From an optimization exercise on the open Yosys and OpenROAD flow, aimed at small area, a short achievable clock period and few clock cycles per item; shortcuts taken in it are not production practice.
At most, simulation tests tie the RTL to the original design; equivalence was not proved.
Not every run is shown, and edits may drop behaviour that the tests do not exercise.
For runs 2 to 6, only the layout was checked, not whether the RTL still works.

Fig. 1: run 1, signal wires on met1
Drawn at 4 px/um. Supply wires on this layer in grey.
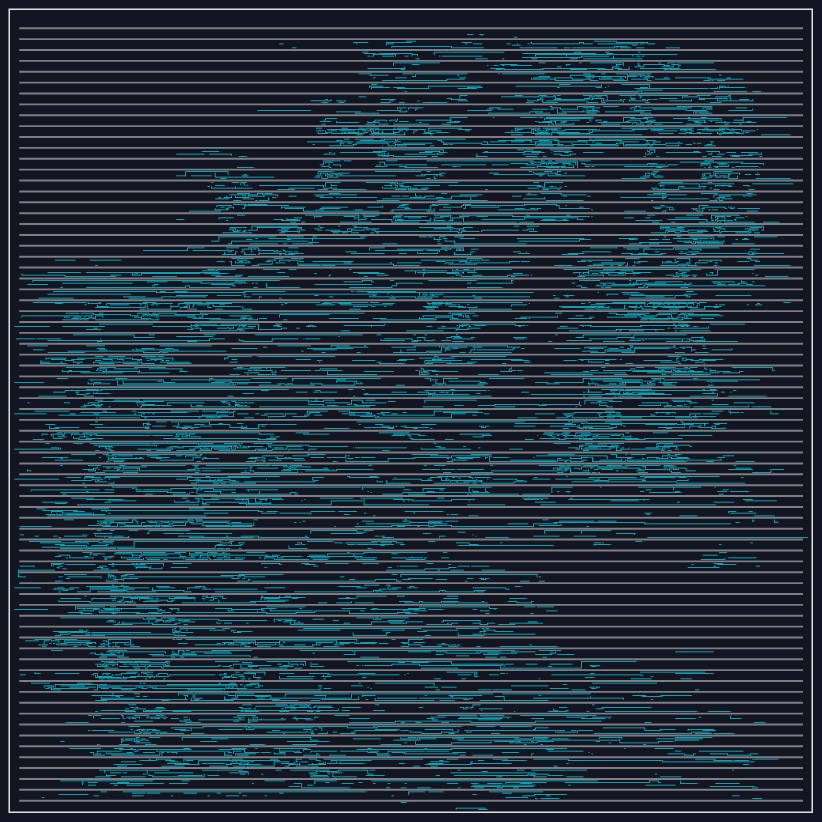
Fig. 2: run 1, met2 routing
Drawn at 3 px/um.
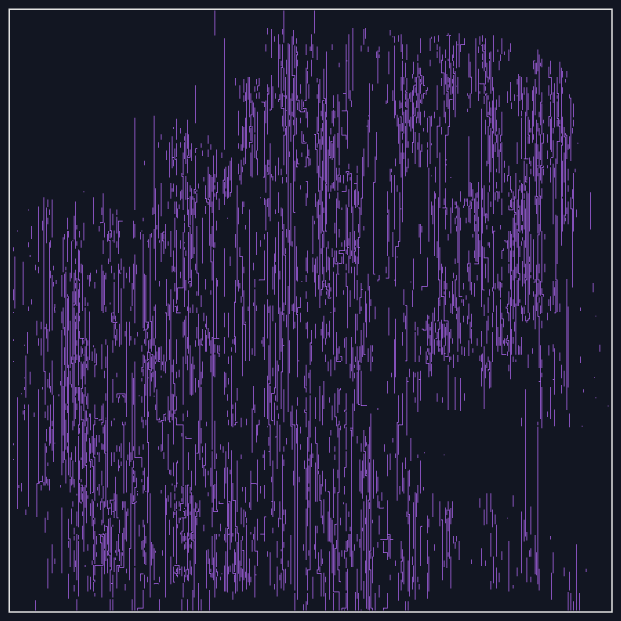
Fig. 3: run 1, metal 3
Drawn at 2 px/um.
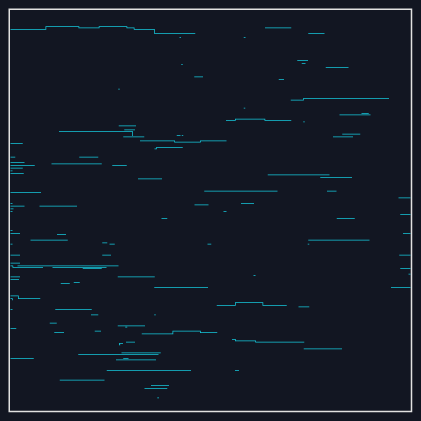
Fig. 4: run 1, M4 wires
Drawn at 2 px/um. Supply wires on this layer in grey.
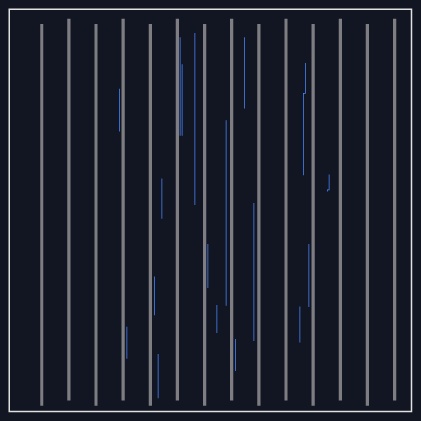
`flow/constraint.sdc`:
```
create_clock -name core_clock -period 6.0 [get_ports {clk}]
set_input_delay 1.2000 -clock core_clock [delete_from_list [all_inputs] [get_ports {clk}]]
set_output_delay 1.2000 -clock core_clock [all_outputs]
set_load 0.01 [all_outputs]
```
`flow/design.v`:
```
`timescale 1ns/1ps
module Sum #(
    parameter int NOF_BITS = 32
) (
    input  logic                clk,
    input  logic                rst_n,
    input  logic                data_first,
    input  logic                data_last,
    input  logic [NOF_BITS-1:0] data_in,
    output logic [NOF_BITS:0]   data_out,
    output logic                busy,
    output logic                done
);
    logic [NOF_BITS:0] sum_reg, sum_next;
    logic              busy_reg, busy_next;
    logic              done_reg, done_next;
    logic [NOF_BITS:0] data_out_reg, data_out_next;
    always_comb begin
        sum_next      = sum_reg;
        busy_next     = busy_reg;
        done_next     = 1'b0;         
        data_out_next = data_out_reg;
        if (data_first) begin
            sum_next  = {1'b0, data_in};  
            busy_next = 1'b1;
            if (data_last) begin
                 data_out_next = {1'b0, data_in};
                 done_next     = 1'b1;
                 busy_next     = 1'b0;
            end
        end
        else if (busy_reg) begin
            sum_next = sum_reg + {1'b0, data_in};  
            if (data_last) begin
                data_out_next = sum_reg + {1'b0, data_in};
                done_next     = 1'b1;
                busy_next     = 1'b0;
            end
        end
    end
    always_ff @(posedge clk or negedge rst_n) begin
        if (!rst_n) begin
            sum_reg      <= '0;
            busy_reg     <= 1'b0;
            done_reg     <= 1'b0;
            data_out_reg <= '0;
        end else begin
            sum_reg      <= sum_next;
            busy_reg     <= busy_next;
            done_reg     <= done_next;
            data_out_reg <= data_out_next;
        end
    end
    assign data_out = data_out_reg;
    assign busy     = busy_reg;
    assign done     = done_reg;
endmodule
module divu_int #(parameter WIDTH=5) (  
    input wire clk,               
    input wire rst_n,               
    input wire start,             
    output reg    busy,              
    output reg    done,              
    output reg    valid,             
    output reg    dbz,               
    input wire [WIDTH-1:0] a,     
    input wire [WIDTH-1:0] b,     
    output     reg [WIDTH-1:0] val,   
    output     reg [WIDTH-1:0] rem    
    );
    reg [WIDTH-1:0] b1;              
    reg [WIDTH-1:0] quo, quo_next;   
    reg [WIDTH:0] acc, acc_next;     
    reg [$clog2(WIDTH)-1:0] i;       
    always_comb begin
        if (acc >= {1'b0, b1}) begin
            acc_next = acc - b1;
            {acc_next, quo_next} = {acc_next[WIDTH-1:0], quo, 1'b1};   
        end else begin
            {acc_next, quo_next} = {acc, quo} << 1;
        end
    end
    always @(posedge clk or negedge rst_n) begin
        if (!rst_n) begin
            busy <= 0;
            done <= 0;
            valid <= 0;
            dbz <= 0;
            val <= 0;
            rem <= 0;
        end else begin
            done <= 0;
            if (start) begin
                valid <= 0;
                i <= 0;
                if (b == 0) begin   
                    busy <= 0;
                    done <= 1;
                    dbz <= 1;
                end else begin
                    busy <= 1;
                    dbz <= 0;
                    b1 <= b;
                    {acc, quo} <= {{WIDTH{1'b0}}, a, 1'b0};   
                end
            end else if (busy) begin
                if (i == WIDTH-1) begin   
                    busy <= 0;
                    done <= 1;
                    valid <= 1;
                    val <= quo_next;
                    rem <= acc_next[WIDTH:1];   
                end else begin   
                    i <= i + 1;
                    acc <= acc_next;
                    quo <= quo_next;
                end
            end
        end
    end
endmodule
`timescale 1ns/1ps
module average #(
    parameter int NOF_BITS = 32
) (
    input  logic                clk,
    input  logic                rst_n,
    input  logic                start,
    input  logic                data_first,
    input  logic                data_last,
    input  logic [NOF_BITS-1:0] data_in,
    output logic [NOF_BITS:0]   data_out,
    output logic                busy,
    output logic                TO,
    output logic                done
);
    localparam logic [1:0] ST_IDLE       = 2'b00;
    localparam logic [1:0] ST_WAIT_FIRST = 2'b01;
    localparam logic [1:0] ST_CALC       = 2'b10;
    localparam logic [1:0] ST_DIV        = 2'b11;
    localparam int TIMEOUT_LIMIT = 10;
    logic [1:0] state_reg, state_next;
    logic [$clog2(TIMEOUT_LIMIT+1)-1:0] wait_cnt_reg, wait_cnt_next;
    logic [NOF_BITS-1:0]                elem_cnt_reg, elem_cnt_next;
    logic [NOF_BITS:0] data_out_next;
    logic              busy_next;
    logic              TO_next;
    logic              done_next;
    logic [NOF_BITS:0] sum_val;
    logic              sum_busy, sum_done;
    logic [NOF_BITS:0] div_result;
    logic              div_done, div_valid;  
    Sum #(NOF_BITS) s_inst (
        .clk        (clk),
        .rst_n      (rst_n),
        .data_first (data_first),
        .data_last  (data_last),
        .data_in    (data_in),
        .data_out   (sum_val),
        .busy       (sum_busy),
        .done       (sum_done)
    );
    divu_int #(NOF_BITS+1) d_inst (
        .clk   (clk),
        .rst_n (rst_n),
        .start (sum_done),
        .busy  (),           
        .done  (div_done),
        .valid (div_valid),
        .dbz   (),
        .a     (sum_val),
        .b     ({1'b0, elem_cnt_reg}),
        .val   (div_result),
        .rem   ()
    );
    always_comb begin
        state_next    = state_reg;
        wait_cnt_next = wait_cnt_reg;
        elem_cnt_next = elem_cnt_reg;
        busy_next     = (state_reg != ST_IDLE);  
        TO_next       = 1'b0;
        done_next     = 1'b0;
        data_out_next = data_out;  
        case (state_reg)
            ST_IDLE: begin
                busy_next = 1'b0;
                if (start) begin
                    state_next    = ST_WAIT_FIRST;
                    wait_cnt_next = '0;
                    elem_cnt_next = '0;
                    busy_next     = 1'b1;
                end
            end
            ST_WAIT_FIRST: begin
                if (data_first) begin
                    wait_cnt_next = '0;
                    elem_cnt_next = {{(NOF_BITS-1){1'b0}}, 1'b1};  
                    if (data_last) begin
                         state_next = ST_DIV; 
                    end else begin
                         state_next = ST_CALC;
                    end
                end 
                else begin
                    if (wait_cnt_reg == TIMEOUT_LIMIT - 1) begin
                        state_next = ST_IDLE;
                        TO_next    = 1'b1;      
                        busy_next  = 1'b0;
                    end else begin
                        wait_cnt_next = wait_cnt_reg + 1'b1;
                    end
                end
            end
            ST_CALC: begin
                elem_cnt_next = elem_cnt_reg + 1'b1;
                if (data_last) begin
                    state_next = ST_DIV;
                end
            end
            ST_DIV: begin
                if (div_done) begin
                    data_out_next = div_result;
                    done_next     = 1'b1;
                    state_next    = ST_IDLE;
                    busy_next     = 1'b0;
                end
            end
            default: state_next = ST_IDLE;
        endcase
    end
    always_ff @(posedge clk or negedge rst_n) begin
        if (!rst_n) begin
            state_reg    <= ST_IDLE;
            wait_cnt_reg <= '0;
            elem_cnt_reg <= '0;
            data_out     <= '0;
            busy         <= 1'b0;
            TO           <= 1'b0;
            done         <= 1'b0;
        end else begin
            state_reg    <= state_next;
            wait_cnt_reg <= wait_cnt_next;
            elem_cnt_reg <= elem_cnt_next;
            data_out     <= data_out_next;
            busy         <= busy_next;
            TO           <= TO_next;
            done         <= done_next;
        end
    end
endmodule
```
`flow/run.sh`:
```
#!/bin/bash
# synth_recipe.tcl (not shown) runs the flow's synth.tcl, then flattens the netlist and writes it again
# the make line also repeats each setting of config.mk as NAME=value (left out here)
make -C /OpenROAD-flow-scripts/flow DESIGN_CONFIG=/design/flow/config.mk WORK_HOME=/design/flow/orfs CLKGATE_MAP_FILE= SYNTH_SCRIPT=/design/flow/synth_recipe.tcl finish
```
`flow/config.mk`:
```
export PLATFORM = sky130hd
export DESIGN_NAME = average
export DESIGN_NICKNAME = average
export VERILOG_FILES = /design/flow/design.v
export SDC_FILE = /design/flow/constraint.sdc
export NUM_CORES = 4
export LEC_CHECK = 0
export CAP_MARGIN = 20
export CORE_MARGIN = 2
export CORE_UTILIZATION = 40
export SLEW_MARGIN = 20
```
==> results.yml, run 1 <==
clocking:
  clockBufferDepth: 3
  post_cts_resized: 0
  cts_sinks: 282
  cts_buffers: 34
  clockRootBuffer: "clkbuf_16"
  clk_pin_slew_ns: 0.06
  h-tree-depth: 2
  clock_latency_ns: 0.54
  cts_tree: "done"
  cts-hold-fix-buffers: 0
  post-cts-setup-buffer-count: 0
floorplan:
  start_util_pct: 40.8
  coreArea_mm2: 0.0378
  rows: 71
  die_x_um: 200
  die-area_mm2: 0.0402
  dieHeight_um: 200
  io-pin-count: 73
worst_hold_path:
  worstHoldStart: "s_inst.data_out_reg[13]"
  hold_path.class: "flop to flop"
  min_path_cells: 2
  holdPathEnd: "s_inst.data_out_reg[13]"
timing:
  drv_slew: 0
  post-route-period-util_pct: 68.4
  fmax_mhz: 244
  slew_headroom_pct: 29.5
  fin_ws_ns: 1.89
  tns_ns: 0
  finalSetupViolations: 0
  skew_ns: 0.0290
  period_needed_ns: 4.11
  rsz0062_at_grt: "no"
  hold_viol_final: 0
  worstMarginPinSlew_ns: 1.06
routing:
  wire_per_inst_um: 17.5
  via_per_inst: 5.34
  drt_iter0_markers: 609
  postRouteAntennaNets: 0
  firstDrtPassIters: 5
  drc: 0
run_status:
  status: "complete, no violations"
layout:
  nNetsFinal: 1681
  largest_register_ffs: 34
  final_area_mm2: 0.0178
  area_growth_pct: 15.1
  drive_gt1_share_pct: 11.8
  final_cell_mix: "nand2_1 (177), dfrtp_1 (176), nor2_1 (120), a21oi_1 (113), edfxtp_1 (105)"
  top_register: "d_inst.acc"
  final_cells: 2102
  diodes: 0
  final_common_cell: "nand2_1"
  fillers: 3631
synth:
  netlist_instances: 1513
  synth_top_area_share_pct: 28.7
  yosys.area.top_type: "dfrtp_1"
  synth_flop_cell: "dfrtp_1"
  synth_seq_cells: 282
  syn-num-nets: 1628
  synth.yosys.seq_area_share_pct: 49.1
  syn_area_per_cell_um2: 10.2
  async_reset_ff_share_pct: 62.8
  yosysWarningCount: 3
  synth_area_mm2: 0.0154
  yosysUniqueCellTypes: 67
  synth_edf_count: 105
  synth_top_cells_by_area: "dfrtp_1 (29%), edfxtp_1 (20%), mux2_2 (7.2%), ha_1 (6.2%), nand2_1 (4.3%)"
critical_path:
  r2r-start: "d_inst.acc[0]"
  cp-start-kind: "input pin"
  crit_required_ns: 6.42
  cp-end-kind: "flop"
  arrival_ns: 4.53
  r2r-end: "d_inst.acc[5]"
  reg2reg_slack_ns: 2.07
  critPathMaxFanout: 5
  critPathKind: "input pin to flop"
  reg2reg_depth: 13
place:
  io_buffers: 72
  gp_congestion: 0.853
  pre_cts_ws_ns: 1.31
  place_area_mm2: 0.0166
  place.detailed.instances: 2041
  hpwl_mm: 25.7
grt:
  grt_overflow: 0
  gr-max-usage-layer: "met2"
  grt_pass1_vias: 11100
  grt_pass1_wl_mm: 60.2
  grt_usage_pct: 18.5
  antenna_found_initial: 0
  grt_max_degree: 70
flow_run:
  maxCapViolCount: 0
Testbench counts for the RTL of run 1, summed over its fixed seeds: cycles 83,808, items 1,600.
Notes on Fig. 1 above:
The layer holds 51% of the routed length. The layer carries 18800 um of wire. The longest straight run is 61.6 um. 1576 nets have wire on it. The wires run mostly horizontal.
GR Layer Usage met1: 27.6%
Routed WL: 36.9 mm
vias: 11200

Notes on Fig. 2 above:
The longest straight run is 66.3 um. 1370 nets have wire on it.
grt met2 use: 28.0%

Notes on Fig. 3 above:
The wires run mostly horizontal. The layer carries 1300 um of wire. 75 nets have wire on it. The longest straight run is 50.1 um.
grt met3 use: 2.93%

Notes on Fig. 4 above:
The longest straight run is 92.5 um. 8 nets have wire on it. The layer holds 1.7% of the routed length. The wires run mostly vertical. The layer carries 630 um of wire.

[run 1: worst max path at each step]
stage	from	to	slack [ns]	cells after the start
2_1_floorplan	rst_n	d_inst.acc[0]	0.65	2
3_3_place_gp	data_in[0]	s_inst.sum_reg[30]	1.41	12
3_5_place_dp	data_in[0]	s_inst.sum_reg[30]	1.31	12
4_1_cts	data_in[0]	s_inst.sum_reg[30]	1.88	12
5_1_grt	data_in[0]	s_inst.sum_reg[30]	1.66	12
6_report	data_in[0]	s_inst.sum_reg[30]	1.89	12
[run 1: cell usage after synthesis (all sizes together), types with 13 or more instances]
cell type    n
dfrtp      177
buf         25
xnor2       44
nand3       42
o211ai      13
clkbuf      43
nand4       17
nand2      178
nor3        17
mux2i       24
and3        23
ha          76
nor2       122
mux2        99
xor2        29
a31oi       21
a21oi      113
or3         19
a211oi      13
o21ai       91
edfxtp     105
a21o        30
inv         71
[run 1: stage by stage]
stage          hold slack [ns]  util (%)
2_1_floorplan            0.433         -
3_3_place_gp             0.459      43.9
3_5_place_dp             0.467      43.9
4_1_cts                  0.480      46.9
5_1_grt                  0.508      46.9
6_report                 0.475      46.9
[run 1: per-layer routing]
| layer | wire (um) | part of all wire, % |
|---|---|---|
| met5 | 0 | 0 |
| met4 | 629 | 1.7 |
| met3 | 1300 | 3.5 |
| met2 | 16100 | 44 |
| met1 | 18800 | 51 |
[run 1: critical path, stage by stage]
cell	delay, ns
clkdlybuf4s50_1	0.45
ha_1	0.24
fa_1	0.40
a21oi_1	0.27
o211ai_1	0.21
nand4_1	0.17
a31oi_1	0.17
a21oi_1	0.43
nor3_1	0.12
a311oi_1	0.46
mux2i_1	0.14
a221o_1	0.27
[run 1: kinds of logic (layout without fill, tap and decap cells)]
family,Yosys count,in the layout,share of synthesized area (%)
AND/OR/NAND/NOR,467,467,13.9
AO/OA/AOI/OAI,351,351,14.1
buffers and inverters,139,217,3.53
XOR/XNOR,73,73,4.14
adder cells (fa/ha/maj),78,78,6.42
flip-flops,282,282,49.1
multiplexers,123,123,8.78
[run 1: area by class of cell]
type / instances / area [um2] / share of cell area, %
clock buffer: 43 / 956 / 5.38
timing repair buffer: 85 / 817 / 4.60
multi-input combinational: 1092 / 7320 / 41.2
tap: 511 / 639 / 3.60
clock inverter: 18 / 181 / 1.02
inverter: 71 / 267 / 1.50
sequential: 282 / 7580 / 42.7
Fig. 5: run 1, the clock tree on the layout
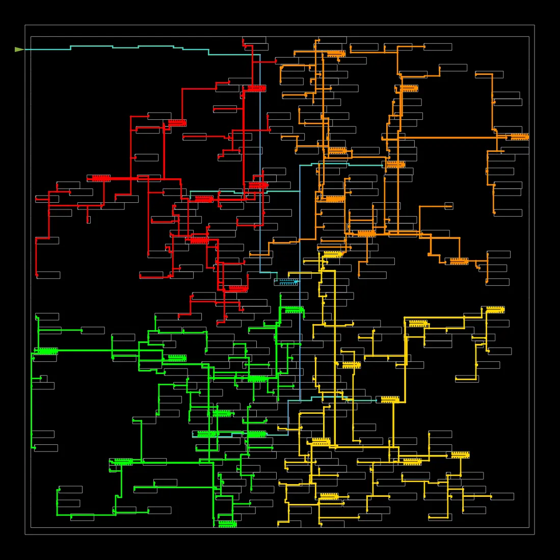

## Run 2: what changed since run 1
==> flow/design.v (replaced) <==
`timescale 1ns/1ps
module average #(
    parameter int NOF_BITS = 32
) (
    input  logic                clk,
    input  logic                rst_n,
    input  logic                start,
    input  logic                data_first,
    input  logic                data_last,
    input  logic [NOF_BITS-1:0] data_in,
    output logic [NOF_BITS:0]   data_out,
    output logic                busy,
    output logic                TO,
    output logic                done
);
    localparam int K   = 3;                           
    localparam int QW  = NOF_BITS + 1;                
    localparam int NC  = (QW + K - 1) / K;            
    localparam int DW  = NC * K;                      
    localparam int TIMEOUT_LIMIT = 10;
    localparam int CW  = $clog2((NC > TIMEOUT_LIMIT ? NC : TIMEOUT_LIMIT));
    logic          acc;        
    logic          div;        
    logic [CW-1:0] cnt;        
    logic [DW-1:0]       s;    
    logic [NOF_BITS-1:0] n;    
    logic [NOF_BITS-1:0] r;    
    wire waiting  = busy & ~acc & ~div;
    wire take     = acc | (waiting & data_first);
    wire to_now   = waiting & ~data_first & (cnt == CW'(TIMEOUT_LIMIT - 1));
    wire go_div   = take & data_last;
    wire div_last = div & (cnt == CW'(NC - 1));
    wire [QW-1:0] s_acc = ({QW{acc}} & s[QW-1:0]) + ({NOF_BITS{take}} & data_in);
    logic [NOF_BITS-1:0] r_st [0:K];
    logic [DW-1:0]       s_st [0:K];
    always_comb begin
        r_st[0] = r;
        s_st[0] = s;
        for (int j = 0; j < K; j++) begin
            logic [NOF_BITS:0] t, d;
            t = {r_st[j], s_st[j][DW-1]};
            d = t - {1'b0, n};
            if (!d[NOF_BITS]) begin
                r_st[j+1] = d[NOF_BITS-1:0];
                s_st[j+1] = {s_st[j][DW-2:0], 1'b1};
            end else begin
                r_st[j+1] = t[NOF_BITS-1:0];
                s_st[j+1] = {s_st[j][DW-2:0], 1'b0};
            end
        end
    end
    always_ff @(posedge clk) begin
        if (div) begin
            s <= s_st[K];
            r <= r_st[K];
        end else begin
            s <= DW'(s_acc);
            n <= ({NOF_BITS{acc}} & n) + NOF_BITS'(take);
            r <= '0;
        end
    end
    always_ff @(posedge clk or negedge rst_n) begin
        if (!rst_n) begin
            busy     <= 1'b0;
            acc      <= 1'b0;
            div      <= 1'b0;
            cnt      <= '0;
            TO       <= 1'b0;
            done     <= 1'b0;
            data_out <= '0;
        end else begin
            TO   <= to_now;
            done <= div_last;
            if (!busy) begin
                busy <= start;
                cnt  <= '0;
            end else begin
                if (to_now | div_last) busy <= 1'b0;
                cnt <= go_div ? '0 : cnt + 1'b1;
                if (go_div) acc <= 1'b0;
                else if (waiting & data_first) acc <= 1'b1;
                if (go_div) div <= 1'b1;
                else if (div_last) div <= 1'b0;
            end
            if (div_last) data_out <= s_st[K][QW-1:0];
        end
    end
endmodule
Fig. 6: run 2, the clock tree on the layout
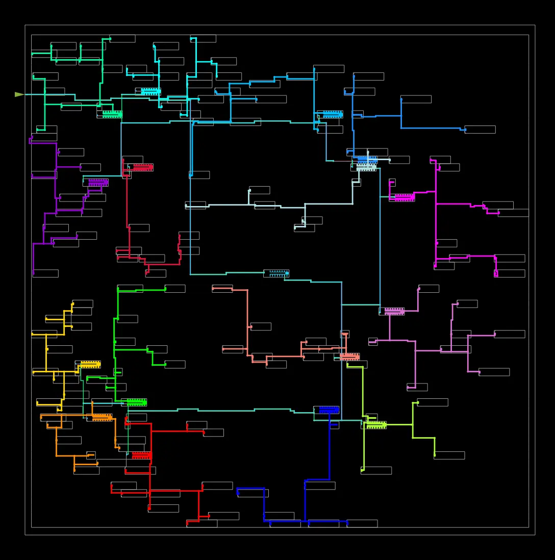
H-tree Lvls: 4
Root Buffer: clkbuf_16
Clock Sinks: 139
cts bufs inserted: 17
number of sequential cells: 139

Fig. 7: run 2, met2 routing
Drawn at 3 px/um.
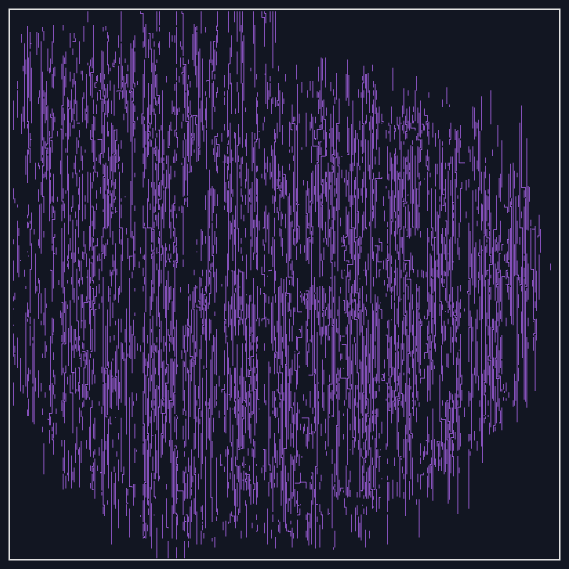
The layer carries 19700 um of wire. The layer holds 48% of the routed length. The longest straight run is 67.0 um. 1880 nets have wire on it.
grt met2 use: 43.8%
Routed WL: 40.8 mm

==> run 2 against run 1 <==
Net effect: highest routed layer unchanged; synthesized cell count increased by 4.0%; now fails the layout checks on negative setup slack; flip-flop and latch count decreased by 143; area after synthesis fell by 17%; global-route usage grew 6.6 points; die area fell by 17%; register-to-register slack worse by 4.2 ns; cell count grew 16%.
==> results.yml, run 2 <==
run_status:
  status: "failed layout checks"
  so.violations: "negative setup slack"
synth:
  synthTopCellsByCount: "nand2_1 (244), ha_1 (132), a21oi_1 (110)"
  yosysWarningCount: 3
  synth_flop_cell: "dfxtp_1"
  yosys.area.top_type: "ha_1"
  synth_edf_count: 32
  syn-num-nets: 1746
  synth_top_family_by_area: "simple AND/OR/NAND/NOR gates"
  synthAdderAreaFrac_pct: 13.5
  synth_area_mm2: 0.0128
  yosysMostFrequentCell: "nand2_1"
  synth.yosys.seq_area_share_pct: 25.8
  muxShareOfSynthArea_pct: 8.16
  syn_area_per_cell_um2: 8.15
  synth_top_cells_by_area: "ha_1 (13%), dfxtp_1 (10%), dfrtp_1 (8.2%), edfxtp_1 (7.5%), nand2_1 (7.1%)"
  netlist_instances: 1573
  synth-simple-area-share_pct: 20.5
  async_reset_ff_share_pct: 30.2
  yosysUniqueCellTypes: 69
  synth_top_area_share_pct: 12.9
  synth_seq_cells: 139
  synth_compound_area_share_pct: 18.5
  synth-xor-area-share_pct: 9.79
critical_path:
  r2r-end: "r[6]"
  cp.depth: 38
  worstSetupEndpoint: "r[6]"
  crit_path_max_incr_delay_ns: 0.38
  reg2reg_slack_ns: -2.15
  r2r-start: "n[18]"
  arrival_ns: 8.49
  cp-end-kind: "flop"
  crit_required_ns: 6.34
  critPathMaxFanout: 8
  worst_path_most_repeated_cell: "a21o_1"
  cp.buffers_inverters: 6
  cp_slowest_cell: "or3b_4"
  cpLargestDelayFamily: "compound AO/OA/AOI/OAI gates"
  reg2reg_depth: 38
  startpoint: "n[18]"
  critPathKind: "flop to flop"
  cp-start-kind: "flop"
worst_hold_path:
  hold_path.class: "flop to flop"
clocking:
  cts-hold-fix-buffers: 0
  clockBufferDepth: 2
  cts_tree: "done"
  clock_latency_ns: 0.45
  clk_pin_slew_ns: 0.07
timing:
  worst_hold_slack_ns: 0.446
  period_needed_ns: 8.15
  rsz0062_at_grt: "yes"
  fmax_mhz: 123
  hold_viol_final: 0
  fin_ws_ns: -2.15
  slew_headroom_pct: 43.0
  skew_ns: 0.0105
  finalSetupViolations: 34
  post-route-period-util_pct: 136
  drv_slew: 0
  worstMarginPinSlew_ns: 0.854
grt:
  grt_overflow: 0
  grt_usage_pct: 25.1
  grt_max_degree: 87
  grt_pass1_wl_mm: 67.5
  grt_pass1_vias: 13200
  antenna_found_initial: 0
place:
  gp_congestion: 0.959
  pre_cts_ws_ns: -2.59
  place_area_mm2: 0.0170
  hpwl_mm: 31.1
  io_buffers: 72
floorplan:
  rows: 65
  die-area_mm2: 0.0335
  die_x_um: 183
  dieHeight_um: 183
  io-pin-count: 73
  coreArea_mm2: 0.0316
  start_util_pct: 40.6
layout:
  diodes: 0
  final_cell_mix: "buf_4 (376), nand2_1 (242), a21oi_1 (97), ha_1 (97), nor2_1 (95)"
  nNetsFinal: 2187
  drive_gt1_share_pct: 29.7
  final_area_mm2: 0.0184
  final_common_cell: "buf_4"
  largest_registers: "data_out: 33 flops, s: 33 flops"
  area_growth_pct: 43.6
routing:
  via_per_inst: 5.31
  wire_per_inst_um: 16.8
  firstDrtPassIters: 5
  drt_iter0_markers: 655
  postRouteAntennaNets: 0
  drc: 0
flow_run:
  maxCapViolCount: 0
Fig. 8: run 2, signal wires on met1
Drawn at 4 px/um. Supply wires on this layer in grey.
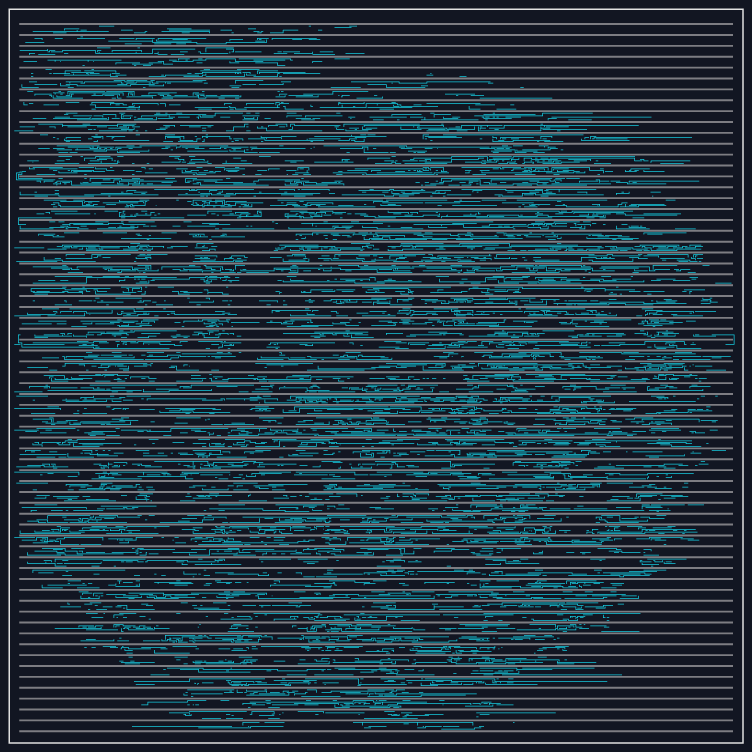
vias: 12900
GR Layer Usage met1: 31.8%

Fig. 9: run 2, M4 wires
Drawn at 2 px/um. Supply wires on this layer in grey.
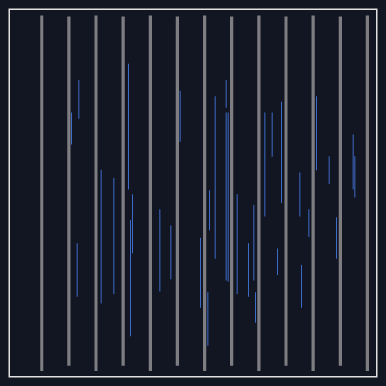
The longest straight run is 84.3 um. The wires run mostly vertical. The layer holds 3.0% of the routed length. 30 nets have wire on it. The layer carries 1210 um of wire.

[run 2: worst register-to-register path: cells and delay by family (launching register included)]
family / cells / cell delay (ns)
DFF: 1 / 0.37
and+or+nand+nor: 5 / 1.35
AOI/OAI and AO/OA: 18 / 3.55
adders and majority gates: 3 / 0.63
muxes: 3 / 0.90
buffers and inverters: 6 / 0.77
xor gates and xnor gates: 3 / 0.45
[run 2: routing by layer]
layer  vias up  GRT usage, %  routed length, um
met1      6109          31.8              18500
met4         0          8.22               1210
met3        74          3.65               1450
li1       6458             -                  -
met2       263          43.8              19700
met5         -             0                  0
[run 2: how the worst min path moves through the flow]
stage,from,slack (ns),cells after the start,endpoint
floorplan,s[8],0.42,2,data_out[11]
CTS,s[24],0.45,2,data_out[27]
finish,s[24],0.45,2,data_out[27]
global route,s[24],0.48,2,data_out[27]
detailed placement,s[24],0.44,2,data_out[27]
global placement,s[18],0.44,2,data_out[21]
[run 2: cells by family (layout without fill, tap and decap cells)]
group,Yosys count,count (layout)
AND/OR/NAND/NOR,566,566
AO/OA/AOI/OAI,377,377
XOR/XNOR,139,139
flip-flops,139,139
adder cells (fa/ha/maj),136,136
buffers and inverters,120,574
multiplexers,96,96
[run 2: through the flow]
stage          utilization [%]  std cells  setup TNS (ns)
2_1_floorplan                -       1573          -57.33
3_3_place_gp              53.8       2369          -76.75
3_5_place_dp              53.8       2369          -83.29
4_1_cts                   57.7       2422          -69.27
5_1_grt                   58.4       2429          -80.15
6_report                  58.4       2429          -70.21
[run 2: layout make-up]
type | instances | area [um2]
fillers | 2825 | 13100
multi-input cells | 1314 | 9880
repair buffers | 469 | 3870
flip-flops and latches | 139 | 3320
well taps | 402 | 503
clock buffers | 19 | 464
inverters | 73 | 274
clock inverters | 13 | 105
[run 2: what timing repair did]
item | in CTS | in global routing
gates cloned | 3 | 0
setup endpoints to repair | 34 | 34
setup buffers | 18 | 11
pin swaps | 39 | 25
gates resized for setup | 71 | 42
Fig. 10: run 2, metal 3
Drawn at 2 px/um.
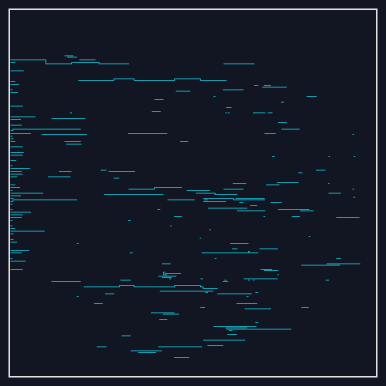

## Run 3: what changed since run 2
--- a/flow/design.v
+++ b/flow/design.v
@@ -13,7 +13,7 @@
     output logic                TO,
     output logic                done
 );
-    localparam int K   = 3;                           
+    localparam int K   = 2;                           
     localparam int QW  = NOF_BITS + 1;                
     localparam int NC  = (QW + K - 1) / K;            
     localparam int DW  = NC * K;                      
Fig. 11: run 3, metal 3
Drawn at 2 px/um.
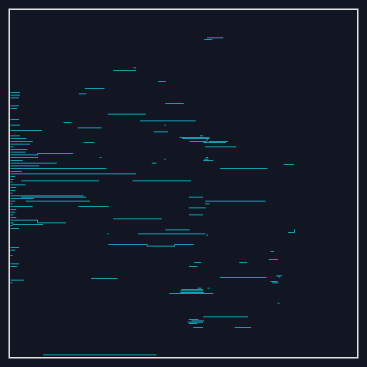
The wires run mostly horizontal. The layer holds 4.2% of the routed length.
Routed WL: 29.5 mm
vias: 10000

Fig. 12: run 3, M4 wires
Drawn at 3 px/um. Supply wires on this layer in grey.
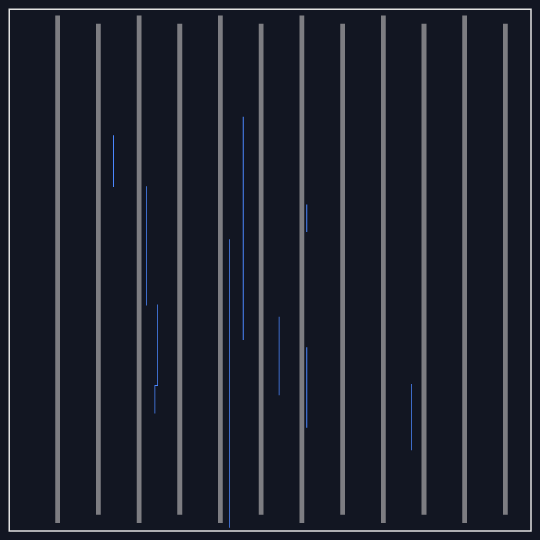
The layer carries 346 um of wire. The longest straight run is 95.9 um. The layer holds 1.2% of the routed length. 5 nets have wire on it.

==> run 3 against run 2 <==
Net effect: now clean on timing, DRC and antenna; maximum frequency up 44%; critical path depth down 10.
==> results.yml, run 3 <==
synth:
  synthTopCellsByCount: "nand2_1 (249), ha_1 (100), nor2_1 (91)"
  yosys.area.top_type: "dfxtp_1"
  synth_edf_count: 32
  syn-num-nets: 1557
  muxShareOfSynthArea_pct: 6.25
  synth-xor-area-share_pct: 7.92
  synth_flop_cell: "dfxtp_1"
  async_reset_ff_share_pct: 30.5
  synth_compound_area_share_pct: 18.5
  synth_top_family_by_area: "simple AND/OR/NAND/NOR gates"
  yosysWarningCount: 3
  synthAdderAreaFrac_pct: 11.4
  netlist_instances: 1417
  synth_top_cells_by_area: "dfxtp_1 (12%), ha_1 (11%), dfrtp_1 (9.4%), edfxtp_1 (8.4%), nand2_1 (8.1%)"
  synth.yosys.seq_area_share_pct: 29.2
  yosysUniqueCellTypes: 69
  synth_seq_cells: 141
  synth_area_mm2: 0.0115
  synth_top_area_share_pct: 11.5
  yosysMostFrequentCell: "nand2_1"
  synth-simple-area-share_pct: 22.7
  syn_area_per_cell_um2: 8.11
timing:
  skew_ns: 0.0122
  worstMarginPinSlew_ns: 0.798
  finalSetupViolations: 0
  drv_slew: 0
  fmax_mhz: 176
  worst_hold_slack_ns: 0.450
  slew_headroom_pct: 46.8
  post-route-period-util_pct: 94.6
  period_needed_ns: 5.67
  hold_viol_final: 0
flow_run:
  maxCapViolCount: 0
layout:
  drive_gt1_share_pct: 8.29
  regArea_mm2: 0.00336
  final_cells: 1892
  final_cell_mix: "nand2_1 (249), ha_1 (98), nor2_1 (91), a21oi_1 (84), o21ai_0 (79)"
  largest_registers: "s: 34 flops, data_out: 33 flops"
  multi_input_area_mm2: 0.00773
  fillers: 2832
  final_common_cell: "nand2_1"
  diodes: 0
  largest_register_ffs: 34
  nNetsFinal: 1635
  top_register: "s"
  area_growth_pct: 17.1
  fin_util_pct: 47.2
worst_hold_path:
  hold_path.class: "flop to flop"
  min_path_cells: 2
  worstHoldStart: "s[12]"
  holdPathEnd: "data_out[14]"
place:
  hpwl_mm: 22.0
  place.detailed.instances: 1853
  gp_congestion: 0.857
  io_buffers: 72
critical_path:
  reg2reg_depth: 28
  crit_path_max_incr_delay_ns: 0.40
  cp-end-kind: "flop"
  critPathKind: "flop to flop"
  arrival_ns: 6.03
  critPathMaxFanout: 8
  r2r-start: "s[33]"
  cp-start-kind: "flop"
  worst_path_most_repeated_cell: "inv_1"
  r2r-end: "r[29]"
  crit_required_ns: 6.35
  reg2reg_slack_ns: 0.33
  cp_slowest_cell: "or3_1"
routing:
  wire_per_inst_um: 15.6
  firstDrtPassIters: 7
  via_per_inst: 5.29
  drt_iter0_markers: 644
  postRouteAntennaNets: 0
  drc: 0
run_status:
  status: "complete, no violations"
grt:
  grt_max_degree: 73
  grt_pass1_vias: 9714
  grt_usage_pct: 19.4
  grt_pass1_wl_mm: 48.4
  antenna_found_initial: 0
  grt_overflow: 0
floorplan:
  die-area_mm2: 0.0301
  start_util_pct: 40.3
  dieHeight_um: 173
  rows: 62
  die_x_um: 173
  coreArea_mm2: 0.0285
  io-pin-count: 73
clocking:
  clockBufferDepth: 2
  cts_tree: "done"
  h-tree-depth: 4
  clk_pin_slew_ns: 0.07
  clockRootBuffer: "clkbuf_16"
  cts_buffers: 17
  clock_latency_ns: 0.43
Fig. 13: run 3, signal wires on met1
Drawn at 4 px/um. Supply wires on this layer in grey.
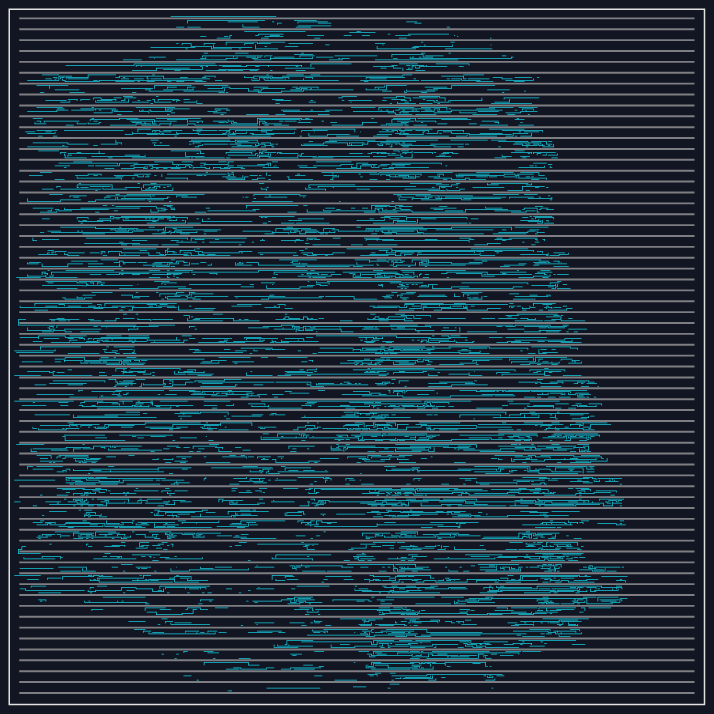
The layer holds 49% of the routed length. The layer carries 14600 um of wire. 1541 nets have wire on it.
GR Layer Usage met1: 27.4%

Fig. 14: run 3, the clock tree on the layout
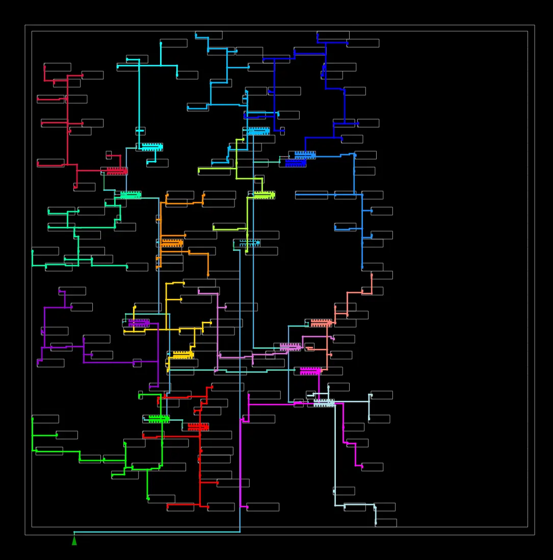
number of sequential cells: 141
Clock Sinks: 141

-- run 3: cell types whose count changed in the layout (fill, tap and decap cells not counted), sizes merged, moves of 7 or more --
cell,change
buf,-364
ha,-32
mux2,-32
xnor2,-25
a21oi,-22
a21o,-16
xor2,-11
inv,-8
nand2b,+7
nor3,-7
-- run 3: area by class of cell --
cell class / instances / area share, %
clock buffers: 19 / 3.22
clock inverters: 13 / 1.03
inverters: 67 / 1.87
multi-input cells: 1161 / 57.5
flip-flops and latches: 141 / 25.0
well taps: 384 / 3.57
repair buffers: 107 / 7.81
-- run 3: worst max path at each step --
stage / start / endpoint / slack [ns] / cells past startpoint
after detailed placement: n[0] / r[2] / 0.11 / 25
final: s[33] / r[29] / 0.33 / 28
after global routing: n[7] / r[24] / -0.009 / 26
after CTS: n[2] / r[17] / 0.06 / 24
after global placement: n[0] / r[29] / 0.21 / 23
after floorplan: n[0] / r[10] / 0.17 / 25
-- run 3: layer usage --
layer / up-vias / global-route usage, % / wire length [um]
met3: 26 / 2.79 / 1240
met4: 0 / 4.66 / 346
met5: - / 0 / 0
met2: 183 / 31.2 / 13400
met1: 4671 / 27.4 / 14600
li1: 5124 / - / -
-- run 3: timing repair --
| item | 4_1_cts | 5_1_grt |
|---|---|---|
| resized for setup | 0 | 15 |
| setup buffers | 0 | 4 |
| endpoints found under the setup margin | 0 | 34 |
| hold buffers | 0 | 0 |
-- run 3: kinds of logic after synthesis --
family                   Yosys count
AO/OA/AOI/OAI                    324
XOR/XNOR                         103
adder cells (fa/ha/maj)          103
buffers and inverters            115
flip-flops                       141
multiplexers                      68
AND/OR/NAND/NOR                  563
-- run 3: worst max-delay path: cells and delay by family (launching register included) --
family | cells | cell delay, ns
buffers and inverters | 7 | 0.89
muxes | 2 | 0.43
DFF | 1 | 0.30
xor gates and xnor gates | 1 | 0.19
AOI/OAI and AO/OA | 12 | 2.13
and+or+nand+nor | 3 | 0.72
adders and majority gates | 3 | 0.93
-- run 3: per-stage QoR --
step           setup WS, ns  setup TNS [ns]  instance area, um2
2_1_floorplan         0.167               0               11500
3_3_place_gp          0.212               0               12700
3_5_place_dp          0.107               0               12700
4_1_cts              0.0643               0               13300
5_1_grt            -0.00948         -0.0458               13400
6_report              0.325               0               13400
Fig. 15: run 3, met2 routing
Drawn at 3 px/um.
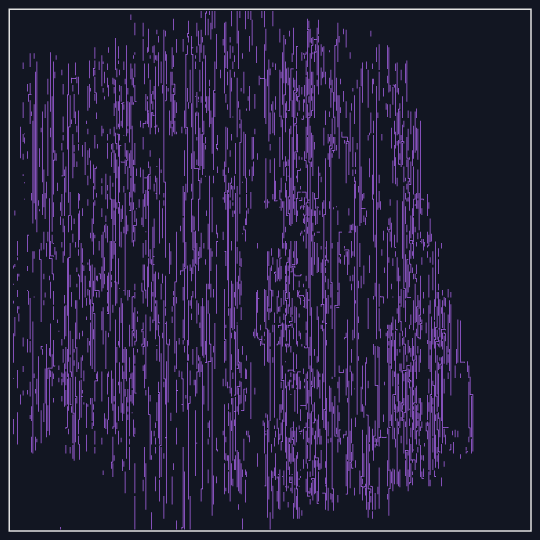

## Run 4: what changed since run 3
--- a/flow/design.v
+++ b/flow/design.v
@@ -30,7 +30,7 @@
     wire to_now   = waiting & ~data_first & (cnt == CW'(TIMEOUT_LIMIT - 1));
     wire go_div   = take & data_last;
     wire div_last = div & (cnt == CW'(NC - 1));
-    wire [QW-1:0] s_acc = ({QW{acc}} & s[QW-1:0]) + ({NOF_BITS{take}} & data_in);
+    wire [QW-1:0] s_acc = ({QW{acc}} & s[QW-1:0]) + data_in;
     logic [NOF_BITS-1:0] r_st [0:K];
     logic [DW-1:0]       s_st [0:K];
     always_comb begin
@@ -55,7 +55,7 @@
             r <= r_st[K];
         end else begin
             s <= DW'(s_acc);
-            n <= ({NOF_BITS{acc}} & n) + NOF_BITS'(take);
+            n <= acc ? n + 1'b1 : NOF_BITS'(1);
             r <= '0;
         end
     end
Fig. 16: run 4, met2 routing
Drawn at 3 px/um.
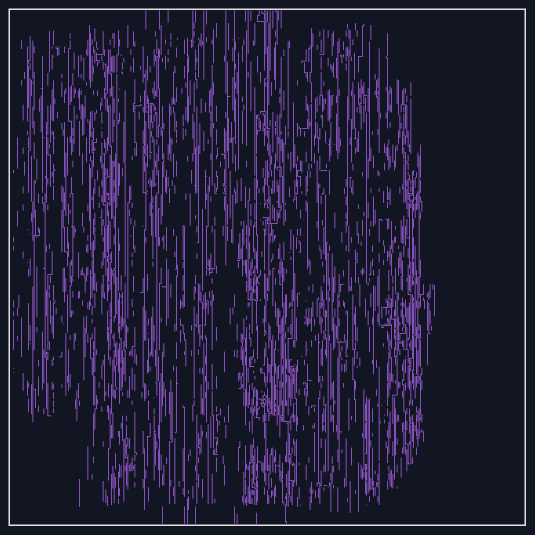
grt met2 use: 31.1%
vias: 9597

Fig. 17: run 4, the clock tree on the layout
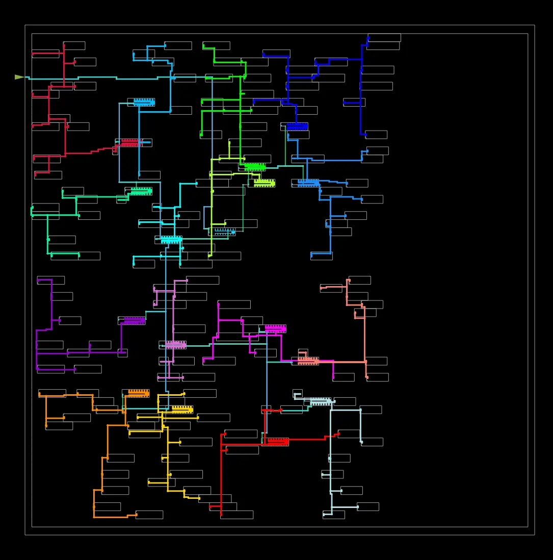

==> run 4 against run 3 <==
Net effect: still clean; via count down 4.1%; register-to-register slack worse by 0.03 ns; hold slack better by 0.0015 ns.
==> results.yml, run 4 <==
run_status:
  status: "complete, no violations"
worst_hold_path:
  worstHoldStart: "s[17]"
  hold_path.class: "flop to flop"
floorplan:
  rows: 61
  die-area_mm2: 0.0294
  die_x_um: 172
  io-pin-count: 73
  start_util_pct: 40.5
synth:
  netlist_instances: 1365
  yosysMostFrequentCell: "nand2_1"
  synth_top_area_share_pct: 11.8
  async_reset_ff_share_pct: 30.5
  synth_area_mm2: 0.0112
  syn_area_per_cell_um2: 8.22
  syn-num-nets: 1505
  synth_seq_cells: 141
  synthTopCellsByCount: "nand2_1 (234), ha_1 (100), a21oi_1 (87)"
  synth.yosys.seq_area_share_pct: 29.9
  synth_flop_cell: "dfxtp_1"
  synth_edf_count: 32
  synth_top_cells_by_area: "dfxtp_1 (12%), ha_1 (11%), dfrtp_1 (9.6%), edfxtp_1 (8.6%), nand2_1 (7.8%)"
timing:
  hold_viol_final: 0
  fin_ws_ns: 0.292
  skew_ns: 0.0103
  post-route-period-util_pct: 95.1
  slew_headroom_pct: 31.7
  finalSetupViolations: 0
  fmax_mhz: 175
  drv_slew: 0
  tns_ns: 0
routing:
  drc: 0
  firstDrtPassIters: 5
  postRouteAntennaNets: 0
  drt_iter0_markers: 540
  wire_per_inst_um: 15.5
  via_per_inst: 5.25
layout:
  fin_util_pct: 47.3
  area_growth_pct: 16.7
  largest_register_ffs: 34
  final_common_cell: "nand2_1"
  nNetsFinal: 1578
  largest_registers: "s: 34 flops, data_out: 33 flops"
  drive_gt1_share_pct: 7.79
  final_cells: 1829
  final_cell_mix: "nand2_1 (234), ha_1 (99), a21oi_1 (86), inv_1 (79), o21ai_0 (78)"
  top_register: "s"
critical_path:
  crit_required_ns: 6.34
  cpLargestDelayFamily: "compound AO/OA/AOI/OAI gates"
  cp-end-kind: "flop"
  cp-start-kind: "flop"
  critPathMaxFanout: 24
  cp_slowest_cell: "edfxtp_1"
  crit_path_max_incr_delay_ns: 0.46
place:
  gp_congestion: 0.898
  pre_cts_ws_ns: 0.105
  hpwl_mm: 21.0
  place.detailed.instances: 1794
flow_run:
  maxCapViolCount: 0
grt:
  grt_usage_pct: 19.6
  grt_pass1_wl_mm: 46.5
  grt_max_degree: 107
  grt_pass1_vias: 9293
  antenna_found_initial: 0
  grt_overflow: 0
clocking:
  clk_pin_slew_ns: 0.07
  clockBufferDepth: 2
  clock_latency_ns: 0.43
  cts-hold-fix-buffers: 0
  cts_sinks: 141
  cts_buffers: 17
  cts_tree: "done"
Fig. 18: run 4, signal wires on met1
Drawn at 4 px/um. Supply wires on this layer in grey.
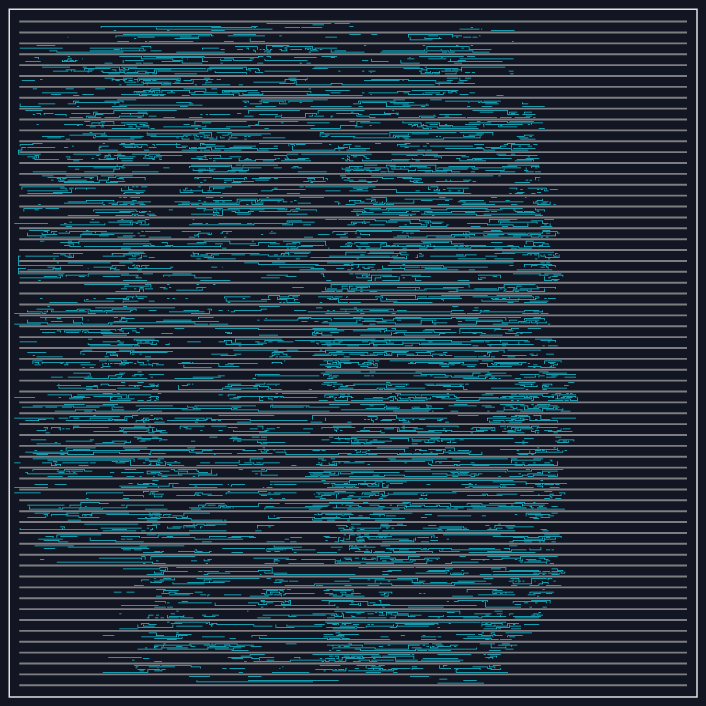
The layer carries 14300 um of wire. 1501 nets have wire on it. The longest straight run is 44.6 um. The wires run mostly horizontal. The layer holds 51% of the routed length.
Routed WL: 28.3 mm
GR Layer Usage met1: 27.9%

Fig. 19: run 4, M4 wires
Drawn at 3 px/um. Supply wires on this layer in grey.
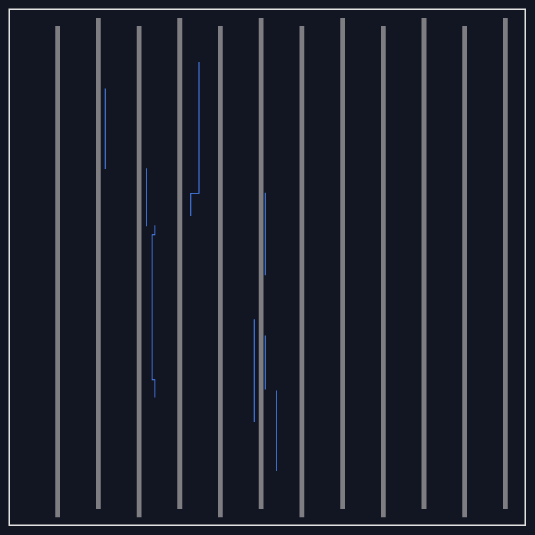
5 nets have wire on it. The longest straight run is 48.3 um. The layer holds 0.93% of the routed length.

[run 4: changes by cell type after synthesis, sizes merged, moves of 5 or more]
| cell | previous run | this run |
|---|---|---|
| inv | 66 | 80 |
| nand2 | 249 | 234 |
| nor2 | 92 | 64 |
| clkbuf | 40 | 31 |
| nand2b | 20 | 14 |
| o211ai | 9 | 4 |
| o21a | 20 | 13 |
| and2 | 41 | 68 |
| nand4 | 16 | 11 |
| nor2b | 42 | 8 |
[run 4: worst reg2reg max path: cells and delay by family (launching register included)]
family	cells	cell delay, ns
AOI/OAI and AO/OA	12	2.68
adders and majority gates	3	0.83
muxes	2	0.64
buffers and inverters	4	0.58
DFF	1	0.46
xor gates and xnor gates	2	0.35
and+or+nand+nor	1	0.08
[run 4: final cells by class]
class                      instances  area, um2
clock buffer                      17        425
clock inverter                    15        160
tap                              378        473
sequential                       141       3360
inverter                          81        304
fill                            2689      14600
timing repair buffer              94        936
multi-input combinational       1103       7440
[run 4: cell families (layout without fill, tap and decap cells)]
| family | count (synthesis) | in the layout | synth area share [%] |
|---|---|---|---|
| multiplexers | 68 | 68 | 6.44 |
| flip-flops | 141 | 141 | 29.9 |
| AO/OA/AOI/OAI | 318 | 318 | 18.1 |
| buffers and inverters | 121 | 207 | 4.36 |
| XOR/XNOR | 100 | 100 | 7.93 |
| AND/OR/NAND/NOR | 514 | 514 | 21.6 |
| adder cells (fa/ha/maj) | 103 | 103 | 11.7 |
[run 4: metal layers]
| layer | wire, um | up-vias | GRT usage (%) |
|---|---|---|---|
| met2 | 12500 | 179 | 31.1 |
| li1 | - | 4955 | - |
| met1 | 14300 | 4441 | 27.9 |
| met5 | 0 | - | 0 |
| met3 | 1200 | 22 | 3.54 |
| met4 | 263 | 0 | 3.83 |
[run 4: per-stage QoR]
step	cell area, um2
floorplan	11200
global placement	12400
detailed placement	12400
CTS	13000
global route	13100
finish	13100
[run 4: repair_timing]
item | CTS | global route
setup endpoints to repair | 0 | 34
gates resized for setup | 0 | 12
setup buffers | 0 | 2
[run 4: worst paths after layout]
check	cells past startpoint	slack, ns	end
worst max-delay path	24	0.29	r[23]
worst min-delay path	2	0.45	data_out[19]
worst max register to register	24	0.29	r[23]
worst min register to register	2	0.45	data_out[19]
max in group asynchronous	2	4.67	div
min in group asynchronous	2	0.86	data_out[21]
Fig. 20: run 4, metal 3
Drawn at 2 px/um.
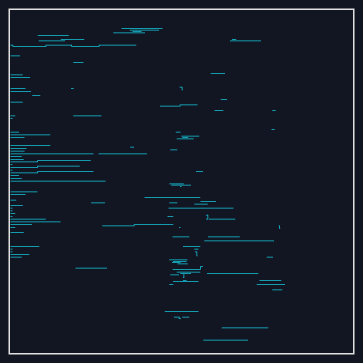

## Run 5: what changed since run 4
--- a/flow/design.v
+++ b/flow/design.v
@@ -13,7 +13,7 @@
     output logic                TO,
     output logic                done
 );
-    localparam int K   = 2;                           
+    localparam int K   = 1;                           
     localparam int QW  = NOF_BITS + 1;                
     localparam int NC  = (QW + K - 1) / K;            
     localparam int DW  = NC * K;                      
Fig. 21: run 5, metal 3
Drawn at 2 px/um.
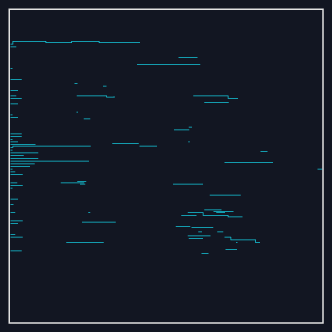
grt met3 use: 3.31%
vias: 7348
Routed WL: 21.0 mm

Fig. 22: run 5, met2 routing
Drawn at 4 px/um.
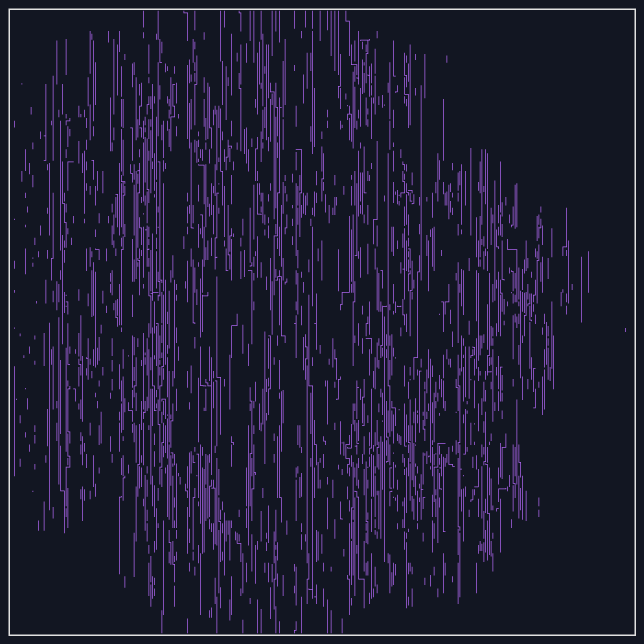
grt met2 use: 29.0%

Fig. 23: run 5, signal wires on met1
Drawn at 4 px/um. Supply wires on this layer in grey.
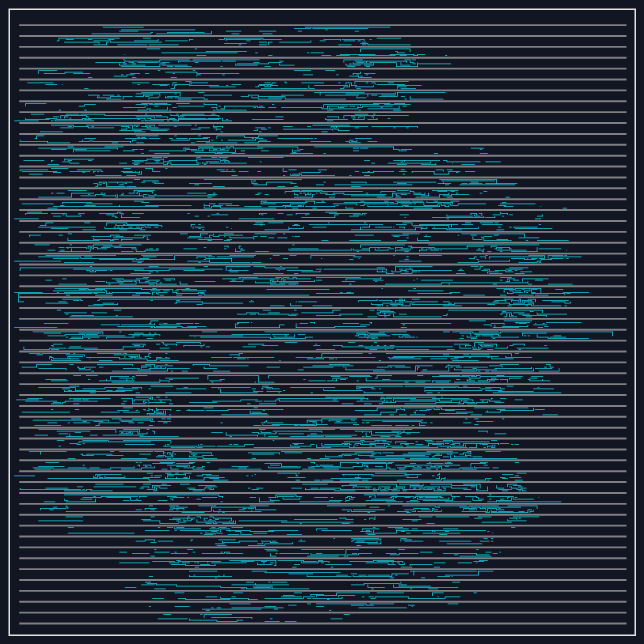
GR Layer Usage met1: 24.9%

Fig. 24: run 5, the clock tree on the layout
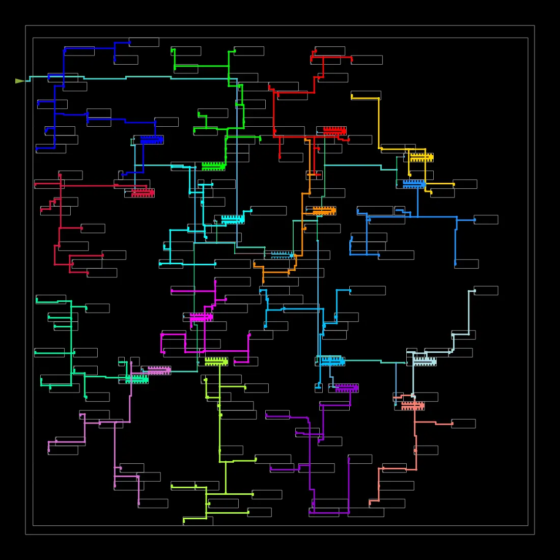

==> run 5 against run 4 <==
Net effect: first-iteration DRC count decreased by 33%; synthesized cell count decreased by 25%; cell count decreased by 25%; critical endpoint is now s[26]; largest cell class unchanged.
==> results.yml, run 5 <==
run_status:
  status: "complete, no violations"
routing:
  drt_iter0_markers: 364
  firstDrtPassIters: 5
  postRouteAntennaNets: 0
  drc: 0
  wire_per_inst_um: 15.2
  via_per_inst: 5.33
place:
  pre_cts_ws_ns: 1.53
  place.detailed.instances: 1347
  io_buffers: 72
  gp_congestion: 0.865
  hpwl_mm: 14.9
critical_path:
  cp-end-kind: "flop"
  crit_required_ns: 6.29
  r2r-end: "r[9]"
  cp-start-kind: "input pin"
  crit_path_cell_trace: "clkdlybuf4s50_1, ha_1, fa_1, a211oi_1, nor3_1, o221ai_1, o221ai_1, o21a_1, or2_2, a211oi_1, xor2_1, o21ai_0"
  r2r-start: "n[0]"
  cp_slowest_cell: "a211oi_1"
  arrival_ns: 4.36
  critPathMaxFanout: 3
  reg2reg_slack_ns: 2.11
  critPathKind: "input pin to flop"
  reg2reg_depth: 13
  crit_path_max_incr_delay_ns: 0.47
synth:
  synth.yosys.seq_area_share_pct: 36.3
  synth_top_cells_by_area: "dfxtp_1 (14%), dfrtp_1 (12%), edfxtp_1 (10%), ha_1 (9.2%), xnor2_1 (5.3%)"
  synth_seq_cells: 141
  synth_edf_count: 32
  synth_area_mm2: 0.00925
  netlist_instances: 1023
  syn_area_per_cell_um2: 9.05
  synth_flop_cell: "dfxtp_1"
  synthTopCellsByCount: "nand2_1 (93), a21oi_1 (71), ha_1 (68), nor2_1 (68), and2_1 (67)"
  yosysWarningCount: 3
  syn-num-nets: 1130
  async_reset_ff_share_pct: 31.2
  yosys.area.top_type: "dfxtp_1"
  yosysUniqueCellTypes: 64
  synth_top_area_share_pct: 14.1
  yosysMostFrequentCell: "nand2_1"
clocking:
  cts_buffers: 17
  cts_tree: "done"
  post_cts_resized: 0
  clockRootBuffer: "clkbuf_16"
  cts_sinks: 141
  clk_pin_slew_ns: 0.07
  clockBufferDepth: 2
  cts-hold-fix-buffers: 0
  h-tree-depth: 4
  post-cts-setup-buffer-count: 0
  clock_latency_ns: 0.42
worst_hold_path:
  worstHoldStart: "s[22]"
  hold_path.class: "flop to flop"
  min_path_cells: 2
  holdPathEnd: "s[23]"
floorplan:
  start_util_pct: 40.7
  rows: 55
  dieHeight_um: 156
  io-pin-count: 73
  coreArea_mm2: 0.0227
  die_x_um: 156
  die-area_mm2: 0.0244
layout:
  area_growth_pct: 16.3
  largest_registers: "data_out: 33 flops, s: 33 flops"
  regArea_mm2: 0.00336
  diodes: 0
  final_cells: 1379
  drive_gt1_share_pct: 9.14
  final_common_cell: "nand2_1"
  multi_input_area_mm2: 0.00552
  final_cell_mix: "nand2_1 (93), a21oi_1 (71), clkdlybuf4s50_1 (71), nor2_1 (68), ha_1 (68)"
  nNetsFinal: 1188
  fillers: 2217
timing:
  finalSetupViolations: 0
  fin_ws_ns: 1.93
  post-route-period-util_pct: 67.9
  hold_viol_final: 0
  fmax_mhz: 246
  rsz0062_at_grt: "no"
  worstMarginPinSlew_ns: 0.882
  skew_ns: 0.0128
  drv_slew: 0
  period_needed_ns: 4.07
  slew_headroom_pct: 40.7
  tns_ns: 0
grt:
  grt_max_degree: 72
  grt_overflow: 0
  grt_pass1_wl_mm: 35.5
  antenna_found_initial: 0
  grt_pass1_vias: 7194
  grt_usage_pct: 17.9
flow_run:
  maxCapViolCount: 0
-- run 5: cell types whose count changed after synthesis, sizes merged, moves of 10 or more --
cell	change
a21o	-25
a21oi	-15
xnor2	-12
o21ai	-15
mux2i	-19
a211oi	+10
ha	-32
nand2	-141
nand3	-17
inv	-30
-- run 5: worst max-delay path, delay by kind of cell --
kind | cells | cell delay, ns
simple gates | 2 | 0.42
buf+inv | 1 | 0.41
xor+xnor | 1 | 0.16
compound gates | 6 | 1.49
fa+ha+maj | 2 | 0.68
-- run 5: cell families (layout without fill, tap and decap cells) --
group           count (synthesis)  after routing  share of synthesized area, %
compound gates                245            245                          16.9
xor+xnor                       87             87                          8.23
fa+ha+maj                      70             70                          9.63
buf+inv                        89            160                          4.14
flops                         141            141                          36.3
mux                            55             55                          6.49
simple gates                  336            336                          18.3
-- run 5: layout make-up --
type                            instances  share of cell area (%)
Clock buffer                           20                    4.26
Inverter                               51                    1.78
Clock inverter                         12                    1.00
Tap cell                              285                    3.31
Multi-Input combinational cell        793                    51.3
Sequential cell                       141                    31.3
Timing Repair Buffer                   77                    7.02
-- run 5: worst max-delay path by stage --
stage                     from  cells after the start    end
finish              data_in[0]                     12  s[26]
global route        data_in[0]                     12  s[26]
CTS                 data_in[0]                     12  s[26]
detailed placement  data_in[0]                     12  s[26]
global placement    data_in[0]                     12  s[26]
floorplan           data_in[0]                     11  s[26]
-- run 5: metal layers --
layer	track usage, %	up-vias	wire (um)
met1	24.9	3470	10600
met2	29.0	113	9540
met4	4.24	0	194
met5	0	-	0
li1	-	3750	-
met3	3.31	15	674
-- run 5: through the flow --
stage / instance area, um2 / util, % / hold slack, ns
floorplan: 9250 / - / 0.423
global placement: 10200 / 44.9 / 0.453
detailed placement: 10200 / 44.9 / 0.457
CTS: 10800 / 47.4 / 0.466
global route: 10800 / 47.4 / 0.505
finish: 10800 / 47.4 / 0.460
Fig. 25: run 5, M4 wires
Drawn at 3 px/um. Supply wires on this layer in grey.
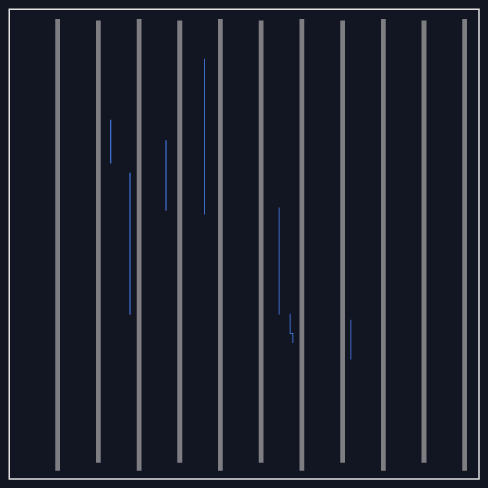

## Run 6: what changed since run 5
==> flow/design.v (replaced) <==
`timescale 1ns/1ps
module average #(
    parameter int NOF_BITS = 32
) (
    input  logic                clk,
    input  logic                rst_n,
    input  logic                start,
    input  logic                data_first,
    input  logic                data_last,
    input  logic [NOF_BITS-1:0] data_in,
    output logic [NOF_BITS:0]   data_out,
    output logic                busy,
    output logic                TO,
    output logic                done
);
    localparam int QW  = NOF_BITS + 1;                
    localparam int NC  = (QW + 1) / 2;                
    localparam int DW  = NC * 2;                      
    localparam int RW  = NOF_BITS;                    
    localparam int TIMEOUT_LIMIT = 10;
    localparam int CW  = $clog2((NC > TIMEOUT_LIMIT ? NC : TIMEOUT_LIMIT));
    logic          acc;        
    logic          div;        
    logic [CW-1:0] cnt;        
    logic [DW-1:0]   s;        
    logic [RW-1:0]   n;        
    logic [RW+1:0]   n3;       
    logic [RW-1:0]   r;        
    wire waiting  = busy & ~acc & ~div;
    wire to_now   = waiting & ~data_first & (cnt == CW'(TIMEOUT_LIMIT - 1));
    wire go_div   = (acc | (waiting & data_first)) & data_last;
    wire div_last = div & (cnt == CW'(NC - 1));
    wire [QW-1:0] s_acc = ({QW{acc}} & s[QW-1:0]) + data_in;
    wire [RW+1:0] t  = {r, s[DW-1:DW-2]};
    wire [RW+2:0] d1 = {1'b0, t} - {3'b0, n};
    wire [RW+2:0] d2 = {1'b0, t} - {2'b0, n, 1'b0};
    wire [RW+2:0] d3 = {1'b0, t} - {1'b0, n3};
    wire          q1 = ~d1[RW+2];
    wire          q2 = ~d2[RW+2];
    wire          q3 = ~d3[RW+2];
    wire [RW-1:0] r_div = q2 ? (q3 ? d3[RW-1:0] : d2[RW-1:0])
                             : (q1 ? d1[RW-1:0] : t[RW-1:0]);
    wire [DW-1:0] s_div = {s[DW-3:0], q2, q3 | (q1 & ~q2)};
    always_ff @(posedge clk) begin
        if (div) begin
            s <= s_div;
            r <= r_div;
        end else begin
            s  <= DW'(s_acc);
            n  <= acc ? n + 1'b1 : RW'(1);
            n3 <= acc ? n3 + 2'd3 : (RW+2)'(3);
            r  <= '0;
        end
    end
    always_ff @(posedge clk or negedge rst_n) begin
        if (!rst_n) begin
            busy     <= 1'b0;
            acc      <= 1'b0;
            div      <= 1'b0;
            cnt      <= '0;
            TO       <= 1'b0;
            done     <= 1'b0;
            data_out <= '0;
        end else begin
            TO   <= to_now;
            done <= div_last;
            if (!busy) begin
                busy <= start;
                cnt  <= '0;
            end else begin
                if (to_now | div_last) busy <= 1'b0;
                cnt <= go_div ? '0 : cnt + 1'b1;
                if (go_div) acc <= 1'b0;
                else if (waiting & data_first) acc <= 1'b1;
                if (go_div) div <= 1'b1;
                else if (div_last) div <= 1'b0;
            end
            if (div_last) data_out <= s_div[QW-1:0];
        end
    end
endmodule
Fig. 26: run 6, M4 wires
Drawn at 2 px/um. Supply wires on this layer in grey.
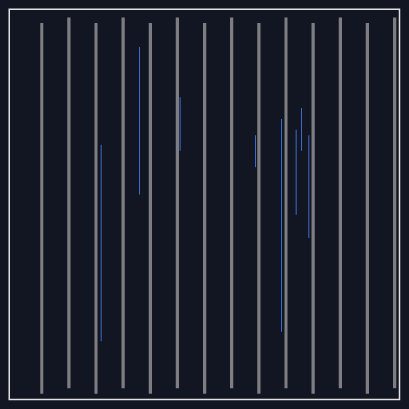
The longest straight run is 106 um. The layer holds 1.2% of the routed length. The wires run mostly vertical.
vias: 12400
Routed WL: 37.2 mm

Fig. 27: run 6, met2 routing
Drawn at 3 px/um.
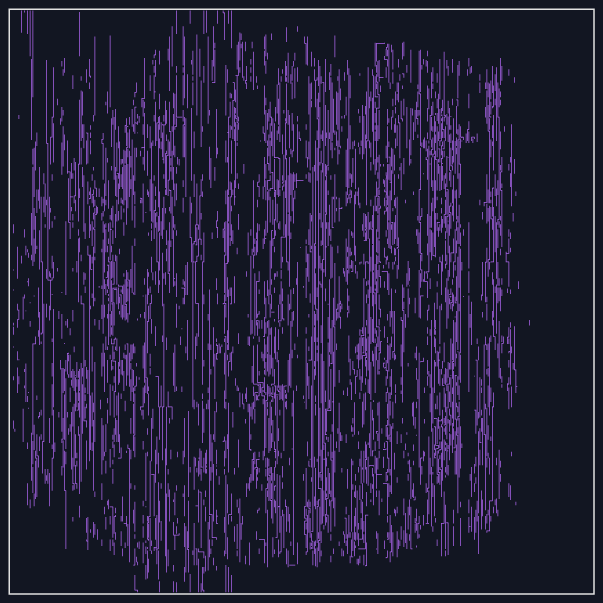
grt met2 use: 33.1%

==> run 6 against run 5 <==
Net effect: via count up 69%; area after synthesis grew 57%; sequential share of layout area is 4.3 points lower; first-iteration DRC count up 130%; design area rose by 51%; count of clock-buffer cells in the layout shrank 3; cell count up 65%; wire length up 77%.
==> results.yml, run 6 <==
critical_path:
  crit_required_ns: 6.32
  cp-start-kind: "input pin"
  r2r-start: "acc"
  cp-end-kind: "flop"
  arrival_ns: 4.27
  r2r-end: "s[31]"
  reg2reg_depth: 11
  critPathKind: "input pin to flop"
  critPathMaxFanout: 4
  reg2reg_slack_ns: 2.09
routing:
  drt_iter0_markers: 846
  via_per_inst: 5.46
  drc: 0
  wire_per_inst_um: 16.4
  postRouteAntennaNets: 0
  firstDrtPassIters: 5
synth:
  yosysUniqueCellTypes: 81
  netlist_instances: 1755
  synthTopCellsByCount: "nand2_1 (228), ha_1 (135), xnor2_1 (121)"
  synth_area_mm2: 0.0145
  synth_seq_cells: 175
  yosysWarningCount: 1
  synth.yosys.seq_area_share_pct: 30.2
  synth_flop_cell: "edfxtp_1"
  async_reset_ff_share_pct: 24.6
  yosysMostFrequentCell: "nand2_1"
  yosys.area.top_type: "edfxtp_1"
  synth_top_area_share_pct: 13.7
  syn-num-nets: 1931
  synth_top_cells_by_area: "edfxtp_1 (14%), ha_1 (12%), dfxtp_1 (9.1%), dfrtp_1 (7.4%), xnor2_1 (7.3%)"
  synth_edf_count: 66
  syn_area_per_cell_um2: 8.26
timing:
  fmax_mhz: 253
  period_needed_ns: 3.95
  worstMarginPinSlew_ns: 1.03
  drv_slew: 0
  tns_ns: 0
  hold_viol_final: 0
  post-route-period-util_pct: 65.9
  rsz0062_at_grt: "no"
  skew_ns: 0.0157
  slew_headroom_pct: 29.8
  finalSetupViolations: 0
worst_hold_path:
  worstHoldStart: "s[24]"
  min_path_cells: 2
  holdPathEnd: "data_out[26]"
  hold_path.class: "flop to flop"
layout:
  multi_input_area_mm2: 0.00947
  drive_gt1_share_pct: 4.25
  regArea_mm2: 0.00438
  nNetsFinal: 1975
  final_common_cell: "nand2_1"
  largest_registers: "n3: 34 flops, s: 34 flops, data_out: 33 flops"
  final_cell_mix: "nand2_1 (228), ha_1 (135), xnor2_1 (121), a21oi_1 (119), nor2_1 (107)"
  diodes: 0
  area_growth_pct: 12.2
  fillers: 3499
  final_area_mm2: 0.0163
place:
  hpwl_mm: 28.3
  io_buffers: 72
  place_area_mm2: 0.0156
  gp_congestion: 0.864
run_status:
  status: "complete, no violations"
clocking:
  cts_tree: "done"
  clk_pin_slew_ns: 0.08
  clockRootBuffer: "clkbuf_16"
  cts_buffers: 17
  post_cts_resized: 0
  post-cts-setup-buffer-count: 0
  cts-hold-fix-buffers: 0
  clockBufferDepth: 2
  clock_latency_ns: 0.46
  h-tree-depth: 4
grt:
  antenna_found_initial: 0
  use_met1_pct: 27.3
  gr-max-usage-layer: "met2"
  grt_pass1_wl_mm: 61.9
  grt_usage_pct: 19.9
  grt_pass1_vias: 12300
  grt_overflow: 0
  grt_max_degree: 55
floorplan:
  dieHeight_um: 194
  io-pin-count: 73
  start_util_pct: 40.7
  coreArea_mm2: 0.0357
  rows: 69
  die_x_um: 194
  die-area_mm2: 0.0378
flow_run:
  maxCapViolCount: 0
Fig. 28: run 6, the clock tree on the layout
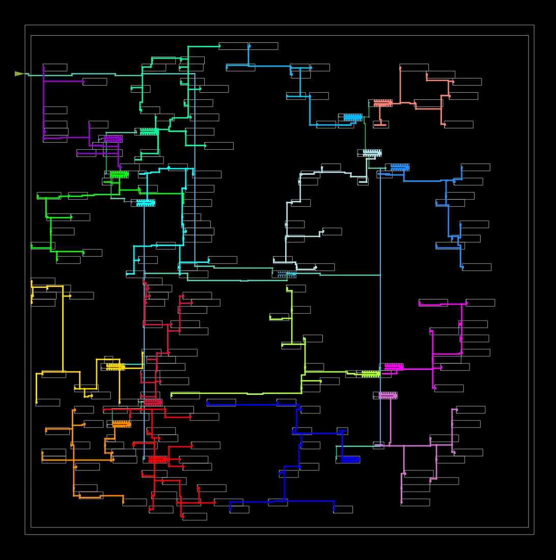
number of sequential cells: 175
Clock Sinks: 175

Fig. 29: run 6, metal 3
Drawn at 2 px/um.
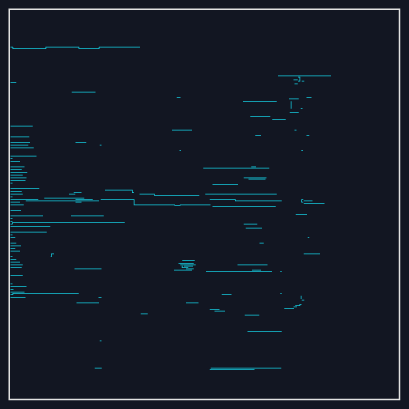
grt met3 use: 2.85%

-- run 6: metrics by stage --
step / util, % / hold slack (ns) / std cells / worst slack, ns
floorplan: - / 0.419 / 1755 / 2.50
global placement: 43.8 / 0.439 / 2241 / 1.69
detailed placement: 43.8 / 0.441 / 2241 / 1.66
CTS: 45.6 / 0.453 / 2273 / 2.07
global route: 45.6 / 0.487 / 2273 / 1.76
finish: 45.6 / 0.447 / 2273 / 2.05
-- run 6: final cells by class --
cell class | count | area share (%)
flip-flops and latches | 175 | 26.9
clock inverters | 15 | 1.32
repair buffers | 83 | 4.91
multi-input cells | 1415 | 58.2
clock buffers | 17 | 2.62
inverters | 107 | 2.48
well taps | 461 | 3.55
-- run 6: worst max path at each step --
stage / start / end / cells after the start
4_1_cts: acc / s[31] / 11
3_3_place_gp: data_in[4] / s[31] / 11
6_report: data_in[4] / s[31] / 11
2_1_floorplan: data_in[4] / s[31] / 10
3_5_place_dp: data_in[4] / s[31] / 11
5_1_grt: acc / s[31] / 13
-- run 6: kinds of logic (layout without fill, tap and decap cells) --
group,count (synthesis),in the layout,share of synthesized area [%]
compound gates,489,489,22.5
xor+xnor,160,160,9.67
fa+ha+maj,139,139,12.2
buf+inv,165,222,4.53
flops,175,175,30.2
mux,7,7,0.501
simple gates,620,620,20.4
-- run 6: layer usage --
layer	up-vias	routed length, um
li1	6366	-
met5	-	0
met4	0	433
met1	5818	18700
met2	199	16900
met3	22	1210
-- run 6: worst max-delay path, cell delays in order --
cell	delay [ns]
clkdlybuf4s50_1	0.41
ha_1	0.35
a2111oi_0	0.59
o21a_1	0.27
o31ai_1	0.11
a211o_1	0.36
o2bb2ai_1	0.15
o21ai_0	0.44
o21ai_0	0.17
xnor2_1	0.15
o21ai_0	0.08
Fig. 30: run 6, signal wires on met1
Drawn at 4 px/um. Supply wires on this layer in grey.
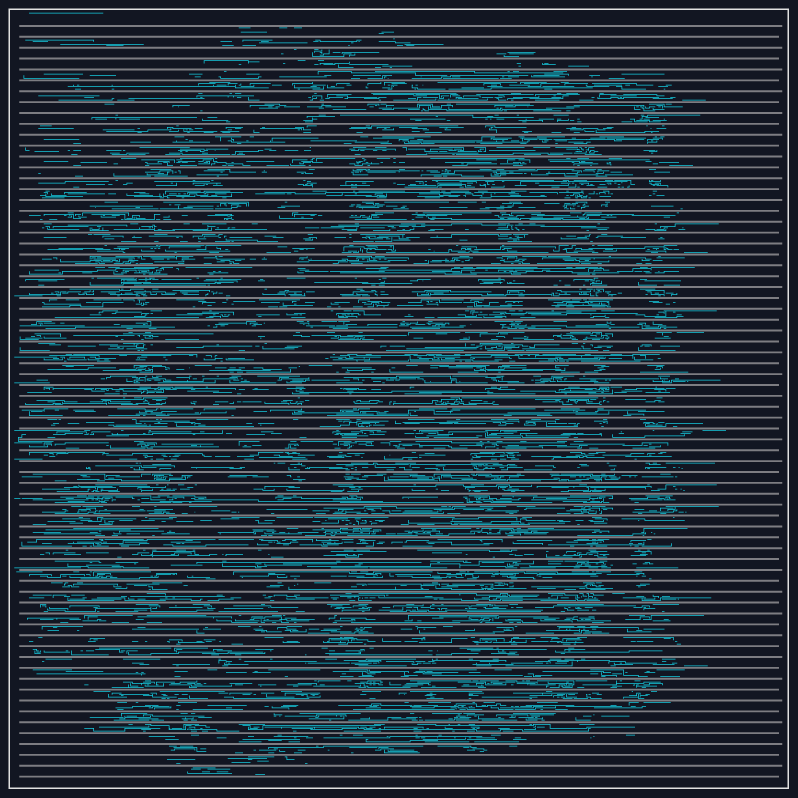

## Run 7: what changed since run 6
==> flow/design.v (replaced) <==
`timescale 1ns/1ps
module average #(
    parameter int NOF_BITS = 32
) (
    input  logic                clk,
    input  logic                rst_n,
    input  logic                start,
    input  logic                data_first,
    input  logic                data_last,
    input  logic [NOF_BITS-1:0] data_in,
    output logic [NOF_BITS:0]   data_out,
    output logic                busy,
    output logic                TO,
    output logic                done
);
    localparam int W = NOF_BITS;
    localparam int TIMEOUT_LIMIT = 10;
    logic       acc;       
    logic       v;         
    logic       div;       
    logic [4:0] cnt;       
    logic [W:0]   x;       
    logic [W:0]   b;       
    logic [W-1:0] y;       
    wire waiting  = busy & ~acc & ~v & ~div;
    wire take     = acc | (waiting & data_first);
    wire to_now   = waiting & ~data_first & (cnt == 5'(TIMEOUT_LIMIT - 1));
    wire fin      = v & ~acc;                  
    wire sum_on   = v & acc;                   
    wire div_last = div & (&cnt);
    wire [W+1:0] sum = {1'b0, x} + {1'b0, b} + (W+2)'(b[W]);
    wire         ge  = sum[W+1];               
    always_ff @(posedge clk) begin
        if (div)
            x <= {ge ? sum[W-1:0] : x[W-1:0], y[W-1]};
        else if (fin)
            x <= {{(W-1){1'b0}}, sum[W:W-1]};
        else if (sum_on)
            x <= sum[W:0];
        else
            x <= '0;
        if (div)
            y <= {y[W-2:0], ge};
        else if (fin)
            y <= {sum[W-2:0], 1'b0};
        else
            y <= acc ? y + 1'b1 : W'(1);
        if (fin)
            b <= {1'b1, ~y};
        else if (!div)
            b <= {1'b0, data_in};
    end
    always_ff @(posedge clk or negedge rst_n) begin
        if (!rst_n) begin
            busy     <= 1'b0;
            acc      <= 1'b0;
            v        <= 1'b0;
            div      <= 1'b0;
            cnt      <= '0;
            TO       <= 1'b0;
            done     <= 1'b0;
            data_out <= '0;
        end else begin
            TO   <= to_now;
            done <= div_last;
            v    <= take;
            if (!busy) begin
                busy <= start;
                cnt  <= '0;
            end else begin
                if (to_now | div_last) busy <= 1'b0;
                cnt <= fin ? '0 : cnt + 1'b1;
                if (take) acc <= ~data_last;
                div <= fin | (div & ~div_last);
            end
            if (div_last) data_out <= {1'b0, y[W-2:0], ge};
        end
    end
endmodule
--- a/flow/config.mk
+++ b/flow/config.mk
@@ -8,4 +8,5 @@
 export CAP_MARGIN = 20
 export CORE_MARGIN = 2
 export CORE_UTILIZATION = 40
+export SETUP_SLACK_MARGIN = 3.0
 export SLEW_MARGIN = 20
Fig. 31: run 7, signal wires on met1
Drawn at 6 px/um. Supply wires on this layer in grey.
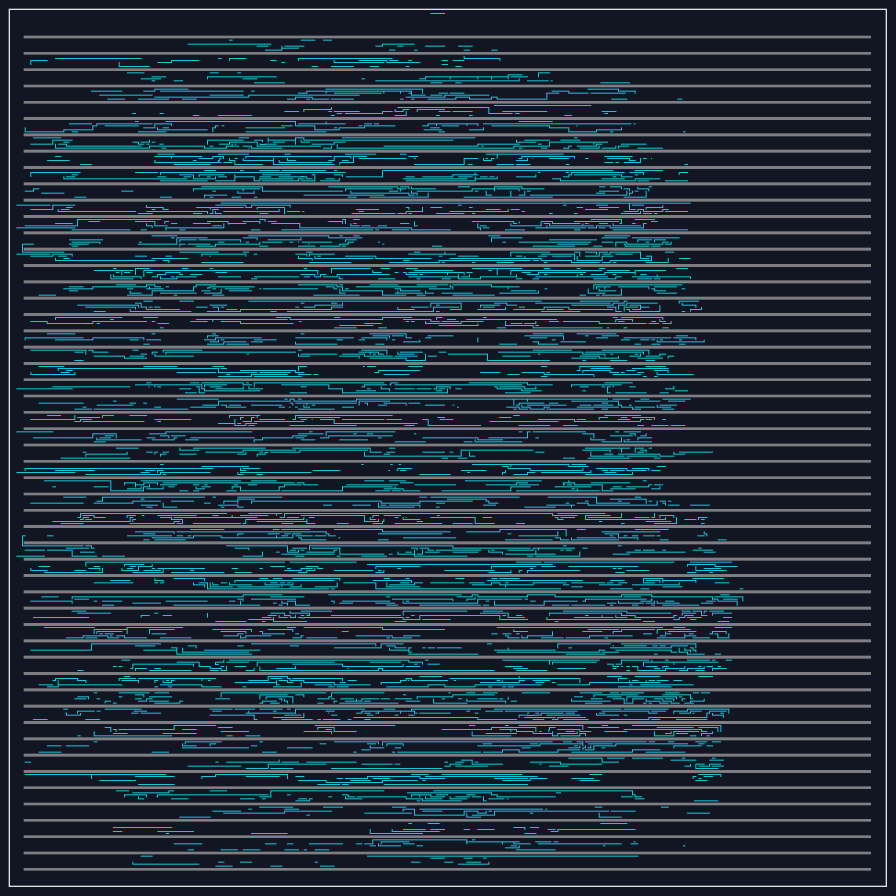
The wires run mostly horizontal. The layer holds 49% of the routed length. 955 nets have wire on it. The layer carries 10600 um of wire.
vias: 6885
Routed WL: 21.7 mm

Fig. 32: run 7, met2 routing
Drawn at 4 px/um.
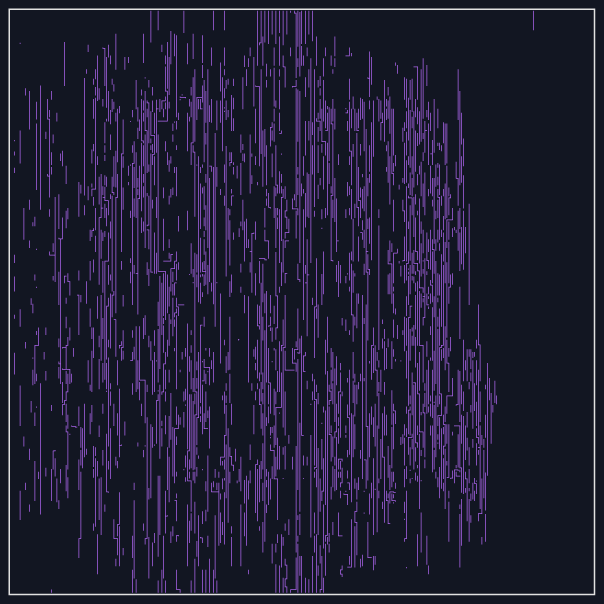
The longest straight run is 52.7 um. 835 nets have wire on it.
grt met2 use: 29.5%

==> run 7 against run 6 <==
Net effect: setup slack improved by 1.0 ns; maximum frequency increased by 35%; first-iteration DRC count decreased by 30%; core utilization increased by 4.4 points; wire length decreased by 42%; register-to-register slack improved by 0.98 ns; global-route usage about the same; cell count decreased by 46%; count of clock-buffer cells in the layout increased by 6; non-clock buffer count increased by 9; critical path type is now flop to flop; largest cell class unchanged.
==> results.yml, run 7 <==
grt:
  grt_pass1_vias: 6311
  grt_usage_pct: 20.0
  grt_overflow: 0
  antenna_found_initial: 0
  grt_max_degree: 80
  grt_pass1_wl_mm: 34.4
floorplan:
  coreArea_mm2: 0.0196
  rows: 51
  start_util_pct: 41.1
  io-pin-count: 73
  die_x_um: 146
  die-area_mm2: 0.0213
  dieHeight_um: 146
critical_path:
  crit_required_ns: 6.31
  arrival_ns: 3.24
  reg2reg_depth: 11
  reg2reg_slack_ns: 3.07
  r2r-start: "b[15]"
  cp-start-kind: "flop"
  critPathKind: "flop to flop"
  critPathMaxFanout: 6
  cp-end-kind: "flop"
  r2r-end: "x[21]"
routing:
  drc: 0
  firstDrtPassIters: 5
  drt_iter0_markers: 588
  postRouteAntennaNets: 0
  via_per_inst: 5.62
  wire_per_inst_um: 17.7
synth:
  yosys.area.top_type: "dfxtp_1"
  yosysMostFrequentCell: "nand2_1"
  syn-num-nets: 969
  synth_area_mm2: 0.00806
  synth_seq_cells: 141
  synth_flop_cell: "dfxtp_1"
  synthTopCellsByCount: "nand2_1 (135), nand3_1 (84), o21ai_0 (80)"
  yosysUniqueCellTypes: 78
  syn_area_per_cell_um2: 9.01
  synth_edf_count: 32
  synth_top_cells_by_area: "dfxtp_1 (16%), dfrtp_1 (13%), edfxtp_1 (12%), nand2_1 (6.3%), ha_1 (5.6%)"
  synth_compound_area_share_pct: 18.4
  netlist_instances: 894
  synth-simple-area-share_pct: 18.8
  synth-xor-area-share_pct: 5.87
  async_reset_ff_share_pct: 30.5
  synth_top_family_by_area: "simple AND/OR/NAND/NOR gates"
  muxShareOfSynthArea_pct: 4.07
  synth.yosys.seq_area_share_pct: 41.7
  synth_top_area_share_pct: 16.4
  synthAdderAreaFrac_pct: 6.09
  yosysWarningCount: 1
layout:
  final_area_mm2: 0.00979
  drive_gt1_share_pct: 13.0
  area_growth_pct: 21.5
  final_common_cell: "nand2_1"
  final_cell_mix: "nand2_1 (135), nand3_1 (84), o21ai_0 (77), clkdlybuf4s50_1 (70), dfxtp_1 (64)"
  diodes: 0
  fillers: 1854
  nNetsFinal: 1023
  largest_registers: "b: 33 flops, x: 33 flops"
clocking:
  clockBufferDepth: 2
  h-tree-depth: 4
  cts_tree: "done"
  cts_buffers: 17
  cts_sinks: 141
  clockRootBuffer: "clkbuf_16"
  cts-hold-fix-buffers: 0
  clk_pin_slew_ns: 0.06
  clock_latency_ns: 0.42
timing:
  drv_slew: 0
  period_needed_ns: 2.93
  worstMarginPinSlew_ns: 1.09
  post-route-period-util_pct: 48.8
  skew_ns: 0.0101
  finalSetupViolations: 0
  tns_ns: 0
  slew_headroom_pct: 27.6
  worst_hold_slack_ns: 0.475
  hold_viol_final: 0
  fmax_mhz: 341
  rsz0062_at_grt: "yes"
place:
  hpwl_mm: 15.2
  gp_congestion: 0.911
  io_buffers: 71
  place_area_mm2: 0.00886
worst_hold_path:
  min_path_cells: 1
  holdPathEnd: "TO"
  hold_path.class: "flop to flop"
  worstHoldStart: "cnt[4]"
flow_run:
  maxCapViolCount: 0
run_status:
  status: "complete, no violations"
Testbench counts for the RTL of run 7, summed over its fixed seeds: cycles 80,608, items 1,600.
Fig. 33: run 7, metal 3
Drawn at 2 px/um.
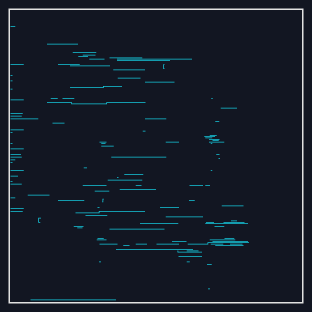
The layer carries 1020 um of wire. 88 nets have wire on it. The wires run mostly horizontal. The layer holds 4.7% of the routed length. The longest straight run is 42.5 um.
grt met3 use: 3.04%

Fig. 34: run 7, M4 wires
Drawn at 3 px/um. Supply wires on this layer in grey.
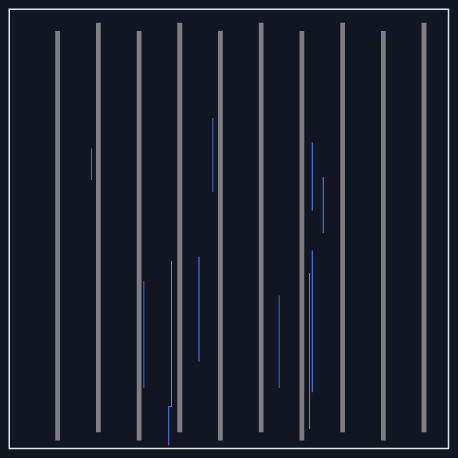
8 nets have wire on it. The longest straight run is 51.7 um.

run 7: cells by family (layout without fill, tap and decap cells):
kind of cell / count (synthesis) / after routing
AOI/OAI and AO/OA: 231 / 231
DFF: 141 / 141
xor gates and xnor gates: 54 / 54
buffers and inverters: 80 / 147
adders and majority gates: 38 / 38
other: 1 / 1
and+or+nand+nor: 319 / 319
muxes: 30 / 30
run 7: layout make-up:
type                            count  area, um2  share of cell area [%]
Tap cell                          265        332                    3.39
Multi-Input combinational cell    673       4540                    46.4
Inverter                           23       86.3                   0.882
Sequential cell                   141       3370                    34.4
Clock buffer                       23        499                    5.10
Timing Repair Buffer               92        906                    9.25
Clock inverter                      9       57.6                   0.588
run 7: routing by layer:
layer  vias up  share of wire, %  GRT usage (%)
li1       3340                 -              -
met1      3320                49           30.0
met2       200                45           29.5
met3        25               4.7           3.04
met4         0               1.5           5.98
met5         -                 0              0
run 7: worst max-delay path: stages (launching register included):
cell	delay, ns
edfxtp_1	0.36
ha_1	0.40
inv_1	0.12
or4_1	0.58
a211oi_4	0.27
buf_4	0.18
nor3_4	0.04
o21bai_2	0.22
buf_4	0.15
xnor2_1	0.18
mux2i_1	0.12
a22o_1	0.19
run 7: timing repair:
item                       CTS  global route
gates cloned                 0             1
gates resized for setup      9            43
pin swaps                    4            14
setup endpoints to repair   43            48
setup buffers                4             7
run 7: how the worst max path moves through the flow:
stage                      from     to  slack, ns  depth (start not counted)
after floorplan           b[32]  y[23]       3.42                         12
after global placement     b[0]  x[32]       2.87                         11
after detailed placement   b[0]  x[32]       2.84                         11
after CTS                  b[1]  x[32]       2.98                         12
after global routing       b[0]  y[25]       2.93                         14
final                     b[15]  x[21]       3.07                         11
run 7: metrics by stage:
step / worst slack [ns] / utilization, % / std cells
2_1_floorplan: 3.42 / - / 894
3_3_place_gp: 2.87 / 45.2 / 1182
3_5_place_dp: 2.84 / 45.2 / 1182
4_1_cts: 2.98 / 48.5 / 1218
5_1_grt: 2.93 / 50.0 / 1226
6_report: 3.07 / 50.0 / 1226
Fig. 35: run 7, the clock tree on the layout
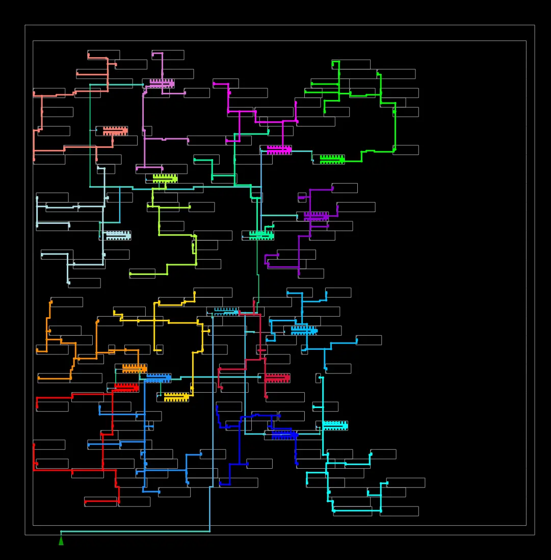

## Run 8: what changed since run 7
--- a/flow/config.mk
+++ b/flow/config.mk
@@ -8,5 +8,4 @@
 export CAP_MARGIN = 20
 export CORE_MARGIN = 2
 export CORE_UTILIZATION = 40
-export SETUP_SLACK_MARGIN = 3.0
 export SLEW_MARGIN = 20
Fig. 36: run 8, the clock tree on the layout
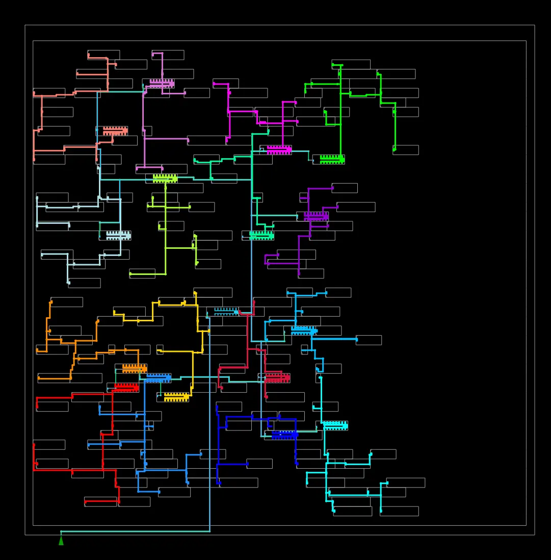
number of sequential cells: 141
Clock Sinks: 141

Fig. 37: run 8, met2 routing
Drawn at 4 px/um.
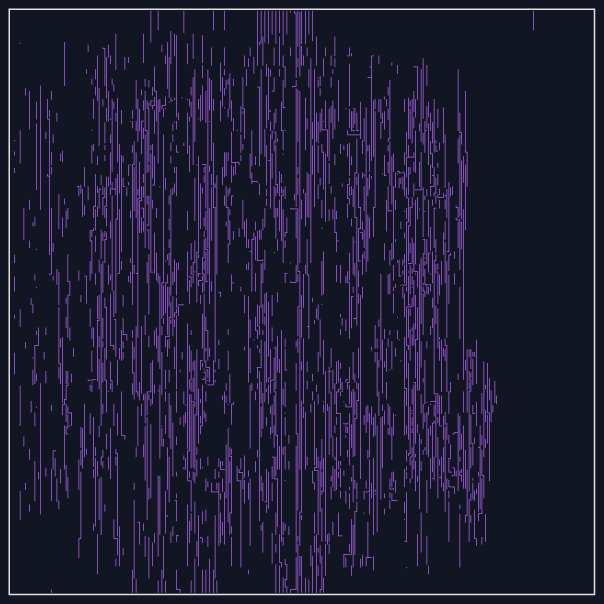
grt met2 use: 29.2%
vias: 6863
Routed WL: 21.1 mm

Fig. 38: run 8, metal 3
Drawn at 2 px/um.
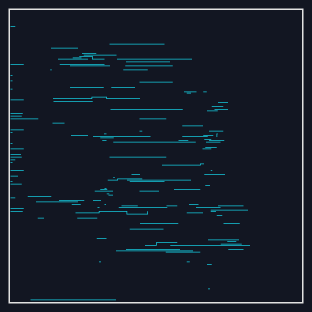
The longest straight run is 42.5 um. The layer holds 6.3% of the routed length. The wires run mostly horizontal.
grt met3 use: 3.17%

Fig. 39: run 8, M4 wires
Drawn at 3 px/um. Supply wires on this layer in grey.
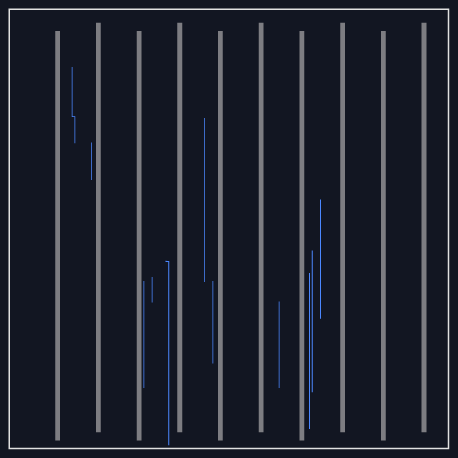
The longest straight run is 61.1 um. The layer carries 392 um of wire. The layer holds 1.9% of the routed length.

==> run 8 against run 7 <==
Net effect: highest routed layer unchanged; largest cell class unchanged; cell count decreased by 0.98%; design area fell by 3.8%; count of clock-buffer cells in the layout unchanged; flip-flop and latch count stayed put; global-route usage fell by 0.15 points; critical path type unchanged; sequential share of layout area increased by 1.3 points.
==> results.yml, run 8 <==
floorplan:
  die-area_mm2: 0.0213
  start_util_pct: 41.1
  dieHeight_um: 146
  io-pin-count: 73
  rows: 51
  coreArea_mm2: 0.0196
  die_x_um: 146
synth:
  syn-num-nets: 969
  yosysWarningCount: 1
  synth_seq_cells: 141
  synth_flop_cell: "dfxtp_1"
  synth_top_area_share_pct: 16.4
  synth.yosys.seq_area_share_pct: 41.7
  yosysUniqueCellTypes: 78
  netlist_instances: 894
  synthTopCellsByCount: "nand2_1 (135), nand3_1 (84), o21ai_0 (80)"
  yosysMostFrequentCell: "nand2_1"
  synth_area_mm2: 0.00806
  synth_top_cells_by_area: "dfxtp_1 (16%), dfrtp_1 (13%), edfxtp_1 (12%), nand2_1 (6.3%), ha_1 (5.6%)"
  synth_edf_count: 32
  yosys.area.top_type: "dfxtp_1"
  async_reset_ff_share_pct: 30.5
  syn_area_per_cell_um2: 9.01
place:
  hpwl_mm: 15.2
  gp_congestion: 0.911
  io_buffers: 71
clocking:
  post_cts_resized: 0
  clk_pin_slew_ns: 0.06
  cts_tree: "done"
  clockRootBuffer: "clkbuf_16"
  clock_latency_ns: 0.42
  post-cts-setup-buffer-count: 0
  clockBufferDepth: 2
  cts_buffers: 17
  cts-hold-fix-buffers: 0
  h-tree-depth: 4
layout:
  drive_gt1_share_pct: 8.64
  fillers: 1898
  largest_registers: "b: 33 flops, x: 33 flops"
  final_cell_mix: "nand2_1 (135), nand3_1 (84), o21ai_0 (80), clkdlybuf4s50_1 (70), dfxtp_1 (66)"
  area_growth_pct: 16.9
  final_common_cell: "nand2_1"
  fin_util_pct: 48.1
  diodes: 0
  nNetsFinal: 1011
grt:
  grt_usage_pct: 19.8
  grt_pass1_wl_mm: 34.1
  antenna_found_initial: 0
  grt_max_degree: 80
  grt_overflow: 0
  grt_pass1_vias: 6285
run_status:
  status: "complete, no violations"
timing:
  fmax_mhz: 314
  finalSetupViolations: 0
  drv_slew: 0
  period_needed_ns: 3.19
  worstMarginPinSlew_ns: 1.08
  skew_ns: 0.00776
  post-route-period-util_pct: 53.1
  tns_ns: 0
  slew_headroom_pct: 27.9
  hold_viol_final: 0
  rsz0062_at_grt: "no"
routing:
  drc: 0
  drt_iter0_markers: 606
  postRouteAntennaNets: 0
  via_per_inst: 5.65
  firstDrtPassIters: 5
  wire_per_inst_um: 17.4
critical_path:
  critPathMaxFanout: 29
  cp-start-kind: "flop"
  arrival_ns: 3.48
  critPathKind: "flop to flop"
  cp-end-kind: "flop"
  crit_required_ns: 6.29
worst_hold_path:
  hold_path.class: "flop to flop"
flow_run:
  maxCapViolCount: 0
-- run 8: cell counts after synthesis --
Identical to the previous run, type by type.
-- run 8: metrics by stage --
| step | hold slack (ns) | setup WS, ns | instances | area (um2) |
|---|---|---|---|---|
| after floorplan | 0.426 | 3.42 | 894 | 8060 |
| after global placement | 0.473 | 2.87 | 1182 | 8860 |
| after detailed placement | 0.463 | 2.84 | 1182 | 8860 |
| after CTS | 0.479 | 2.81 | 1214 | 9420 |
| after global routing | 0.503 | 2.52 | 1214 | 9420 |
| final | 0.476 | 2.81 | 1214 | 9420 |
-- run 8: path summary, 6_finish.rpt --
check | end | slack (ns) | cells past startpoint | startpoint
worst max-delay path | x[18] | 2.81 | 11 | b[1]
worst min-delay path | TO | 0.48 | 1 | cnt[4]
worst max register to register | x[18] | 2.81 | 11 | b[1]
worst min register to register | TO | 0.48 | 1 | cnt[4]
max in group asynchronous | div | 4.72 | 2 | rst_n
min in group asynchronous | data_out[8] | 0.84 | 2 | rst_n
-- run 8: kinds of logic (layout without fill, tap and decap cells) --
| kind of cell | after synthesis | after routing | synth area share, % |
|---|---|---|---|
| DFF | 141 | 141 | 41.7 |
| buffers and inverters | 80 | 135 | 5.09 |
| adders and majority gates | 38 | 38 | 6.09 |
| AOI/OAI and AO/OA | 231 | 231 | 18.4 |
| other | 1 | 1 | 0.0465 |
| xor gates and xnor gates | 54 | 54 | 5.87 |
| muxes | 30 | 30 | 4.07 |
| and+or+nand+nor | 319 | 319 | 18.8 |
-- run 8: cell type report --
class	instances	area, um2	area share (%)
flip-flops and latches	141	3360	35.7
repair buffers	80	773	8.21
clock buffers	23	499	5.30
clock inverters	9	57.6	0.611
multi-input cells	673	4310	45.8
inverters	23	86.3	0.916
well taps	265	332	3.52
-- run 8: worst max-delay path, stage by stage (launching register included) --
cell and delay, ns:
edfxtp_1 0.39, ha_1 0.30, a21oi_1 0.08, nand4b_1 0.22, a21oi_1 0.29, o211ai_1 0.20, a21oi_2 0.28, a41oi_2 0.23
o311ai_4 0.30, buf_4 0.40, mux2i_1 0.24, o22ai_1 0.10
-- run 8: metal layers --
layer	vias to the layer above	track usage (%)	part of all wire, %
met3	29	3.17	6.3
met1	3286	29.8	48
met5	-	0	0
met4	0	5.88	1.9
met2	230	29.2	44
li1	3318	-	-
Fig. 40: run 8, signal wires on met1
Drawn at 6 px/um. Supply wires on this layer in grey.
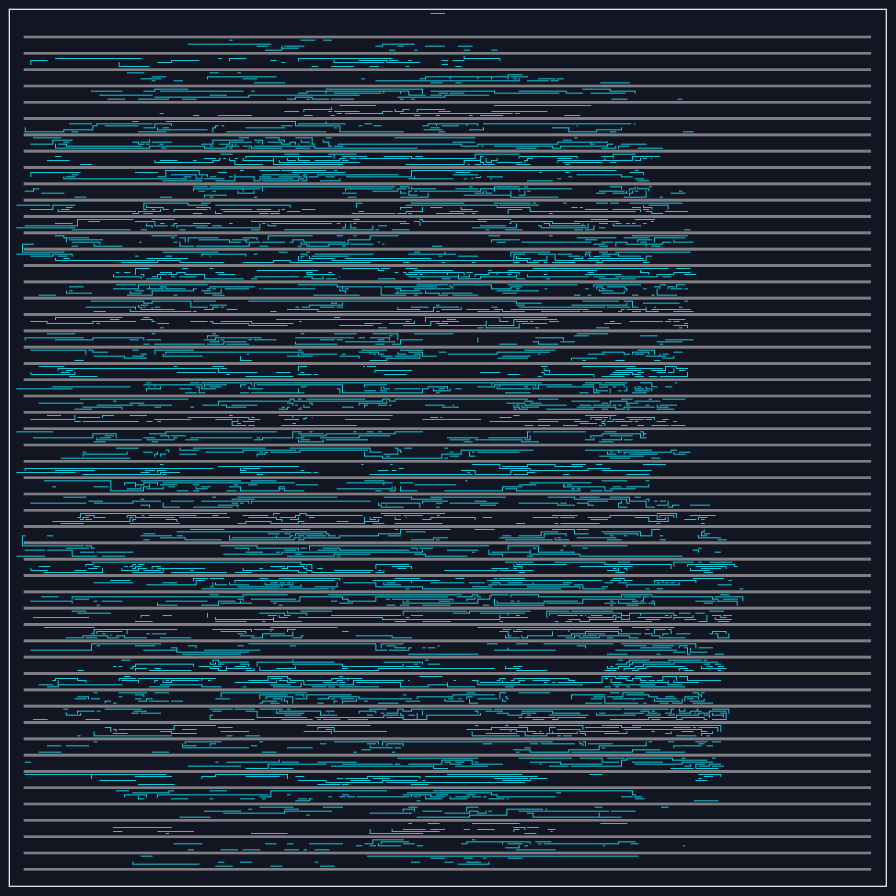

## Run 9: what changed since run 8
--- a/flow/design.v
+++ b/flow/design.v
@@ -20,7 +20,7 @@
     logic       div;       
     logic [4:0] cnt;       
     logic [W:0]   x;       
-    logic [W:0]   b;       
+    logic [W-1:0] b;       
     logic [W-1:0] y;       
     wire waiting  = busy & ~acc & ~v & ~div;
     wire take     = acc | (waiting & data_first);
@@ -28,10 +28,13 @@
     wire fin      = v & ~acc;                  
     wire sum_on   = v & acc;                   
     wire div_last = div & (&cnt);
-    wire [W+1:0] sum = {1'b0, x} + {1'b0, b} + (W+2)'(b[W]);
+    wire skip     = div & ~|x & ~|y[W-1:W-3] & ~&cnt[4:2];
+    wire [W+1:0] sum = {1'b0, x} + {1'b0, div, b} + (W+2)'(div);
     wire         ge  = sum[W+1];               
     always_ff @(posedge clk) begin
-        if (div)
+        if (skip)
+            x <= {{W{1'b0}}, y[W-4]};
+        else if (div)
             x <= {ge ? sum[W-1:0] : x[W-1:0], y[W-1]};
         else if (fin)
             x <= {{(W-1){1'b0}}, sum[W:W-1]};
@@ -39,16 +42,18 @@
             x <= sum[W:0];
         else
             x <= '0;
-        if (div)
+        if (skip)
+            y <= {y[W-5:0], 4'b0};
+        else if (div)
             y <= {y[W-2:0], ge};
         else if (fin)
             y <= {sum[W-2:0], 1'b0};
         else
             y <= acc ? y + 1'b1 : W'(1);
         if (fin)
-            b <= {1'b1, ~y};
+            b <= ~y;
         else if (!div)
-            b <= {1'b0, data_in};
+            b <= data_in;
     end
     always_ff @(posedge clk or negedge rst_n) begin
         if (!rst_n) begin
@@ -69,7 +74,7 @@
                 cnt  <= '0;
             end else begin
                 if (to_now | div_last) busy <= 1'b0;
-                cnt <= fin ? '0 : cnt + 1'b1;
+                cnt <= fin ? '0 : cnt + (skip ? 5'd4 : 5'd1);
                 if (take) acc <= ~data_last;
                 div <= fin | (div & ~div_last);
             end
--- a/flow/config.mk
+++ b/flow/config.mk
@@ -8,4 +8,5 @@
 export CAP_MARGIN = 20
 export CORE_MARGIN = 2
 export CORE_UTILIZATION = 40
+export SETUP_SLACK_MARGIN = 3.0
 export SLEW_MARGIN = 20
Fig. 41: run 9, signal wires on met1
Drawn at 4 px/um. Supply wires on this layer in grey.
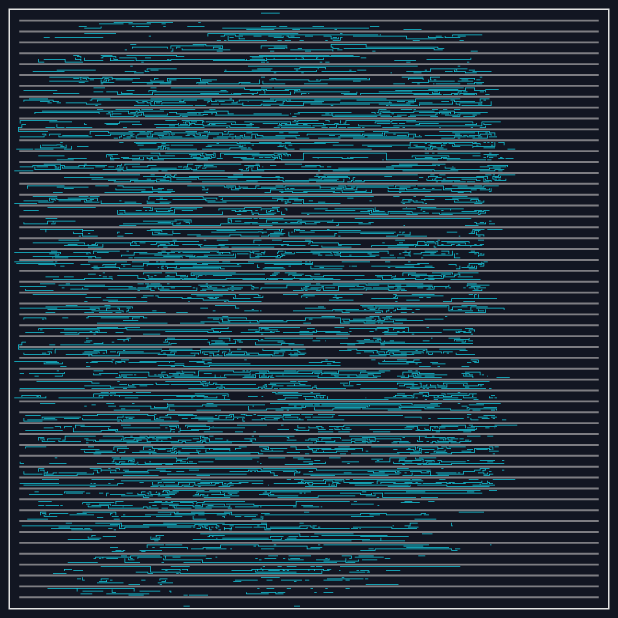
Routed WL: 26.1 mm
vias: 7832
GR Layer Usage met1: 34.9%

Fig. 42: run 9, the clock tree on the layout
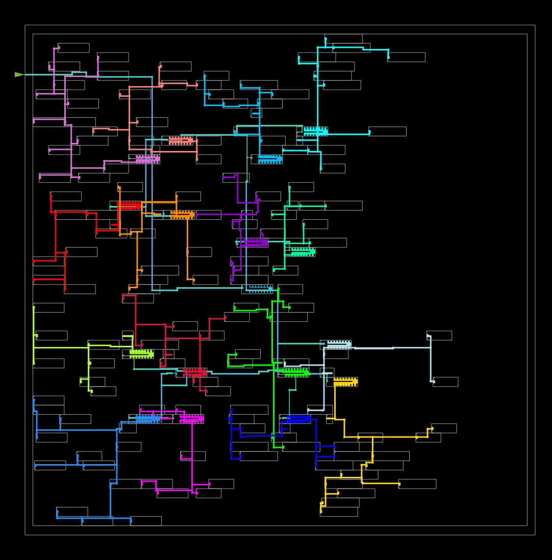
Clock Sinks: 140
number of sequential cells: 140

==> run 9 against run 8 <==
Net effect: global-route usage up 3.9 points; critical endpoint is now x[30]; hold slack lost 0.0035 ns; highest routed layer unchanged.
==> results.yml, run 9 <==
synth:
  synth_top_cells_by_area: "dfxtp_1 (15%), dfrtp_1 (13%), edfxtp_1 (11%), nand2_1 (9.2%), o21ai_0 (5.5%)"
  async_reset_ff_share_pct: 30.7
  synthTopCellsByCount: "nand2_1 (207), o21ai_0 (93), nor2_1 (70)"
  netlist_instances: 1030
  synth_flop_cell: "dfxtp_1"
  synth-simple-area-share_pct: 20.5
  synth_top_family_by_area: "compound AO/OA/AOI/OAI gates"
  yosysUniqueCellTypes: 69
  synth_edf_count: 32
  syn_area_per_cell_um2: 8.23
  yosysWarningCount: 1
  synth_seq_cells: 140
  synth.yosys.seq_area_share_pct: 39.4
  yosysMostFrequentCell: "nand2_1"
  synthAdderAreaFrac_pct: 5.79
  yosys.area.top_type: "dfxtp_1"
  synth_compound_area_share_pct: 21.8
  muxShareOfSynthArea_pct: 2.36
  synth_top_area_share_pct: 15.4
floorplan:
  coreArea_mm2: 0.0209
  rows: 53
  io-pin-count: 73
  dieHeight_um: 150
  die_x_um: 150
grt:
  grt_pass1_wl_mm: 41.2
  grt_pass1_vias: 7388
  antenna_found_initial: 0
  grt_max_degree: 53
critical_path:
  cp-end-kind: "flop"
  arrival_ns: 3.29
  critPathMaxFanout: 4
  r2r-end: "x[30]"
  reg2reg_depth: 13
  startpoint: "b[0]"
layout:
  final_cell_mix: "nand2_1 (206), o21ai_0 (89), clkdlybuf4s50_1 (70), nor2_1 (68), dfxtp_1 (64)"
  diodes: 0
  drive_gt1_share_pct: 7.76
  area_growth_pct: 19.0
  fin_util_pct: 48.3
  nNetsFinal: 1144
  final_area_mm2: 0.0101
clocking:
  clock_latency_ns: 0.43
  cts_tree: "done"
  clk_pin_slew_ns: 0.07
  clockBufferDepth: 2
  clockRootBuffer: "clkbuf_16"
  cts-hold-fix-buffers: 0
routing:
  wire_per_inst_um: 19.3
  postRouteAntennaNets: 0
place:
  hpwl_mm: 18.9
  gp_congestion: 0.890
  place_area_mm2: 0.00933
worst_hold_path:
  hold_path.class: "flop to flop"
run_status:
  status: "complete, no violations"
timing:
  finalSetupViolations: 0
  worst_hold_slack_ns: 0.473
  post-route-period-util_pct: 48.9
  drv_slew: 0
  fmax_mhz: 341
  hold_viol_final: 0
  tns_ns: 0
  rsz0062_at_grt: "yes"
  worstMarginPinSlew_ns: 0.933
  fin_ws_ns: 3.07
  skew_ns: 0.0111
flow_run:
  maxCapViolCount: 0
Testbench counts for the RTL of run 9, summed over its fixed seeds: cycles 72,898, items 1,600.
Fig. 43: run 9, met2 routing
Drawn at 4 px/um.
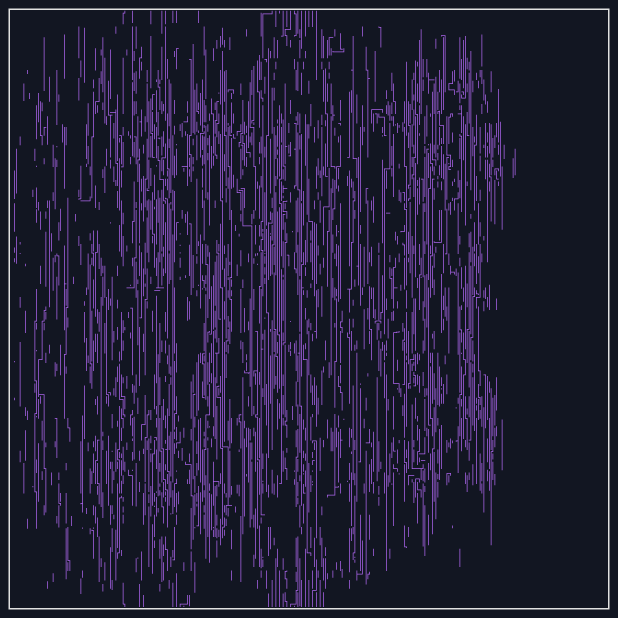
grt met2 use: 36.1%

Fig. 44: run 9, M4 wires
Drawn at 3 px/um. Supply wires on this layer in grey.
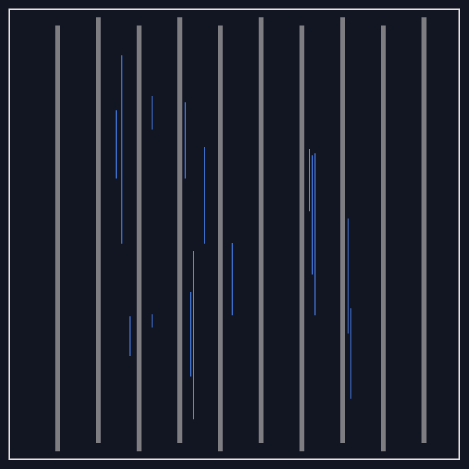

run 9: layout make-up:
class	instances	area (um2)	share of cell area, %
flip-flops and latches	140	3340	33.1
clock inverters	14	116	1.15
well taps	275	344	3.41
clock buffers	18	439	4.36
multi-input cells	803	4940	49.0
repair buffers	85	823	8.17
inverters	22	82.6	0.819
run 9: metrics by stage:
step | instances
floorplan | 1030
global placement | 1322
detailed placement | 1322
CTS | 1355
global route | 1357
finish | 1357
run 9: worst min-delay path by stage:
stage	cells past startpoint	to	slack, ns	from
after floorplan	2	data_out[2]	0.46	y[1]
after global placement	2	data_out[28]	0.46	data_out[28]
after detailed placement	2	data_out[11]	0.46	data_out[11]
after CTS	2	data_out[11]	0.48	data_out[11]
after global routing	2	data_out[17]	0.50	data_out[17]
final	2	data_out[11]	0.47	data_out[11]
run 9: layer usage:
metal  up-vias  global-route usage (%)  wire, um
met5         -                       0         0
met4         0                    6.48       459
met3        36                    3.54      1400
met2       249                    36.1     11700
met1      3758                    34.9     12600
li1       3789                       -         -
run 9: what timing repair did:
action	CTS	global route
cloned	0	0
pin swaps	2	4
endpoints found under the setup margin	40	45
endpoints found under the hold margin	0	0
gates resized for setup	13	29
buffers inserted	1	2
run 9: cells by family after synthesis:
family / after synthesis
other: 1
AND/OR/NAND/NOR: 393
AO/OA/AOI/OAI: 295
flip-flops: 140
adder cells (fa/ha/maj): 38
multiplexers: 20
XOR/XNOR: 56
buffers and inverters: 87
run 9: critical path: stages (launching register included):
cell and delay, ns:
edfxtp_1 0.40, fa_2 0.44, inv_1 0.08, fa_1 0.20, nand2b_1 0.19, a21oi_4 0.09, buf_4 0.15, nor3_4 0.25
o211ai_1 0.15, o21ai_2 0.26, buf_4 0.15, nand4_1 0.15, o311ai_4 0.16, o2bb2ai_1 0.17

static timing again, ports no longer ideal:
The results above use ideal ports. As a check the final layouts listed here were re-extracted and re-timed, cells and wires unchanged.
Step 1 (the two cells are an assumption about what drives the block):
set clk [get_ports {clk}]
set_driving_cell -lib_cell sky130_fd_sc_hd__clkbuf_16 $clk
set_driving_cell -lib_cell sky130_fd_sc_hd__buf_2 [delete_from_list [all_inputs] $clk]
Step 2 adds t to the input delays and takes it off the output delays; t is the mean of the earliest and latest rising clock arrival at the registers after step 1. Input paths then give back, and output paths get back, about the clock's delay inside the block.
Slacks: no drivers / after step 1 / after step 2; pairs: no drivers / after step 1.
run	t, ns	slack for setup (ns)	latest minus earliest clock arrival (ns)	worst data-port slew with drivers (ns)	pins driven straight from the clock port
run 1	0.575	1.893 / 1.924 / 1.350	0.029 / 0.029	0.04	1
run 2	0.497	-2.146 / -2.146 / -2.146	0.011 / 0.011	0.05	1
run 3	0.471	0.325 / 0.325 / 0.325	0.012 / 0.012	0.05	1
run 4	0.470	0.292 / 0.292 / 0.292	0.010 / 0.010	0.06	1
run 5	0.465	1.927 / 1.952 / 1.487	0.014 / 0.014	0.06	1
run 6	0.501	2.048 / 2.076 / 1.575	0.016 / 0.016	0.04	1
run 7	0.456	3.070 / 3.070 / 3.070	0.010 / 0.010	0.04	1
run 8	0.454	2.812 / 2.812 / 2.812	0.008 / 0.008	0.04	1
run 9	0.476	3.066 / 3.066 / 3.066	0.012 / 0.012	0.05	1
The setup slack of run 1, which loses most, moves by +0.031 ns with the drivers and by -0.543 ns with both steps.
